Context: an optimization exercise on an open-source flow, tuned for small area. The choices shown serve that exercise and are no tape-out recipe.
Where RTL was checked, it was by simulation tests only, not by an equivalence proof against the original.
The series may have gaps, and a smaller design here may also do less where the tests do not look.
The RTL of run 7 was laid out without a check of its function.

## flow/design.v in outline (module list and top-level ports)
// module select_unit: 25 lines
// module add_unit: 19 lines
// module add_unit_by_DSP: 14 lines
// module mult_scaler: 18 lines
// module rect_linear: 18 lines
// module register: 39 lines
// module CLP: 13119 lines
module CLP (
    input  wire                clk,
    input  wire                rst_n,
    input  wire [1199:0]       feature_in,
    input  wire [199:0]        weight_in,
    input  wire [23:0]         weight_scaler,
    input  wire [47:0]         bias_in,
    input  wire [3:0]          ctr,
    input  wire                enable,
    output wire                out_valid,
    output wire [47:0]         feature_out
);
  // ...
==> flow/flow/run.sh <==
#!/bin/bash
# Standard ORFS layout; ports are buffered with the smallest buffer cell.
set -euo pipefail
bash standard.sh BUFFER_PORTS_ARGS="-buffer_cell sky130_fd_sc_hd__buf_1" finish > make_finish.log 2>&1
==> flow/standard.sh <==
#!/bin/bash
# synth_recipe.tcl (not shown) runs the flow's synth.tcl, then flattens the netlist and writes it again
# the make line also repeats each setting of config.mk as NAME=value (left out here)
make -C /OpenROAD-flow-scripts/flow DESIGN_CONFIG=/design/flow/config.mk WORK_HOME=/design/flow/orfs CLKGATE_MAP_FILE= SYNTH_SCRIPT=/design/flow/synth_recipe.tcl "${@:-finish}"
==> flow/config.mk <==
export PLATFORM = sky130hd
export DESIGN_NAME = CLP
export DESIGN_NICKNAME = CLP
export VERILOG_FILES = /design/flow/design.v
export SDC_FILE = /design/flow/constraint.sdc
export NUM_CORES = 4
export LEC_CHECK = 0
export ABC_AREA = 1
export CAP_MARGIN = 20
export CORE_MARGIN = 2
export CORE_UTILIZATION = 40
export SLEW_MARGIN = 20
==> flow/constraint.sdc <==
create_clock -name core_clock -period 10.0 [get_ports {clk}]
set_input_delay 2.0000 -clock core_clock [delete_from_list [all_inputs] [get_ports {clk}]]
set_output_delay 2.0000 -clock core_clock [all_outputs]
set_load 0.01 [all_outputs]
Figure 1. Final layout (run 1).
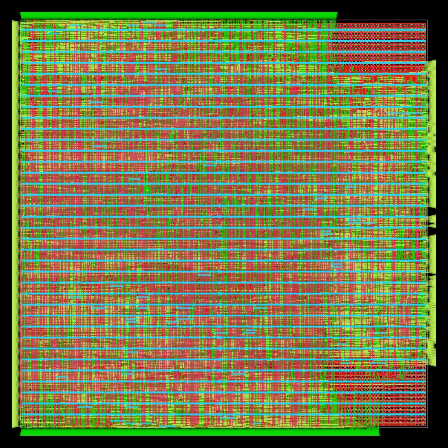
Final Non-Filler Cells: 17556
Post-Route WL: 699900 µm
Layout Utilization: 0.4616
final instance area: 0.1149 mm²

Figure 2. The metal 4 layer (run 1).
Bar = 200 µm.
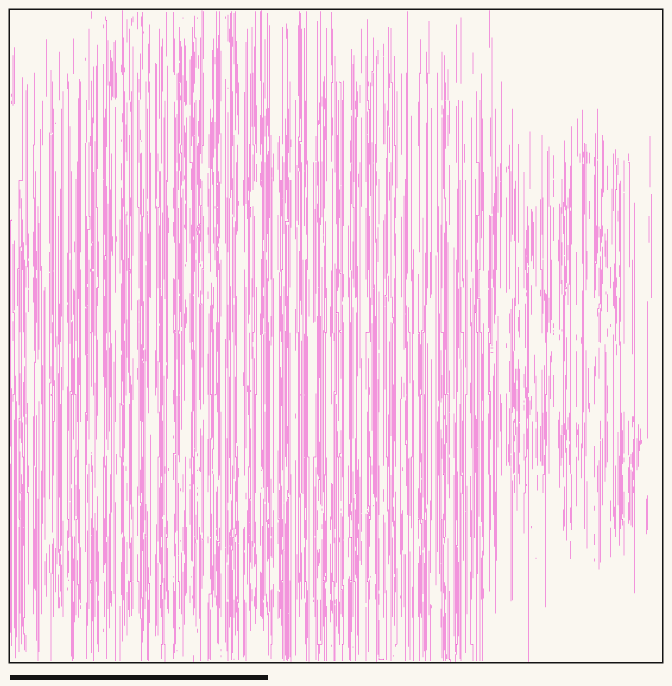
wire length on this layer: 99.1 mm
nets with wire on the layer: 1262
share of all routed wire: 14%
main direction: vertical
Vias: 105725

Figure 3. Close-up of the layout (run 1).
Region (358, 358) to (398, 398) µm. Cells in grey, sequential cells in the stronger grey; small squares are vias.
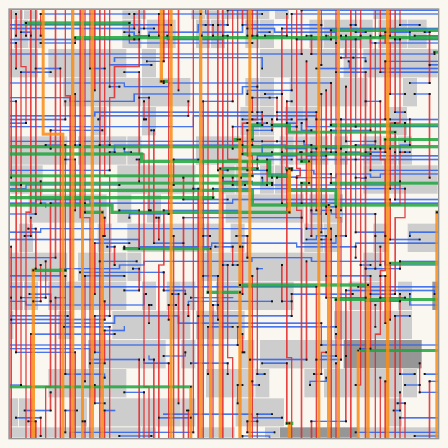
| layer | colour |
|---|---|
| metal 3 | green |
| metal 1 | blue |
| metal 4 | orange |
| metal 2 | red |
cells with their middle in the window: 101
most frequent: inv_1 (31), fa_1 (21), nand2_1 (18)
sequential cells in the window: 1

==> impl_metrics.csv, run 1 <==
group,metric,value,unit
worst_setup_path,critPathSlowestCell,"fa_1",
placed_design,pre_cts_ws,0.2224,ns
yosys,synth_top_family_by_area,"adder cells",
floorplan,start_util,0.4028,
floorplan,chipWidth,504.7,µm
clock_network,clkTransAtPathRegs,0.09,ns
grt,grt_pass1_wl,910200,µm
yosys,ys_ff_latch,73,
worst_setup_path,cp.required,8.00,ns
grt,gr-total-overflow,0,
yosys,yosys_most_used_dff,"dfxtp_1",
worst_setup_path,path_delay_family,"adder cells",
yosys,synth_edf_count,0,
yosys,synth_cell_types,49,
placed_design,placed_cells,17057,
yosys,netlist_instances,12274,
worst_setup_path,cp_num_cells,38,
clock_network,cts.sinks,73,
clock_network,cts_setup_buffers,0,
yosys,yosysTopAreaCellShare,0.5239,
routing,highest_layer,"met5",
run,drv_cap,0,
grt,top_usage_layer,"met2",
sta,finalSetupViolCount,0,
floorplan,tap_cells,3330,
sta,fmax,0.1022,GHz
routing,wl_per_cell,39.87,µm
yosys,ys_seq_area_frac,0.01463,
worst_setup_path,cp-end-kind,"output port",
yosys,ys_top_cells_by_area,"fa_1 52%, nand2_1 12%, o21ai_0 12%",
yosys,synth_fa_ha_area_frac,0.5534,
clock_network,cts_tree,"built",
worst_setup_path,worst-setup-path-type,"reg2out",
routing,dr_wl_met2,285700,µm
cells_and_area,seq_share,0.01305,
yosys,synth_common_cells,"3322 x nand2_1, 2624 x fa_1, 2400 x o21ai_0",
worst_setup_path,critPathLaunchType,"flip-flop",
cells_and_area,inverters,1369,
yosys,synthSimpleGateAreaFrac,0.1430,
yosys,yosysMostFrequentCell,"nand2_1",
yosys,synth_compound_area_frac,0.1574,
sta,slew-limit-headroom,0.1512,
cells_and_area,clock_area_frac,0.002494,
worst_setup_path,path_buf_inv,11,
cells_and_area,seq_cells,73,
routing,final_antenna_net_count,0,
yosys,syn_avg_cell_area,8.168,µm²
routing,drc,0,
floorplan,dieHeight,504.7,µm
clock_network,cts_max_level,3,
cells_and_area,area_growth,14.59,%
floorplan,die_area,0.2547,mm²
clock_network,clockBufferDepth,2,
cells_and_area,fillers,25384,
routing,drt-met1-wl,212600,µm
floorplan,num_rows,183,
yosys,synth_nets,16613,
placed_design,gp_congestion,1.184,
cells_and_area,drive_gt1_frac,0.05962,
cells_and_area,num_antenna_cells,456,
status,status,"no timing/DRC/antenna violations",
clock_network,cts_buffers,9,
grt,grt_pass1_vias,100810,
-- run 1: logic make-up after synthesis --
family	after synthesis
muxes	6
adders and majority gates	2860
xor gates and xnor gates	631
DFF	73
AOI/OAI and AO/OA	2997
and+or+nand+nor	3702
buffers and inverters	2005
-- run 1: layout by cell type, fill, tap and decap left out, types with 8 or more instances in the layout --
cell       Yosys  layout
nand2_1     3322    3302
fa_1        2624    2594
o21ai_0     2400    2396
buf_1         52    1510
inv_1       1356    1352
buf_4          2     537
xor2_1       545     532
diode_2        0     456
o22ai_1      461     434
ha_1         236     233
nand3_1      187     187
nor2_1       123     116
xnor2_1       85      83
a21oi_1       68      59
dfxtp_1       72      56
buf_12         0      33
fa_2           0      30
o22ai_2        5      29
a21oi_2       18      27
nand3b_1      24      24
nand2_2        4      18
buf_6          6      17
clkbuf_16      0      16
inv_2         12      14
nor2_2         9      13
xor2_2         0      13
dfxtp_2        0      11
nor3_1         9       9
clkbuf_2       0       8
-- run 1: per-stage QoR --
step                  util  hold WS, ns
floorplan                -        1.704
global placement    0.4515        1.766
detailed placement  0.4516        1.767
CTS                 0.4527        1.322
global route        0.4590        1.328
finish              0.4616        1.324
Figure 4. Pin placement (run 1).
Pins as bars across the die edge, other pins in grey.
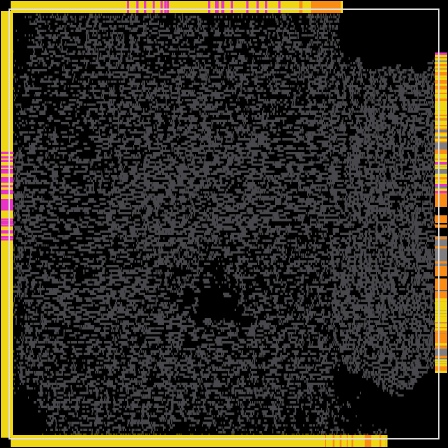

==> run 2: changes to the inputs <==
==> flow/run.sh (new file) <==
#!/bin/bash
# synth_recipe.tcl (not shown) runs the flow's synth.tcl, then flattens the netlist and writes it again
# the make line also repeats each setting of config.mk as NAME=value (left out here)
make -C /OpenROAD-flow-scripts/flow DESIGN_CONFIG=/design/flow/config.mk WORK_HOME=/design/flow/orfs CLKGATE_MAP_FILE= SYNTH_SCRIPT=/design/flow/synth_recipe.tcl finish
removed: flow/flow/run.sh
removed: flow/standard.sh
Figure 5. Pin placement (run 2).
Pins as bars across the die edge, other pins in grey.
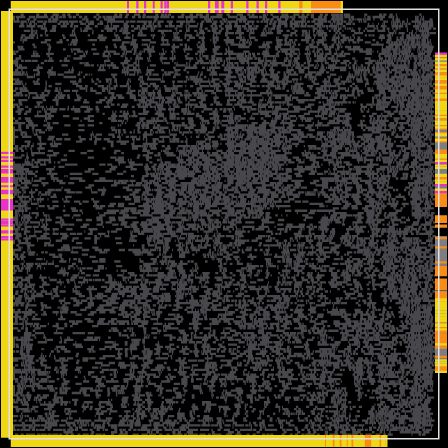
| port | colour | pins | direction | edge |
|---|---|---|---|---|
| bias_in | magenta | 48 | input | 27 left, 17 top, 4 right |
| feature_in | yellow | 1200 | input | 440 bottom, 357 top, 342 left, 61 right |
| weight_in | orange | 200 | input | 114 right, 50 top, 36 bottom |
all pins by edge: 481 bottom, 424 top, 369 left, 254 right
DIE HEIGHT: 504.7 µm
IO Port Bufs: 1527

Figure 6. Final layout (run 2).
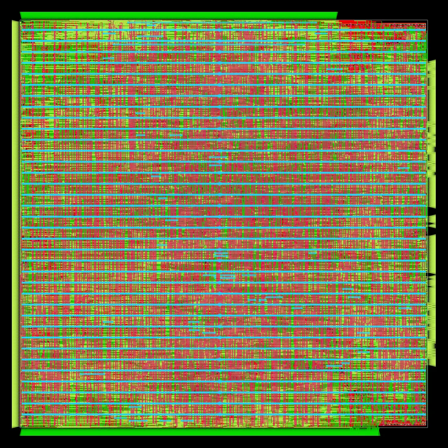
Die Width: 504.7 µm
Post-Route WL: 779300 µm
placement row count: 183
Final Non-Filler Cells: 17804
final instance area: 0.1280 mm²

Figure 7. Close-up of the layout (run 2).
Region (358, 358) to (398, 398) µm. Cells in grey, sequential cells in the stronger grey; small squares are vias.
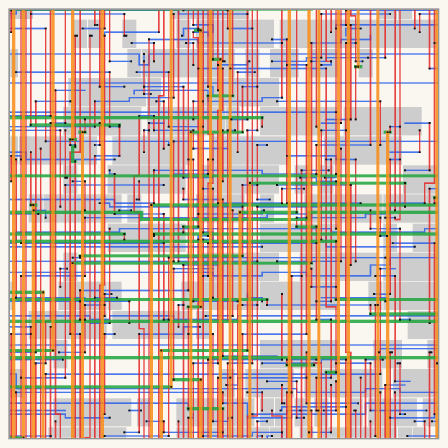
| layer | colour |
|---|---|
| metal 1 | blue |
| metal 2 | red |
| metal 4 | orange |
| metal 3 | green |
most frequent: fa_1 (34), inv_1 (32), ha_1 (4)
sequential cells in the window: 0
cells with their middle in the window: 73

==> impl_metrics.csv, run 2 <==
group,metric,value,unit
status,status,"failed layout checks",
status,so_faults,"negative setup slack",
yosys,synth_edf_count,0,
yosys,synth_common_cells,"3322 x nand2_1, 2624 x fa_1, 2400 x o21ai_0",
sta,holdWs,1.720,ns
routing,final_antenna_net_count,0,
grt,grt_max_degree,29,
grt,grt_pass1_vias,112160,
placed_design,gp_congestion,1.290,
sta,slew-limit-headroom,0.1647,
worst_setup_path,crit_path_frequent_cell,"fa_1",
yosys,ys_seq_area_frac,0.01463,
clock_network,cts.sinks,73,
clock_network,cts_max_level,3,
worst_setup_path,arrival,10.24,ns
sta,finalSetupViolCount,13,
sta,setup_ws,-0.04764,ns
clock_network,cts_tree,"built",
clock_network,cts_buffers,9,
yosys,yosys_most_used_dff,"dfxtp_1",
clock_network,cts_setup_buffers,4,
yosys,netlist_instances,12274,
cells_and_area,fillers,23176,
worst_setup_path,worst-setup-path-type,"in2reg",
yosys,ys_ff_latch,73,
worst_setup_path,cp_num_cells,26,
routing,vias,115351,
grt,grt_pass1_wl,1013000,µm
floorplan,pin_count,1528,
worst_setup_path,critPathLaunchType,"primary input",
floorplan,core_area,0.2489,mm²
routing,post_drt_via_cell_ratio,6.479,
yosys,yosysMostFrequentCell,"nand2_1",
worst_setup_path,path_delay_family,"adder cells",
worst_setup_path,critPathSlowestCell,"fa_1",
worst_setup_path,cp-end-kind,"flip-flop",
placed_design,pre_cts_ws,-0.4216,ns
worst_setup_path,path_buf_inv,8,
yosys,synth_nets,16613,
worst_setup_path,cp.required,10.19,ns
floorplan,start_util,0.4028,
cells_and_area,area_growth,27.65,%
yosys,synthArstFlopShare,0.01370,
sta,fmax,0.09953,GHz
cells_and_area,final_util,0.5142,
grt,gr-total-overflow,0,
cells_and_area,layout_commonest_cell,"nand2_1",
routing,drc,0,
run,drv_cap,0,
cells_and_area,drive_gt1_frac,0.09139,
yosys,yosysTopAreaCellShare,0.5239,
cells_and_area,mostFrequentLayoutCells,"3300 x nand2_1, 2543 x fa_1, 2389 x o21ai_0, 1475 x clkdlybuf4s50_1, 1337 x inv_1",
placed_design,placed_cells,17398,
floorplan,die_area,0.2547,mm²
grt,grt_use_total,0.5986,
yosys,syn_avg_cell_area,8.168,µm²
yosys,synth_cell_types,49,
grt,antenna_found_initial,427,
clock_network,clockBufferDepth,2,
clock_network,clkTransAtPathRegs,0.09,ns
yosys,ys_top_cells_by_area,"fa_1 52%, nand2_1 12%, o21ai_0 12%",
routing,wl_per_cell,43.77,µm
run 2: cell counts after synthesis:
No cell type changed its count.
run 2: layout make-up:
type	instances	area (µm²)	area share
diodes	369	923.4	0.007215
clock buffers	9	225.2	0.001760
clock inverters	7	108.9	0.0008506
inverters	1369	5161	0.04033
multi-input cells	10196	92370	0.7217
flip-flops and latches	73	1484	0.01159
well taps	3330	4167	0.03256
repair buffers	2451	23550	0.1840
run 2: layer usage:
| layer | up-vias | routed length, µm | share of wire | track usage |
|---|---|---|---|---|
| met5 | - | 1081 | 0.0014 | 0.03397 |
| met4 | 92 | 115400 | 0.15 | 0.6745 |
| met3 | 4375 | 121700 | 0.16 | 0.3078 |
| met2 | 12364 | 306200 | 0.39 | 0.8211 |
| met1 | 55461 | 234900 | 0.30 | 0.6167 |
| li1 | 43059 | - | - | - |
run 2: cells by family after synthesis:
family / after synthesis / share of synthesized area
and+or+nand+nor: 3702 / 0.1430
AOI/OAI and AO/OA: 2997 / 0.1574
adders and majority gates: 2860 / 0.5534
buffers and inverters: 2005 / 0.07568
xor gates and xnor gates: 631 / 0.05526
DFF: 73 / 0.01463
muxes: 6 / 0.0005990
Figure 8. The metal 4 layer (run 2).
Bar = 200 µm.
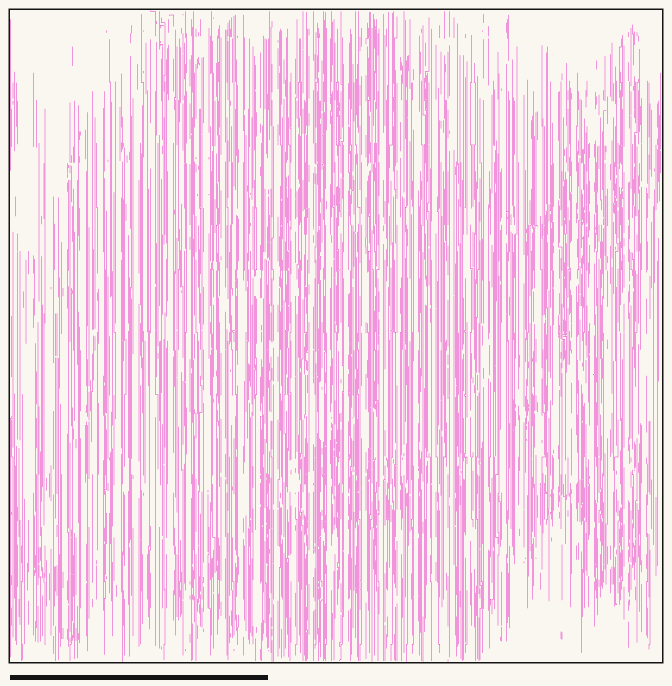

==> run 3: changes to the inputs <==
==> flow/flow/run.sh (new file) <==
#!/bin/bash
# Standard ORFS synthesis, then an inverter clean-up of the gate netlist
# (polfix.py: full adders may be used in flipped polarity), then the
# standard ORFS layout with the ports buffered by the smallest buffer cell.
set -euo pipefail
R=orfs/results/sky130hd/CLP/base
bash standard.sh synth > make_synth.log 2>&1
python3 flow/polfix.py $R/1_2_yosys.v $R/1_2_yosys_polfix.v > polfix.log 2>&1
cp $R/1_2_yosys.v $R/1_2_yosys_orig.v
cp $R/1_2_yosys_polfix.v $R/1_2_yosys.v
touch $R/1_2_yosys.v
bash standard.sh BUFFER_PORTS_ARGS="-buffer_cell sky130_fd_sc_hd__buf_1" finish > make_finish.log 2>&1
==> flow/flow/polfix.py (new file) <==
#!/usr/bin/env python3
"""Inverter cleanup for a flat sky130hd gate netlist written by Yosys.

A full adder is self-dual: FA(~a, ~b, ~c) = (~sum, ~cout). Each fa cell may
therefore be implemented in flipped polarity (all inputs and both outputs
complemented) without changing the function. This pass chooses a flip for
every fa cell to minimise the inverters needed, removes all inverters, and
re-inserts one inverter per net that some sink needs in the other polarity.

usage: polfix.py IN.v OUT.v
"""
import re, sys, random

src = open(sys.argv[1]).read()
m = re.search(r'\n(\s*)(sky130_fd_sc_hd__\w+)\s+(\S+)\s*\(', src)
head = src[:m.start() + 1]
body = src[m.start() + 1:]
end = body.rindex('endmodule')
tail = body[end:]
body = body[:end]

cell_re = re.compile(r'\s*(sky130_fd_sc_hd__\w+)\s+(\S+)\s*\((.*?)\);', re.S)
pin_re = re.compile(r'\.(\w+)\(([^()]*)\)')
cells = []
pos = 0
for mm in cell_re.finditer(body):
    assert body[pos:mm.start()].strip() == '', body[pos:mm.start()][:200]
    pos = mm.end()
    pins = [(p, n.strip()) for p, n in pin_re.findall(mm.group(3))]
    cells.append([mm.group(1), mm.group(2), pins])
assert body[pos:].strip() == ''

OUTPINS = {'X', 'Y', 'Q', 'Q_N', 'SUM', 'COUT', 'HI', 'LO'}
isinv = lambda t: re.match(r'sky130_fd_sc_hd__(clk)?inv_\d+$', t) is not None
isfa = lambda t: re.match(r'sky130_fd_sc_hd__fa_\d+$', t) is not None

# output ports are sinks with fixed polarity
outports = set()
for mo in re.finditer(r'^\s*output\s+(\[(\d+):(\d+)\]\s*)?(\S+);', head, re.M):
    if mo.group(1):
        hi, lo = int(mo.group(2)), int(mo.group(3))
        for i in range(min(hi, lo), max(hi, lo) + 1):
            outports.add('%s[%d]' % (mo.group(4), i))
    else:
        outports.add(mo.group(4))

driver = {}
for ci, (t, n, pins) in enumerate(cells):
    for p, net in pins:
        if p in OUTPINS:
            driver[net] = (ci, p)

# inverters to remove: all whose output is not an output port
rem = set()
inv_in = {}
for ci, (t, n, pins) in enumerate(cells):
    if isinv(t):
        d = dict(pins)
        if d['Y'] in outports:
            continue
        rem.add(ci)
        inv_in[d['Y']] = d['A']


def base(net):
    par = 0
    seen = 0
    while net in inv_in:
        net = inv_in[net]
        par ^= 1
        seen += 1
        assert seen < 100
    return net, par


# sinks: (cell index or -1 for port, pin, base net, parity)
sinks = {}
for ci, (t, n, pins) in enumerate(cells):
    if ci in rem:
        continue
    for p, net in pins:
        if p in OUTPINS:
            continue
        if not net or net.startswith("1'") or net.startswith("'"):
            continue
        b, par = base(net)
        sinks.setdefault(b, []).append((ci, p, par))
for net in outports:
    if net in inv_in:
        b, par = base(net)
        sinks.setdefault(b, []).append((-1, net, par))

fas = [ci for ci, c in enumerate(cells) if isfa(c[0])]
flip = {ci: 0 for ci in fas}


def xcell(ci):
    return flip.get(ci, 0)


def netcost(b):
    d = driver.get(b)
    avail = xcell(d[0]) if d else 0
    need = set()
    for ci, p, par in sinks.get(b, []):
        need.add(par ^ (xcell(ci) if ci >= 0 else 0) ^ avail)
    return 1 if 1 in need else 0


# nets touched by each fa
touch = {}
for ci in fas:
    nets = set()
    for p, net in cells[ci][2]:
        if p in OUTPINS:
            nets.add(net)
        else:
            nets.add(base(net)[0])
    touch[ci] = nets

allnets = set(sinks)
before = sum(netcost(b) for b in allnets)

# simulated annealing over the flips, starting from no flips
import math
rng = random.Random(1)
cur = before
best = cur
bestflip = dict(flip)
N = len(fas)
steps = 400 * N
T0, T1 = 1.5, 0.02
for st in range(steps):
    T = T0 * (T1 / T0) ** (st / steps)
    ci = fas[rng.randrange(N)]
    c0 = sum(netcost(b) for b in touch[ci])
    flip[ci] ^= 1
    c1 = sum(netcost(b) for b in touch[ci])
    dlt = c1 - c0
    if dlt <= 0 or rng.random() < math.exp(-dlt / T):
        cur += dlt
        if cur < best:
            best = cur
            bestflip = dict(flip)
    else:
        flip[ci] ^= 1
flip = bestflip
after = sum(netcost(b) for b in allnets)

# rebuild
esc = lambda n: n + ' ' if n.startswith('\\') else n
invnet = {}
newcells = []
for b in sorted(allnets):
    if netcost(b):
        nn = 'pfx_inv_' + re.sub(r'\W', '_', b)
        invnet[b] = nn
for ci, (t, n, pins) in enumerate(cells):
    if ci in rem:
        continue
    newpins = []
    for p, net in pins:
        if p in OUTPINS or not net or net.startswith("1'") or net.startswith("'"):
            newpins.append((p, net))
            continue
        b, par = base(net)
        d = driver.get(b)
        avail = xcell(d[0]) if d else 0
        needinv = par ^ xcell(ci) ^ avail
        newpins.append((p, invnet[b] if needinv else b))
    cells[ci][2] = newpins
# output ports driven through removed inverters: none (kept)
out = [head]
for b, nn in invnet.items():
    out.append('  wire %s;\n' % nn)
k = 0
for ci, (t, n, pins) in enumerate(cells):
    if ci in rem:
        continue
    out.append('  %s %s (\n%s\n  );\n' % (t, n, ',\n'.join('    .%s(%s)' % (p, esc(q)) for p, q in pins)))
for b, nn in invnet.items():
    k += 1
    out.append('  sky130_fd_sc_hd__inv_1 pfx_inv_%d (\n    .A(%s),\n    .Y(%s)\n  );\n' % (k, esc(b), nn))
out.append(tail)
open(sys.argv[2], 'w').write(''.join(out))
sys.stderr.write('polfix: %d fa, %d inverters removed, %d before-model, %d inserted, %d flipped\n'
                 % (len(fas), len(rem), before, len(invnet), sum(flip.values())))
==> flow/standard.sh (new file) <==
#!/bin/bash
# synth_recipe.tcl (not shown) runs the flow's synth.tcl, then flattens the netlist and writes it again
# the make line also repeats each setting of config.mk as NAME=value (left out here)
make -C /OpenROAD-flow-scripts/flow DESIGN_CONFIG=/design/flow/config.mk WORK_HOME=/design/flow/orfs CLKGATE_MAP_FILE= SYNTH_SCRIPT=/design/flow/synth_recipe.tcl "${@:-finish}"
--- a/flow/config.mk
+++ b/flow/config.mk
@@ -8,5 +8,5 @@
 export ABC_AREA = 1
-export CAP_MARGIN = 20
+export CAP_MARGIN = 10
 export CORE_MARGIN = 2
 export CORE_UTILIZATION = 40
-export SLEW_MARGIN = 20
+export SLEW_MARGIN = 10
removed: flow/run.sh
Figure 9. The metal 4 layer (run 3).
Bar = 200 µm.
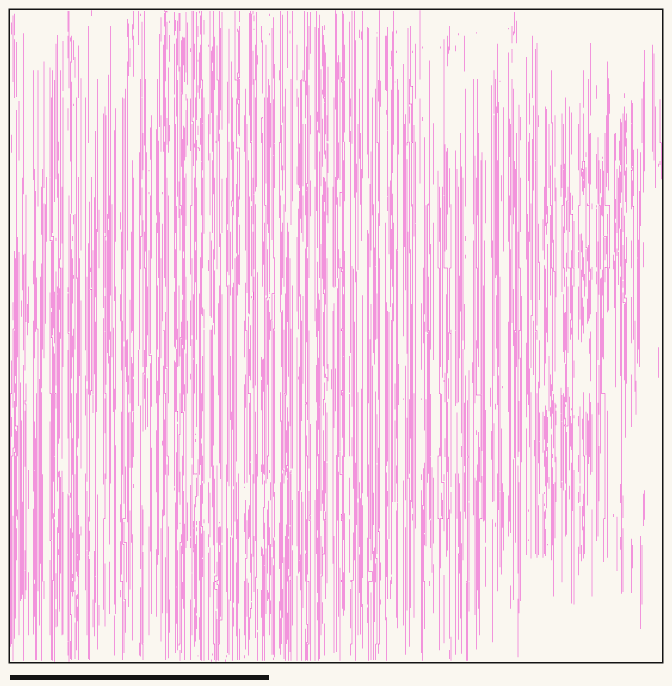
main direction: vertical
nets with wire on the layer: 1197
Post-Route WL: 724300 µm
Vias: 105570

Figure 10. Close-up of the layout (run 3).
Region (357, 357) to (397, 397) µm. Cells in grey, sequential cells in the stronger grey; small squares are vias.
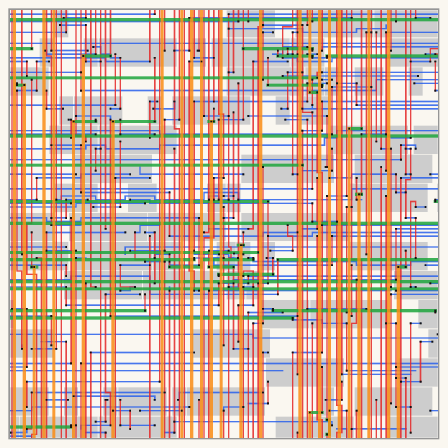
| layer | colour |
|---|---|
| metal 1 | blue |
| metal 4 | orange |
| metal 2 | red |
| metal 3 | green |
sequential cells in the window: 0
cells with their middle in the window: 72
most frequent: fa_1 (32), inv_1 (17), ha_1 (7)

Figure 11. Final layout (run 3).
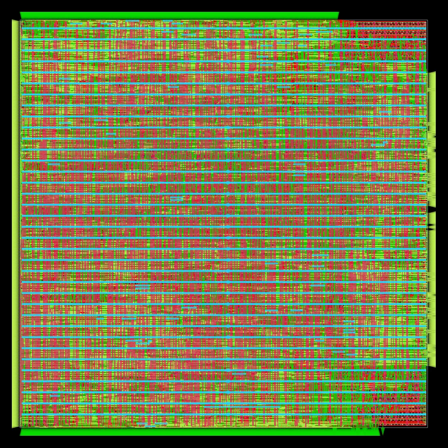
Die Width: 502.5 µm
Layout Utilization: 0.4594
Final Non-Filler Cells: 17337
DIE HEIGHT: 502.5 µm

==> impl_metrics.csv, run 3 <==
group,metric,value,unit
status,status,"no timing/DRC/antenna violations",
floorplan,pin_count,1528,
yosys,syn-cell-area,0.09941,mm²
worst_setup_path,worst-setup-path-type,"reg2out",
sta,holdWs,1.363,ns
grt,grt_use_total,0.5644,
routing,final_antenna_net_count,0,
grt,grt_use_met2,0.7958,
sta,finalSetupViolCount,0,
yosys,yosysWarnings,1,
grt,grt_pass1_wl,931500,µm
worst_setup_path,path_buf_inv,11,
sta,tightest_slew,1.306,ns
yosys,netlist_instances,12047,
routing,highest_layer,"met5",
worst_setup_path,critPathSlowestCell,"fa_1",
yosys,syn_avg_cell_area,8.252,µm²
grt,antenna_found_initial,507,
grt,top_usage_layer,"met2",
placed_design,gp_congestion,1.167,
clock_network,clockBufferDepth,2,
worst_setup_path,crit_path_frequent_cell,"fa_1",
routing,wl_per_cell,41.78,µm
routing,dr_wl_met2,294800,µm
floorplan,die_area,0.2525,mm²
grt,grt_use_met1,0.5930,
cells_and_area,fin_nets,17883,
placed_design,portBuffers,1527,
clock_network,clkTransAtPathRegs,0.08,ns
worst_setup_path,arrival,7.89,ns
grt,grt_pass1_vias,100593,
sta,slew-limit-headroom,0.1267,
routing,dr.first_iter.drc_count,16099,
grt,grt_max_degree,32,
sta,fmax,0.1011,GHz
cells_and_area,mostFrequentLayoutCells,"3307 x nand2_1, 2610 x fa_1, 2398 x o21ai_0, 1499 x buf_1, 1132 x inv_1",
grt,gr-total-overflow,0,
sta,hold_viol,0,
routing,drt-met1-wl,225600,µm
worst_setup_path,path_delay_family,"adder cells",
run,drv_cap,0,
cells_and_area,drive_gt1_frac,0.05897,
routing,post_drt_via_cell_ratio,6.089,
sta,final_max_slew_viol_count,0,
clock_network,holdBufCountCts,0,
worst_setup_path,cp.required,8.00,ns
worst_setup_path,cp_slowest_stage_delay,0.54,ns
placed_design,hpwl,641100,µm
floorplan,start_util,0.4009,
worst_setup_path,cp_num_cells,39,
floorplan,num_rows,183,
floorplan,core_area,0.2480,mm²
grt,use_met3,0.2504,
cells_and_area,area_growth,14.60,%
yosys,synth_nets,16386,
clock_network,cts_tree,"built",
routing,drc,0,
routing,route.met3.wl,100500,µm
routing,drt_pass1_iterations,14,
worst_setup_path,cp_max_fo,21,
clock_network,cts_buffers,9,
clock_network,cts-root-buf,"clkbuf_16",
worst_setup_path,cp-end-kind,"output port",
worst_hold_path,hp-class,"in2async",
cells_and_area,layout_commonest_cell,"nand2_1",
clock_network,cts.sinks,73,
worst_setup_path,critPathLaunchType,"flip-flop",
clock_network,cts_max_level,3,
sta,timing.final.crit_share,0.9893,
sta,period_minus_slack,9.893,ns
run 3: area by class of cell:
| cell class | instances | area [µm²] |
|---|---|---|
| fillers | 25311 | 134100 |
| multi-input cells | 10196 | 91700 |
| repair buffers | 2122 | 10800 |
| inverters | 1142 | 4287 |
| well taps | 3330 | 4167 |
| flip-flops and latches | 73 | 1486 |
| diodes | 458 | 1146 |
| clock buffers | 10 | 239.0 |
| clock inverters | 6 | 95.09 |
run 3: repair_timing:
item | CTS | global route
setup endpoints to repair | 31 | 48
cloned | 0 | 4
pin swaps | 1 | 51
setup buffers | 0 | 11
gates resized for setup | 9 | 148
run 3: stage by stage:
stage	setup TNS [ns]	cell area, µm²	setup slack (ns)	instances	util
2_1_floorplan	0	99410	0.7842	12047	-
3_3_place_gp	0	111600	0.2525	16848	0.4501
3_5_place_dp	0	111600	0.2498	16848	0.4501
4_1_cts	0	112000	0.01466	16864	0.4516
5_1_grt	-1.839	113300	-0.1621	17084	0.4568
6_report	0	113900	0.1069	17337	0.4594
==> run 4: changes to the inputs <==
--- a/flow/design.v
+++ b/flow/design.v
@@ -13252,8 +13252,19 @@
   wire [33:0] prod1 = {w9080 ^ w9243, w9078 ^ w9241, w9076 ^ w9239, w9074 ^ w9237, w9072 ^ w9235, w9070 ^ w9233, w9068 ^ w9231, w9066 ^ w9229, w9064 ^ w9227, w9062 ^ w9225, w9060 ^ w9223, w9058 ^ w9221, w9056 ^ w9219, w9054 ^ w9217, w9052 ^ w9215, w9050 ^ w9213, w9048 ^ w9211, w9046 ^ w9193, w9044 ^ w9191, w9042 ^ w9189, w9040 ^ w9187, w9038 ^ w9185, w9036 ^ w9183, w9034 ^ w9181, w9032 ^ w9179, w9030 ^ w9153, w9028 ^ w9151, w9026 ^ w9149, w9024 ^ w9147, w9022 ^ w9117, w9020 ^ w9115, w9018 ^ w9081, w9016 ^ w9013, w9014};
+  reg [23:0] pr0, pr1;
+  reg        vld2;
+  always @(posedge clk) begin
+    pr0 <= prod0[33:10];
+    pr1 <= prod1[33:10];
+  end
+  always @(posedge clk or negedge rst_n)
+    if (!rst_n) vld2 <= 1'b0;
+    else        vld2 <= vld;
   wire md_lin  = (ctr == 4'b0111);
   wire md_relu = (ctr == 4'b1000);
-  wire keep0 = md_lin | (md_relu & ~prod0[33]);
-  wire keep1 = md_lin | (md_relu & ~prod1[33]);
-  assign feature_out = {prod1[33:10] & {24{keep1}}, prod0[33:10] & {24{keep0}}};
-  assign out_valid = vld & (md_lin | md_relu);
+  wire [23:0] r0 = pr0;
+  wire [23:0] r1 = pr1;
+  wire keep0 = md_lin | (md_relu & ~r0[23]);
+  wire keep1 = md_lin | (md_relu & ~r1[23]);
+  assign feature_out = {r1 & {24{keep1}}, r0 & {24{keep0}}};
+  assign out_valid = vld2 & (md_lin | md_relu);
 endmodule
--- a/flow/flow/run.sh
+++ b/flow/flow/run.sh
@@ -1,5 +1,2 @@
 #!/bin/bash
-# Standard ORFS synthesis, then an inverter clean-up of the gate netlist
-# (polfix.py: full adders may be used in flipped polarity), then the
-# standard ORFS layout with the ports buffered by the smallest buffer cell.
 set -euo pipefail
--- a/flow/flow/polfix.py
+++ b/flow/flow/polfix.py
@@ -33,2 +33,46 @@
 OUTPINS = {'X', 'Y', 'Q', 'Q_N', 'SUM', 'COUT', 'HI', 'LO'}
+
+# select rewrite: t = o21ai(A1=f, A2=y, B1=nand2(f, x)) = f ? x : ~y
+# becomes ~t = o22ai(~f, x, f, ~y) (consensus form); the inverters added here
+# are folded by the polarity pass below.
+if '--noselect' not in sys.argv:
+    drv0 = {}
+    use0 = {}
+    for ci, (t, n, pins) in enumerate(cells):
+        for p, net in pins:
+            if p in ('X', 'Y', 'Q', 'Q_N', 'SUM', 'COUT', 'HI', 'LO'):
+                drv0[net] = ci
+            else:
+                use0[net] = use0.get(net, 0) + 1
+    dead = set()
+    extra = []
+    nsel = 0
+    for ci, (t, n, pins) in enumerate(cells):
+        if not re.match(r'sky130_fd_sc_hd__o21ai_[01]$', t):
+            continue
+        d = dict(pins)
+        nb = d['B1']
+        ni = drv0.get(nb)
+        if ni is None or ni in dead or use0.get(nb) != 1:
+            continue
+        if not re.match(r'sky130_fd_sc_hd__nand2_1$', cells[ni][0]):
+            continue
+        dn = dict(cells[ni][2])
+        common = {dn['A'], dn['B']} & {d['A1'], d['A2']}
+        if len(common) != 1:
+            continue
+        f = common.pop()
+        x = dn['B'] if dn['A'] == f else dn['A']
+        y = d['A2'] if d['A1'] == f else d['A1']
+        nsel += 1
+        tag = 'pfs%d' % nsel
+        fn, yn, tn = tag + '_fn', tag + '_yn', tag + '_tn'
+        cells[ci] = ['sky130_fd_sc_hd__o22ai_1', n,
+                     [('A1', fn), ('A2', x), ('B1', f), ('B2', yn), ('Y', tn)]]
+        extra.append(['sky130_fd_sc_hd__inv_1', tag + '_i1', [('A', f), ('Y', fn)]])
+        extra.append(['sky130_fd_sc_hd__inv_1', tag + '_i2', [('A', y), ('Y', yn)]])
+        extra.append(['sky130_fd_sc_hd__inv_1', tag + '_i3', [('A', tn), ('Y', d['Y'])]])
+        dead.add(ni)
+    cells = [c for i, c in enumerate(cells) if i not in dead] + extra
+    sys.stderr.write('polfix: %d selects rewritten\n' % nsel)
 isinv = lambda t: re.match(r'sky130_fd_sc_hd__(clk)?inv_\d+$', t) is not None
@@ -52,3 +96,11 @@
 
-# inverters to remove: all whose output is not an output port
+# buffers are dropped (the placer removes them anyway); inverters are
+# removed unless they drive an output port
+isbuf = lambda t: re.match(r'sky130_fd_sc_hd__(clk)?buf_\d+$', t) is not None
+bufsrc = {}
+for ci, (t, n, pins) in enumerate(cells):
+    if isbuf(t):
+        d = dict(pins)
+        if d['X'] not in outports:
+            bufsrc[d['X']] = d['A']
 rem = set()
@@ -56,2 +108,4 @@
 for ci, (t, n, pins) in enumerate(cells):
+    if isbuf(t) and dict(pins)['X'] in bufsrc:
+        rem.add(ci)
     if isinv(t):
@@ -67,5 +121,8 @@
     seen = 0
-    while net in inv_in:
-        net = inv_in[net]
-        par ^= 1
+    while net in inv_in or net in bufsrc:
+        if net in bufsrc:
+            net = bufsrc[net]
+        else:
+            net = inv_in[net]
+            par ^= 1
         seen += 1
@@ -171,2 +228,29 @@
     cells[ci][2] = newpins
+# drivers of high-fanout nets get a stronger cell of the same function
+if '--upsize' in sys.argv:
+    libcells = set(re.findall(r'cell \("?(sky130_fd_sc_hd__\w+)"?\)', open(
+        '/OpenROAD-flow-scripts/flow/platforms/sky130hd/lib/sky130_fd_sc_hd__tt_025C_1v80.lib').read()))
+    fo = {}
+    for ci, (t, n, pins) in enumerate(cells):
+        if ci in rem:
+            continue
+        for p, net in pins:
+            if p not in OUTPINS:
+                fo[net] = fo.get(net, 0) + 1
+    for b, nn in invnet.items():
+        pass
+    nup = 0
+    for ci, (t, n, pins) in enumerate(cells):
+        if ci in rem or isfa(t) or 'df' in t:
+            continue
+        outs = [net for p, net in pins if p in OUTPINS]
+        if len(outs) != 1 or fo.get(outs[0], 0) < 16:
+            continue
+        mm = re.match(r'(sky130_fd_sc_hd__\w+)_(\d+)$', t)
+        for sz in ('4', '2'):
+            if mm.group(1) + '_' + sz in libcells:
+                cells[ci][0] = mm.group(1) + '_' + sz
+                nup += 1
+                break
+    sys.stderr.write('polfix: %d drivers upsized\n' % nup)
 # output ports driven through removed inverters: none (kept)
@@ -182,3 +266,4 @@
     k += 1
-    out.append('  sky130_fd_sc_hd__inv_1 pfx_inv_%d (\n    .A(%s),\n    .Y(%s)\n  );\n' % (k, esc(b), nn))
+    isz = '4' if '--upsize' in sys.argv and fo.get(nn, 0) >= 16 else '1'
+    out.append('  sky130_fd_sc_hd__inv_%s pfx_inv_%d (\n    .A(%s),\n    .Y(%s)\n  );\n' % (isz, k, esc(b), nn))
 out.append(tail)
--- a/flow/config.mk
+++ b/flow/config.mk
@@ -10,3 +10,4 @@
 export CORE_MARGIN = 2
-export CORE_UTILIZATION = 40
+export CORE_UTILIZATION = 50
+export CTS_BUF_LIST = sky130_fd_sc_hd__clkbuf_4 sky130_fd_sc_hd__clkbuf_8
 export SLEW_MARGIN = 10
==> impl_metrics.csv, run 4 <==
group,metric,value,unit
clock_network,ctsResizeCount,0,
placed_design,hpwl,597200,µm
grt,grt_max_degree,45,
floorplan,dieHeight,442.6,µm
clock_network,cts_buffers,17,
yosys,syn_avg_cell_area,9.416,µm²
clock_network,cts_max_level,4,
floorplan,chipWidth,442.6,µm
floorplan,pin_count,1528,
clock_network,holdBufCountCts,0,
placed_design,post_dp_cell_area,0.1090,mm²
clock_network,clockBufferDepth,2,
placed_design,gp_congestion,1.464,
status,lastStage,"global routing",
status,status,"stopped before the end",
floorplan,start_util,0.5047,
clock_network,cts_setup_buffers,0,
status,firstError,"[ERROR GRT-0116] Global routing finished with congestion. Check the congestion regions in the DRC Viewer.",
yosys,synth_nets,14554,
yosys,netlist_instances,10215,
yosys,yosysWarnings,1,
placed_design,portBuffers,1527,
yosys,syn-cell-area,0.09619,mm²
clock_network,cts-root-buf,"clkbuf_8",
floorplan,num_rows,160,
==> run 4: stage by stage <==
step / worst slack [ns] / util / instances
after CTS: 0.9795 / 0.5741 / 14708
after detailed placement: 0.3300 / 0.5721 / 14676
after global placement: 0.3565 / 0.5721 / 14676
after floorplan: 1.526 / - / 10215
==> run 5: changes to the inputs <==
--- a/flow/config.mk
+++ b/flow/config.mk
@@ -11,3 +11,2 @@
 export CORE_UTILIZATION = 50
-export CTS_BUF_LIST = sky130_fd_sc_hd__clkbuf_4 sky130_fd_sc_hd__clkbuf_8
 export SLEW_MARGIN = 10
==> impl_metrics.csv, run 5 <==
group,metric,value,unit
status,status,"stopped before the end",
status,lastStage,"global routing",
status,firstError,"[ERROR GRT-0116] Global routing finished with congestion. Check the congestion regions in the DRC Viewer.",
clock_network,ctsResizeCount,0,
placed_design,gp_congestion,1.464,
clock_network,cts-root-buf,"clkbuf_16",
yosys,synth_nets,14554,
yosys,netlist_instances,10215,
placed_design,placed_cells,14676,
yosys,yosysWarnings,1,
yosys,syn-cell-area,0.09619,mm²
floorplan,pin_count,1528,
clock_network,clockBufferDepth,2,
clock_network,cts_buffers,17,
floorplan,chipWidth,442.6,µm
floorplan,num_rows,160,
placed_design,portBuffers,1527,
clock_network,cts_max_level,4,
placed_design,hpwl,597200,µm
grt,grt_max_degree,45,
placed_design,post_dp_cell_area,0.1090,mm²
placed_design,pre_cts_ws,0.3300,ns
clock_network,holdBufCountCts,0,
yosys,syn_avg_cell_area,9.416,µm²
clock_network,cts_setup_buffers,0,
floorplan,start_util,0.5047,
floorplan,dieHeight,442.6,µm
-- run 5: stage by stage --
stage / hold slack, ns
after floorplan: 0.3312
after global placement: 0.3459
after detailed placement: 0.3380
after CTS: 0.3623
==> run 6: changes to the inputs <==
--- a/flow/config.mk
+++ b/flow/config.mk
@@ -10,3 +10,3 @@
 export CORE_MARGIN = 2
-export CORE_UTILIZATION = 50
+export CORE_UTILIZATION = 40
 export SLEW_MARGIN = 10
Figure 12. The metal 4 layer (run 6).
Bar = 100 µm.
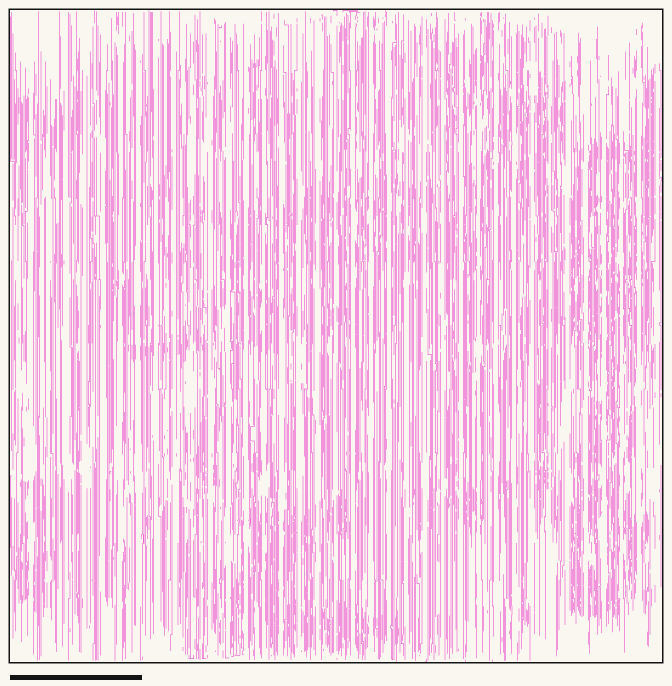
share of all routed wire: 16%
longest straight run: 294 µm
wire length on this layer: 127 mm
Post-Route WL: 816500 µm
Vias: 115241

Figure 13. Pin placement (run 6).
Pins as bars across the die edge, other pins in grey.
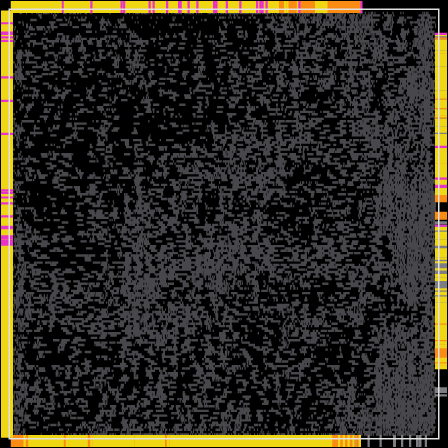
| port | colour | pins | direction | edge |
|---|---|---|---|---|
| bias_in | magenta | 48 | input | 22 top, 20 left, 6 right |
| weight_in | orange | 200 | input | 86 top, 74 bottom, 40 right |
| feature_in | yellow | 1200 | input | 355 bottom, 342 left, 332 top, 171 right |
all pins by edge: 448 bottom, 440 top, 362 left, 278 right
Die Width: 494.4 µm
DIE HEIGHT: 494.4 µm

==> impl_metrics.csv, run 6 <==
group,metric,value,unit
status,status,"failed layout checks",
clock_network,cts_buffers,17,
sta,holdWs,0.3732,ns
grt,antenna_found_initial,516,
worst_setup_path,crit_path_frequent_cell,"fa_1",
yosys,syn_avg_cell_area,9.416,µm²
cells_and_area,stdcell_area,0.1124,mm²
grt,grt_max_degree,45,
placed_design,gp_congestion,1.198,
worst_setup_path,crit_chain,"buf_1, nand2_1, buf_4, o22ai_1, fa_1, fa_1, fa_1, fa_1, fa_1, fa_1, fa_1, fa_1, ha_1, a21oi_1, o21ai_0, buf_4, nand2_1, nand3_1, fa_1, inv_1, xor2_1",
worst_setup_path,critPathLaunchType,"primary input",
worst_setup_path,critPathSlowestCell,"fa_1",
floorplan,start_util,0.4010,
cells_and_area,fin_nets,16541,
clock_network,ctsResizeCount,0,
sta,timing.final.crit_share,0.9688,
worst_setup_path,cp.required,10.48,ns
placed_design,placed_cells,15368,
clock_network,cts_setup_buffers,0,
grt,grt_use_total,0.6574,
cells_and_area,mostFrequentLayoutCells,"2821 x o22ai_1, 2622 x fa_1, 2248 x inv_1, 1527 x buf_1, 862 x nand2_1",
worst_setup_path,cp_slowest_stage_delay,1.44,ns
worst_setup_path,cp_max_fo,19,
sta,hold_viol,0,
status,so_faults,"max-capacitance violations, max-slew violations",
cells_and_area,stdcell_count,15926,
worst_setup_path,ff2ff_path_depth,32,
routing,drc,0,
routing,wl_per_cell,51.27,µm
sta,period_minus_slack,9.688,ns
placed_design,post_dp_cell_area,0.1105,mm²
routing,post_drt_via_cell_ratio,7.236,
cells_and_area,drive_gt1_frac,0.05199,
cells_and_area,area_growth,16.84,%
sta,fmax,0.1032,GHz
grt,grt_pass1_vias,110688,
clock_network,cts-root-buf,"clkbuf_16",
sta,finClkSkew,0.01633,ns
clock_network,cts_tree,"built",
floorplan,num_rows,180,
floorplan,pin_count,1528,
clock_network,clkTransAtPathRegs,0.07,ns
worst_hold_path,hp-class,"reg2reg",
grt,grt_pass1_wl,1047000,µm
worst_setup_path,cp-end-kind,"flip-flop",
clock_network,clk_latency,0.56,ns
routing,drt_pass1_iterations,17,
clock_network,clockBufferDepth,2,
sta,rsz0062_at_grt,"false",
sta,final_max_slew_viol_count,5,
routing,dr.first_iter.drc_count,25426,
clock_network,holdBufCountCts,0,
grt,gr-total-overflow,0,
cells_and_area,layout_commonest_cell,"o22ai_1",
placed_design,hpwl,673000,µm
sta,slew-limit-headroom,-0.02830,
yosys,synth_nets,14554,
yosys,netlist_instances,10215,
worst_setup_path,worst-setup-path-type,"in2reg",
sta,fin_setup_tns,0,ns
routing,final_antenna_net_count,0,
yosys,yosysWarnings,1,
floorplan,die_area,0.2444,mm²
worst_setup_path,rrSetupSlack,0.64,ns
worst_setup_path,arrival,10.17,ns
sta,finalSetupViolCount,0,
floorplan,core_area,0.2399,mm²
clock_network,cts.sinks,122,
placed_design,portBuffers,1527,
clock_network,cts_max_level,4,
worst_hold_path,hold_depth,0,
run,drv_cap,2,
sta,tightest_slew,1.539,ns
yosys,syn-cell-area,0.09619,mm²
Figure 14. Close-up of the layout (run 6).
Region (351, 351) to (391, 391) µm. Cells in grey, sequential cells in the stronger grey; small squares are vias.
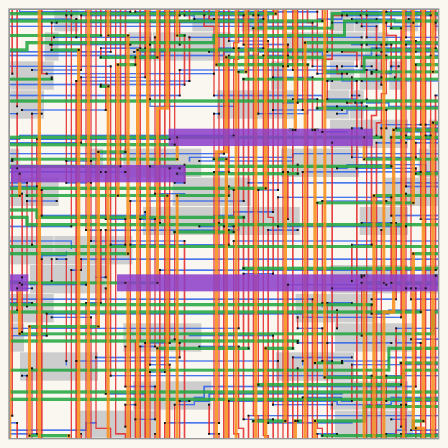
| layer | colour |
|---|---|
| metal 3 | green |
| metal 1 | blue |
| metal 5 | purple |
| metal 4 | orange |
| metal 2 | red |
sequential cells in the window: 0
most frequent: fa_1 (26), o22ai_1 (10)
cells with their middle in the window: 45

run 6: routing by layer:
metal / part of all wire / global-route usage / vias up
met5: 0.0030 / 0.1785 / -
met4: 0.16 / 0.7620 / 128
met3: 0.17 / 0.4208 / 5760
met2: 0.38 / 0.8672 / 13910
met1: 0.29 / 0.6320 / 55742
li1: - / - / 39701
run 6: stage by stage:
step                      worst slack (ns)  utilization
after detailed placement            0.2122       0.4605
after global placement              0.2119       0.4605
after floorplan                      1.526            -
final                               0.3123       0.4686
after CTS                           0.7680       0.4630
after global routing                0.3017       0.4664
run 6: area by class of cell:
cell class	count	area, µm²
Multi-Input combinational cell	7831	85500
Clock inverter	12	140.1
Inverter	2262	8491
Sequential cell	122	2457
Clock buffer	20	446.7
Fill cell	22988	127500
Antenna cell	526	1316
Timing Repair Buffer	1968	10040
Tap cell	3185	3985
run 6: worst max-delay path, delay by kind of cell:
kind | cells | cell delay [ns]
adders and majority gates | 10 | 5.77
buffers and inverters | 4 | 0.91
and+or+nand+nor | 3 | 0.80
AOI/OAI and AO/OA | 3 | 0.46
xor gates and xnor gates | 1 | 0.13
Figure 15. Final layout (run 6).
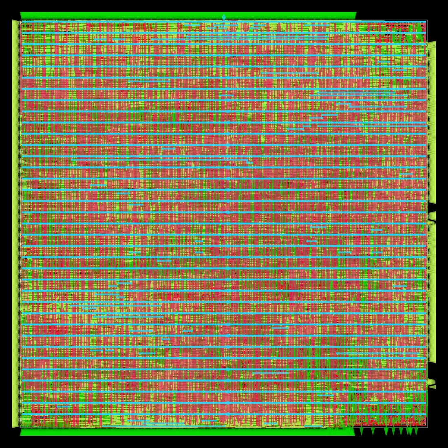

--- run 7 (changed files replaced; the others as in run 6) ---
removed: flow/flow/run.sh
removed: flow/flow/polfix.py
removed: flow/standard.sh
==> flow/design.v <==
`timescale 1ns / 1ps
module select_unit#(
    parameter FEATURE_WIDTH = 32, 
    parameter KERNEL_WIDTH = 2
)(
    input wire                                      clk,
    input wire                                      rst_n,
    input wire  signed [FEATURE_WIDTH-1:0]          select_in,
    input wire  signed [KERNEL_WIDTH - 1 : 0]       kernel,
    output reg  signed [FEATURE_WIDTH-1:0]          select_out
    );
always @(posedge clk or negedge rst_n)
    begin
        if(!rst_n)
            select_out <= 0;
        else
            begin
            if(kernel == 1)
                select_out <= select_in;
            else if(kernel == -1)
                select_out <= -select_in;
            else 
                select_out <= 0;
            end
    end
endmodule
`timescale 1ns / 1ps
module add_unit#(
        parameter data_in_width = 32
)(
        input wire                              clk,
        input wire                              rst_n,
        input wire [data_in_width-1:0]          adder_a,
        input wire [data_in_width-1:0]          adder_b,
        output wire [data_in_width-1:0]          adder_out
);    
reg [data_in_width:0]sum;
always@(posedge clk or negedge rst_n)
begin
    if(!rst_n)
        sum <= 0;
    else
        sum <= adder_a + adder_b;
end
assign adder_out = sum[data_in_width - 1:0];
endmodule
`timescale 1ns / 1ps
module add_unit_by_DSP(
    input  wire          CLK,
    input  wire          CE,
    input  wire [47:0]   A,
    input  wire [47:0]   B,
    output reg  [47:0]   S
    );
always @(posedge CLK)
    if (CE)
        begin
            S[47:24] <= A[47:24] + B[47:24];
            S[23:0]  <= A[23:0]  + B[23:0];
        end
endmodule
`timescale 1ns / 1ps
module mult_scaler#(
    parameter FEATURE_WIDTH = 32,
    parameter SCALER_WIDTH = 32
)(
    input wire                                      clk,
    input wire                                      rst_n,
    input wire signed [ FEATURE_WIDTH - 1 : 0 ]     in1,
    input wire signed [ FEATURE_WIDTH - 1 : 0 ]     in2,
    output wire signed [ FEATURE_WIDTH - 1 : 0 ]    out
  );
reg    signed [ FEATURE_WIDTH + SCALER_WIDTH  - 1 :0]   temp_out;
always@(posedge clk or negedge rst_n)
    if(!rst_n)
        temp_out<= 0;
    else
        temp_out <= in1 * in2;
assign out = temp_out>>>10;
endmodule
`timescale 1ns / 1ps
module rect_linear#(
    parameter FEATURE_WIDTH = 32  
)(
    input wire                                       clk,
    input wire                                       rst_n,
    input wire  [FEATURE_WIDTH - 1:0]                function_in,
    output reg  [FEATURE_WIDTH - 1 :0]               function_out
    );
always @(posedge clk or negedge rst_n)
    begin
        if(!rst_n)
            function_out <= 0;
        else if(function_in[FEATURE_WIDTH- 1] == 1'b1)
            function_out <= 0;
        else 
            function_out <=  function_in;
    end
endmodule
`timescale 1ns/1ps
module register #(
    parameter NUM_STAGES = 2,
    parameter DATA_WIDTH = 2
)(
    input  wire                  CLK,
    input  wire                  RESET,
    input  wire [DATA_WIDTH-1:0] DIN,
    output wire [DATA_WIDTH-1:0] DOUT
);
reg [NUM_STAGES*DATA_WIDTH-1:0] din_delay;
genvar i;
generate
    if (NUM_STAGES == 0) 
        begin
            assign DOUT = DIN;
        end 
    else if (NUM_STAGES > 0) 
        begin
            always @(posedge CLK)
                begin
                    if(!RESET)
                        din_delay[DATA_WIDTH-1:0] <= 0;
                    else
                        din_delay[DATA_WIDTH-1:0] <= DIN;
                end
                for (i=1; i<NUM_STAGES; i=i+1)
                    begin : REGISTER_STAGES
                        always @(posedge CLK)
                            begin
                                if(!RESET)
                                    din_delay[i*DATA_WIDTH+:DATA_WIDTH] <= 0;
                                else
                                    din_delay[i*DATA_WIDTH+:DATA_WIDTH] <= din_delay[(i-1)*DATA_WIDTH+:DATA_WIDTH];
                            end
                    end
            assign DOUT = din_delay[(NUM_STAGES-1)*DATA_WIDTH+:DATA_WIDTH];
        end
endgenerate
endmodule
`timescale 1ns / 1ps
module CLP#(
    parameter Tn = 2,
    parameter Tm = 2,
    parameter KERNEL_SIZE = 5,
    parameter KERNEL_WIDTH = 2,
    parameter SCALER_WIDTH = 24,
    parameter FEATURE_WIDTH = 24,
    parameter FEATURE_SIZE = 28,
    parameter ADDER_TREE_CELL=63,
    parameter ADDER_TREE_CELL2 = 7,
    parameter BIAS_WIDTH = 24,
    parameter COMPARE_TREE_CELL = 7    
)( 
    input   wire                                                                    clk,
    input   wire                                                                    rst_n,
    input   wire  [ Tn * KERNEL_SIZE * KERNEL_SIZE * FEATURE_WIDTH - 1 : 0 ]        feature_in,
    input   wire  [ Tn * Tm * KERNEL_SIZE * KERNEL_SIZE * KERNEL_WIDTH - 1 : 0 ]    weight_in,
    input   wire  [ SCALER_WIDTH - 1 : 0 ]                                          weight_scaler,
    input   wire  [ Tm * BIAS_WIDTH - 1 : 0 ]                                       bias_in,
    input   wire  [ 3 : 0 ]                                                         ctr,
    input   wire                                                                    enable,
    output  wire                                                                    out_valid,
    output  wire  [ Tm * FEATURE_WIDTH - 1 : 0 ]                                    feature_out
    );
wire        [ FEATURE_WIDTH - 1 : 0 ]                                                   feature_in_wire[Tn * KERNEL_SIZE * KERNEL_SIZE - 1:0];
wire        [ KERNEL_WIDTH - 1 : 0 ]                                                    weight_in_wire[Tn * Tm * KERNEL_SIZE * KERNEL_SIZE - 1 : 0];
wire        [ FEATURE_WIDTH - 1 : 0 ]                                                   select_out_wire[Tn * Tm * KERNEL_SIZE * KERNEL_SIZE - 1 : 0];
wire signed [ FEATURE_WIDTH - 1 :0 ]                                                    adder_tree_wire[Tn * Tm * ADDER_TREE_CELL - 1 : 0];
wire signed [ FEATURE_WIDTH - 1 : 0 ]                                                   scaler_out[Tm - 1 : 0];
wire signed [ FEATURE_WIDTH - 1 : 0 ]                                                   adder_tree_wire2[Tm * ADDER_TREE_CELL2 - 1 : 0];
wire signed [ FEATURE_WIDTH - 1 : 0 ]                                                   bias_out[Tm - 1 : 0];
wire signed [ FEATURE_WIDTH - 1 : 0 ]                                                   function_out[Tm - 1 : 0]; 
genvar i,j,k,x,y,z;
generate
    for(i = 0 ; i < Tn ; i = i + 1) begin:feature_in_wire_i
        for(j = 0 ; j < KERNEL_SIZE ; j = j + 1) begin:feature_in_wire_j
            for(k = 0 ; k < KERNEL_SIZE; k = k + 1) begin:feature_in_wire_k
                assign feature_in_wire[i * KERNEL_SIZE * KERNEL_SIZE + j * KERNEL_SIZE + k] 
                        = feature_in[i * KERNEL_SIZE * KERNEL_SIZE * FEATURE_WIDTH + j * KERNEL_SIZE * FEATURE_WIDTH + k * FEATURE_WIDTH  + FEATURE_WIDTH - 1 :
                                     i * KERNEL_SIZE * KERNEL_SIZE * FEATURE_WIDTH + j * KERNEL_SIZE * FEATURE_WIDTH + k * FEATURE_WIDTH  ];
            end
        end
    end
endgenerate
generate
    for(i = 0 ; i < Tm;i = i + 1) begin:weight_in_wire_i
        for(j = 0 ; j < Tn; j = j + 1) begin:weight_in_wire_j
            for(k = 0 ; k < KERNEL_SIZE ; k = k + 1) begin:weight_in_wire_k
                for(x = 0 ; x < KERNEL_SIZE ; x = x+ 1) begin:weight_in_wire_x
                    assign weight_in_wire[i * Tn * KERNEL_SIZE * KERNEL_SIZE + j * KERNEL_SIZE * KERNEL_SIZE + k * KERNEL_SIZE + x]
                            = weight_in[i * Tn * KERNEL_SIZE * KERNEL_SIZE * KERNEL_WIDTH + j * KERNEL_SIZE * KERNEL_SIZE * KERNEL_WIDTH + k * KERNEL_SIZE * KERNEL_WIDTH + x * KERNEL_WIDTH + KERNEL_WIDTH - 1 :
                                        i * Tn * KERNEL_SIZE * KERNEL_SIZE * KERNEL_WIDTH + j * KERNEL_SIZE * KERNEL_SIZE * KERNEL_WIDTH + k * KERNEL_SIZE * KERNEL_WIDTH + x * KERNEL_WIDTH];
                end
            end
        end
    end
endgenerate
generate 
    for(x = 0; x < Tm;x = x + 1) begin:select_m
        for(k = 0; k < Tn; k = k + 1) begin:select_n
            for(i = 0; i < KERNEL_SIZE; i = i + 1) begin:select_r
               for(j = 0; j < KERNEL_SIZE; j = j + 1) begin:select_c
                   select_unit #(
                    .FEATURE_WIDTH(FEATURE_WIDTH) 
                   )my_select_unit(
                    .clk(clk),
                    .rst_n(rst_n),
                    .select_in(feature_in_wire[k * KERNEL_SIZE * KERNEL_SIZE + i * KERNEL_SIZE + j]),
                    .kernel(weight_in_wire[x * Tn *KERNEL_SIZE *KERNEL_SIZE + k * KERNEL_SIZE * KERNEL_SIZE + i * KERNEL_SIZE + j]),                                
                    .select_out(select_out_wire[x * Tn * KERNEL_SIZE * KERNEL_SIZE + k * KERNEL_SIZE * KERNEL_SIZE + i * KERNEL_SIZE + j])
                    );
                end
            end
        end
    end
endgenerate 
generate
    for(x = 0; x < Tm;x = x + 1) begin:adder_tree_wire_m
        for(k = 0; k < Tn; k = k + 1) begin:adder_tree_wire_n
            for(z = (ADDER_TREE_CELL - 1)/2 + KERNEL_SIZE * KERNEL_SIZE ; z < ADDER_TREE_CELL;z = z + 1) begin:adder_tree_wire_z
                assign adder_tree_wire[x * Tn * ADDER_TREE_CELL + k *ADDER_TREE_CELL + z] = 0;
            end
            for (i = 0; i < KERNEL_SIZE; i = i + 1) begin:adder_tree_i
                for(j = 0;j < KERNEL_SIZE;j = j + 1) begin:adder_tree_j
                   assign adder_tree_wire[x * Tn * ADDER_TREE_CELL + k * ADDER_TREE_CELL + i * KERNEL_SIZE + j + (ADDER_TREE_CELL - 1)/2 ]
                              =select_out_wire[x * Tn * KERNEL_SIZE * KERNEL_SIZE + k * KERNEL_SIZE * KERNEL_SIZE   + i * KERNEL_SIZE + j];
                end
            end
        end
    end
endgenerate
generate 
    for(x = 0; x < Tm;x = x + 1) begin:add_x
        for(k = 0; k < Tn; k = k + 1) begin:add_k
            for(i =ADDER_TREE_CELL - 1; i > 22;i = i - 2) begin:add_i
                      add_unit  #(
                               .data_in_width(FEATURE_WIDTH)
                      )my_adder_tree(
                        .clk(clk),
                        .rst_n(rst_n),
                        .adder_a(adder_tree_wire[x * Tn * ADDER_TREE_CELL  + k * ADDER_TREE_CELL  + (i - 1)]),
                        .adder_b(adder_tree_wire[x * Tn * ADDER_TREE_CELL  + k * ADDER_TREE_CELL  + i]),
                        .adder_out(adder_tree_wire[x * Tn * ADDER_TREE_CELL + k * ADDER_TREE_CELL  + (i/2) -1])
                      );
            end      
        end
    end
endgenerate
generate 
    for(x = 0; x < Tm;x = x + 2) begin:add_xx
        for(k = 0; k < Tn; k = k + 1) begin:add_kk
            for(z = 22; z >=1 ; z= z - 2) begin:add_zz
            add_unit_by_DSP my_adder_tree_2 (
                 .A({adder_tree_wire[x * Tn * ADDER_TREE_CELL  + k * ADDER_TREE_CELL + (z - 1)],adder_tree_wire[(x+1) * Tn * ADDER_TREE_CELL  + k * ADDER_TREE_CELL + (z - 1)]}),       
                 .B({adder_tree_wire[x * Tn * ADDER_TREE_CELL  + k * ADDER_TREE_CELL  + z],adder_tree_wire[(x+1) * Tn * ADDER_TREE_CELL  + k * ADDER_TREE_CELL  + z]}),       
                 .CLK(clk),   
                 .CE(1'b1),     
                 .S({adder_tree_wire[x * Tn * ADDER_TREE_CELL + k * ADDER_TREE_CELL  + (z/2) -1],adder_tree_wire[(x+1) * Tn * ADDER_TREE_CELL + k * ADDER_TREE_CELL  + (z/2) -1]})       
               );          
            end           
        end
    end
endgenerate
generate
    for(i = 0 ; i < Tm ; i = i + 1) begin:adder_tree_wire2_i
        for(j = 0 ; j < Tn ; j = j + 1) begin:adder_tree_wire2_j
            assign adder_tree_wire2[ i * ADDER_TREE_CELL2 + j + ( ADDER_TREE_CELL2 - 1 ) / 2 ] = adder_tree_wire[i * Tn * ADDER_TREE_CELL + j * ADDER_TREE_CELL];
        end
        for(j = Tn ; j < ( ADDER_TREE_CELL2 + 1 ) / 2 ; j = j + 1) begin:adder_tree_wire2_zero_j
            assign adder_tree_wire2[ i * ADDER_TREE_CELL2 + j + ( ADDER_TREE_CELL2 - 1 ) / 2 ] = 0;
        end
    end
endgenerate
generate
    for(i = 0 ; i < Tm ; i = i + 2) begin:add_2_i
        for(j = ADDER_TREE_CELL2 - 1 ; j >= 1;j = j - 2) begin:add2_j
                add_unit_by_DSP my_adder_tree2 (
                  .A({adder_tree_wire2[ i * ADDER_TREE_CELL2  + (j - 1)],adder_tree_wire2[ (i+1) * ADDER_TREE_CELL2  + (j - 1)]}),       
                  .B({adder_tree_wire2[ i * ADDER_TREE_CELL2 + j],adder_tree_wire2[ (i+1) * ADDER_TREE_CELL2 + j]}),       
                  .CLK(clk),   
                  .CE(1'b1),     
                  .S({adder_tree_wire2[ i * ADDER_TREE_CELL2  + ( j / 2 ) - 1],adder_tree_wire2[ (i+1) * ADDER_TREE_CELL2  + ( j / 2 ) - 1]})       
                );
        end
    end
endgenerate
generate
    for(i = 0; i < Tm;i = i + 2) begin:add_bias_i                       
            add_unit_by_DSP bias_add (
              .A({adder_tree_wire2[i * ADDER_TREE_CELL2],adder_tree_wire2[(i+1) * ADDER_TREE_CELL2]}),       
              .B({bias_in[i * BIAS_WIDTH + BIAS_WIDTH - 1 : i * BIAS_WIDTH],bias_in[(i+1) * BIAS_WIDTH + BIAS_WIDTH - 1 : (i+1) * BIAS_WIDTH]}),       
              .CLK(clk),   
              .CE(1'b1),     
              .S({bias_out[i],bias_out[i+1]})       
            );   
    end
endgenerate
generate 
    for(i = 0; i < Tm;i = i + 1) begin:mult_i
            mult_scaler #(
                .FEATURE_WIDTH(FEATURE_WIDTH),
                .SCALER_WIDTH(SCALER_WIDTH)
            )my_mult_scaler(
            .clk(clk),
            .rst_n(rst_n),
            .in1(bias_out[i]),
            .in2(weight_scaler),
            .out(scaler_out[i])
            );
    end
endgenerate
generate
    for(i = 0 ; i < Tm ; i = i + 1) begin:rect_linear_i
        rect_linear #(
            .FEATURE_WIDTH(FEATURE_WIDTH)
        )ReLu(
            .clk(clk),
            .rst_n(rst_n),
            .function_in(scaler_out[i]),
            .function_out(function_out[i])
            );
    end
endgenerate
wire        [ 3 : 0 ]                                                                   ctr_p;
wire                                                                                    out_valid_scaler_out;
wire                                                                                    out_valid_function_out;
register #(
     .NUM_STAGES(11),
     .DATA_WIDTH(4)
     )ctr_delay(
     .CLK(clk),
     .RESET(rst_n),
     .DIN(ctr),
     .DOUT(ctr_p)           
     );
register #(
     .NUM_STAGES(10),
     .DATA_WIDTH(1)
     )enable_delay_scaler_out(
     .CLK(clk),
     .RESET(rst_n),
     .DIN(enable),
     .DOUT(out_valid_scaler_out)           
     );
register #(
     .NUM_STAGES(11),
     .DATA_WIDTH(1)
     )enable_delay_function_out(
     .CLK(clk),
     .RESET(rst_n),
     .DIN(enable),
     .DOUT(out_valid_function_out)           
     );
generate
    for(i = 0 ; i < Tm ; i = i + 1) begin:feature_out_i
         assign feature_out[i * FEATURE_WIDTH + FEATURE_WIDTH - 1 : i * FEATURE_WIDTH] = (ctr_p==4'b0111) ? scaler_out[i]:
                                                                                         ((ctr_p==4'b1000) ? function_out[i]:{FEATURE_WIDTH{1'b0}});
    end
endgenerate
assign out_valid = (ctr_p==4'b0111) ? out_valid_scaler_out :
                   ((ctr_p==4'b1000) ? out_valid_function_out:1'b0) ;
endmodule
==> flow/run.sh <==
#!/bin/bash
# synth_recipe.tcl (not shown) runs the flow's synth.tcl, then flattens the netlist and writes it again
# the make line also repeats each setting of config.mk as NAME=value (left out here)
make -C /OpenROAD-flow-scripts/flow DESIGN_CONFIG=/design/flow/config.mk WORK_HOME=/design/flow/orfs CLKGATE_MAP_FILE= SYNTH_SCRIPT=/design/flow/synth_recipe.tcl finish
==> flow/config.mk <==
export PLATFORM = sky130hd
export DESIGN_NAME = CLP
export DESIGN_NICKNAME = CLP
export VERILOG_FILES = /design/flow/design.v
export SDC_FILE = /design/flow/constraint.sdc
export NUM_CORES = 4
export LEC_CHECK = 0
export CAP_MARGIN = 20
export CORE_MARGIN = 2
export CORE_UTILIZATION = 40
export SLEW_MARGIN = 20
Figure 16. Final layout (run 7).
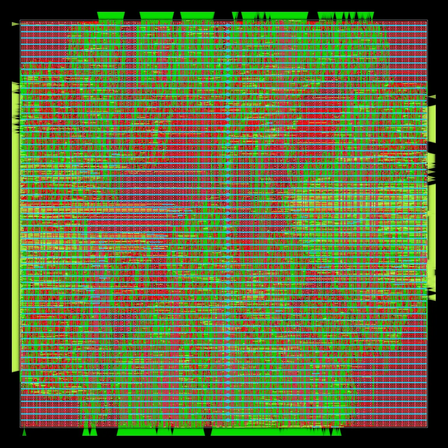
IO Count: 1528
Final Non-Filler Cells: 44248
Die Width: 885.0 µm
Die ar.: 0.7831 mm²
placement row count: 323

Figure 17. Close-up of the layout (run 7).
Region (644, 644) to (684, 684) µm. Cells in grey, sequential cells in the stronger grey; small squares are vias.
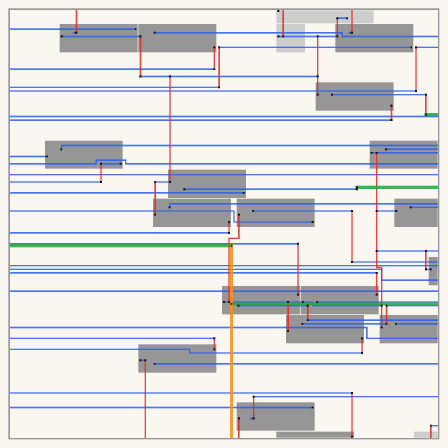
| layer | colour |
|---|---|
| metal 1 | blue |
| metal 3 | green |
| metal 2 | red |
| metal 4 | orange |
sequential cells in the window: 16
most frequent: dfxtp_1 (16), clkinvlp_4 (1)
cells with their middle in the window: 17

Figure 18. The metal 4 layer (run 7).
Bar = 200 µm.
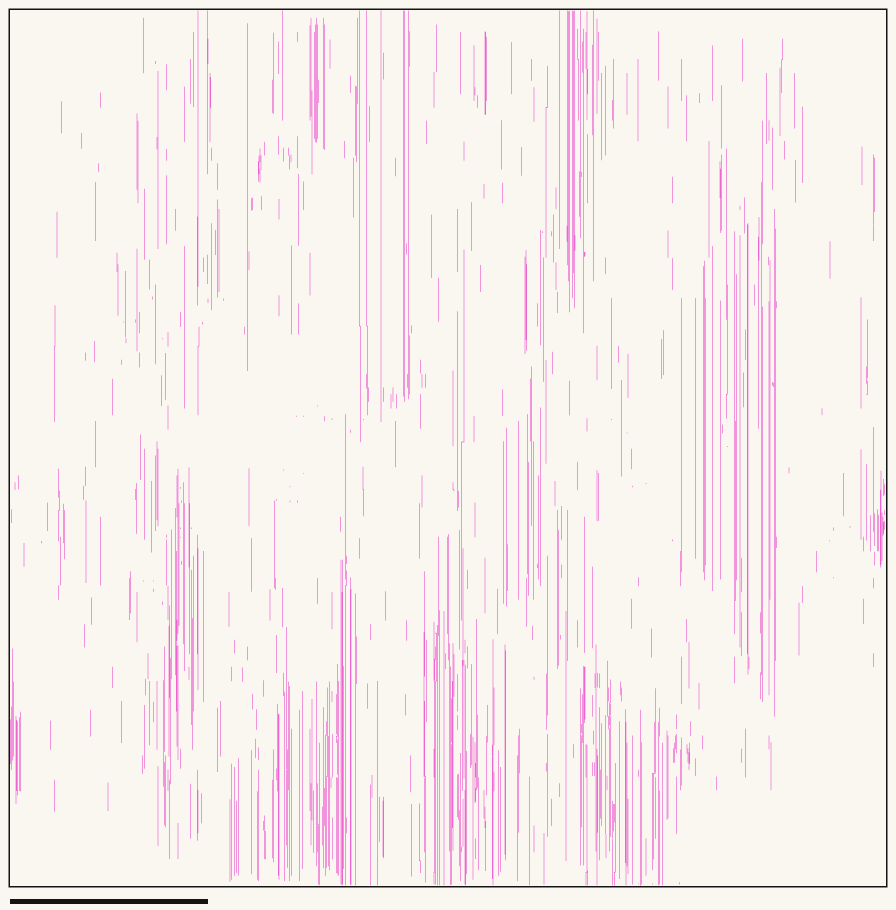
wire length on this layer: 57.3 mm
share of all routed wire: 5.7%
main direction: vertical
Vias: 226126
Post-Route WL: 1003000 µm

==> impl_metrics.csv, run 7 <==
group,metric,value,unit
status,status,"no timing/DRC/antenna violations",
sta,tightest_slew,1.211,ns
worst_setup_path,rrSetupSlack,2.12,ns
sta,hold_viol,0,
yosys,synth_top_family_by_area,"simple AND/OR/NAND/NOR gates",
yosys,yosysTopAreaCellShare,0.3249,
sta,rsz0062_at_grt,"false",
yosys,synth_cell_types,79,
yosys,yosysWarnings,9,
placed_design,gp_congestion,0.9545,
yosys,synth.mux.area_fraction,0.003873,
clock_network,cts_setup_buffers,0,
worst_setup_path,critPathLaunchType,"primary input",
cells_and_area,drive_gt1_frac,0.04110,
worst_setup_path,cp.required,10.97,ns
grt,use_met3,0.04720,
worst_setup_path,ff2ff_path_depth,24,
yosys,syn-cell-area,0.3104,mm²
routing,wl_per_cell,22.66,µm
sta,setup_ws,1.353,ns
worst_setup_path,critPathSlowestCell,"clkdlybuf4s50_1",
grt,grt_use_total,0.2501,
cells_and_area,fin_nets,38045,
routing,post_drt_via_cell_ratio,5.110,
yosys,ys_top_cells_by_area,"dfrtp_1 32%, xnor2_1 10%, ha_1 10%",
placed_design,portBuffers,1527,
clock_network,cts_buffers,613,
sta,period_minus_slack,8.647,ns
yosys,synthArstFlopShare,0.7625,
cells_and_area,stdcell_area,0.3605,mm²
clock_network,cts_max_level,6,
grt,grt_pass1_vias,227061,
grt,gr-total-overflow,0,
yosys,yosysMostFrequentCell,"dfrtp_1",
worst_setup_path,worst-setup-path-type,"in2reg",
clock_network,ctsResizeCount,0,
yosys,netlist_instances,31373,
grt,grt_max_degree,179,
yosys,synth_xor_area_frac,0.1183,
clock_network,clockBufferDepth,4,
run,drv_cap,0,
clock_network,cts.sinks,5285,
clock_network,clkTransAtPathRegs,0.07,ns
placed_design,post_dp_cell_area,0.3378,mm²
yosys,synth_common_cells,"4030 x dfrtp_1, 3711 x xnor2_1, 3282 x nand2_1",
grt,top_usage_layer,"met2",
worst_setup_path,crit_path_frequent_cell,"fa_1",
yosys,synth_edf_count,0,
sta,finClkSkew,0.06280,ns
grt,grt_use_met2,0.3952,
sta,fin_setup_tns,0,ns
worst_setup_path,cp_slowest_stage_delay,0.82,ns
sta,slew-limit-headroom,0.1913,
floorplan,start_util,0.4013,
worst_setup_path,arrival,9.61,ns
routing,final_antenna_net_count,0,
yosys,synth_nets,36366,
yosys,synthSimpleGateAreaFrac,0.1847,
cells_and_area,layout_commonest_cell,"dfrtp_1",
worst_hold_path,hold_depth,0,
worst_hold_path,hp-class,"reg2reg",
worst_setup_path,cp_num_cells,26,
sta,fmax,0.1156,GHz
routing,dr.first_iter.drc_count,15168,
clock_network,cts_tree,"built",
floorplan,core_area,0.7735,mm²
sta,finalSetupViolCount,0,
yosys,yosys_most_used_dff,"dfrtp_1",
placed_design,pre_cts_ws,0.3552,ns
routing,drc,0,
yosys,ys_seq_area_frac,0.4058,
grt,grt_use_met1,0.3282,
worst_setup_path,path_delay_family,"adder cells",
worst_setup_path,cp-end-kind,"flip-flop",
grt,grt_pass1_wl,1472000,µm
clock_network,clk_latency,1.15,ns
clock_network,holdBufCountCts,0,
grt,antenna_found_initial,348,
placed_design,hpwl,818800,µm
yosys,yosys.area.top_type,"dfrtp_1",
worst_setup_path,cp_max_fo,12,
sta,final_max_slew_viol_count,0,
yosys,syn_avg_cell_area,9.895,µm²
yosys,ys_ff_latch,5285,
sta,timing.final.crit_share,0.8647,
yosys,synth_compound_area_frac,0.09157,
worst_setup_path,path_buf_inv,7,
cells_and_area,mostFrequentLayoutCells,"4030 x dfrtp_1, 3702 x xnor2_1, 3282 x nand2_1, 2877 x and2_1, 2580 x ha_1",
yosys,synth_fa_ha_area_frac,0.1642,
routing,drt_pass1_iterations,6,
sta,holdWs,0.3201,ns
cells_and_area,area_growth,16.12,%
clock_network,cts-root-buf,"clkbuf_16",
[run 7: logic make-up after synthesis]
| logic type | after synthesis |
|---|---|
| AOI/OAI and AO/OA | 4368 |
| xor gates and xnor gates | 4192 |
| and+or+nand+nor | 11284 |
| adders and majority gates | 3514 |
| DFF | 5285 |
| muxes | 120 |
| buffers and inverters | 2610 |
[run 7: per-stage QoR]
| stage | utilization | instances |
|---|---|---|
| floorplan | - | 31373 |
| finish | 0.4660 | 44248 |
| global placement | 0.4368 | 42673 |
| detailed placement | 0.4368 | 42673 |
| CTS | 0.4646 | 43813 |
| global route | 0.4658 | 44179 |
[run 7: layer usage]
metal	vias up	wire length [µm]
li1	108005	-
met5	-	596
met3	1645	60580
met4	86	57340
met1	110675	433700
met2	5715	450600
[run 7: layout make-up]
class / instances / area [µm²]
clock inverter: 289 / 3920
clock buffer: 851 / 17620
tap: 10237 / 12810
inverter: 1986 / 7455
timing repair buffer: 1688 / 16880
sequential: 5285 / 126000
antenna: 434 / 1086
fill: 72109 / 413000
multi-input combinational: 23478 / 174700

## port drivers added, routing unchanged
Ports are ideal in the flow. The routed layouts listed here were re-timed in OpenROAD.
Step 1, drivers: a clkbuf_16 drives clk and a buf_2 each remaining input, both assumed.
Step 2 times the ports against the registers' clock, not the clock port: input delays grow and output delays shrink by t, the midpoint of the rising clock arrivals with the driver on.
Three values: ideal, step 1, step 2; two values: the first two.
| run | t (ns) | setup slack, ns | hold WS [ns] | worst setup path after step 2 |
|---|---|---|---|---|
| run 1 | 0.481 | 0.216 / 0.142 / -0.075 | 1.324 / 1.279 / 1.760 | input to register |
| run 2 | 0.462 | -0.048 / -0.107 / -0.470 | 1.720 / 1.693 / 2.155 | input to register |
| run 3 | 0.442 | 0.107 / 0.045 / -0.271 | 1.363 / 1.328 / 1.770 | input to register |
| run 6 | 0.638 | 0.312 / 0.379 / -0.259 | 0.373 / 0.373 / 0.373 | input to register |
| run 7 | 1.244 | 1.353 / 1.446 / 0.202 | 0.320 / 0.320 / 0.320 | input to register |
For run 7, which loses most, drivers alone change the setup slack by +0.093 ns; drivers and shift together by -1.151 ns.
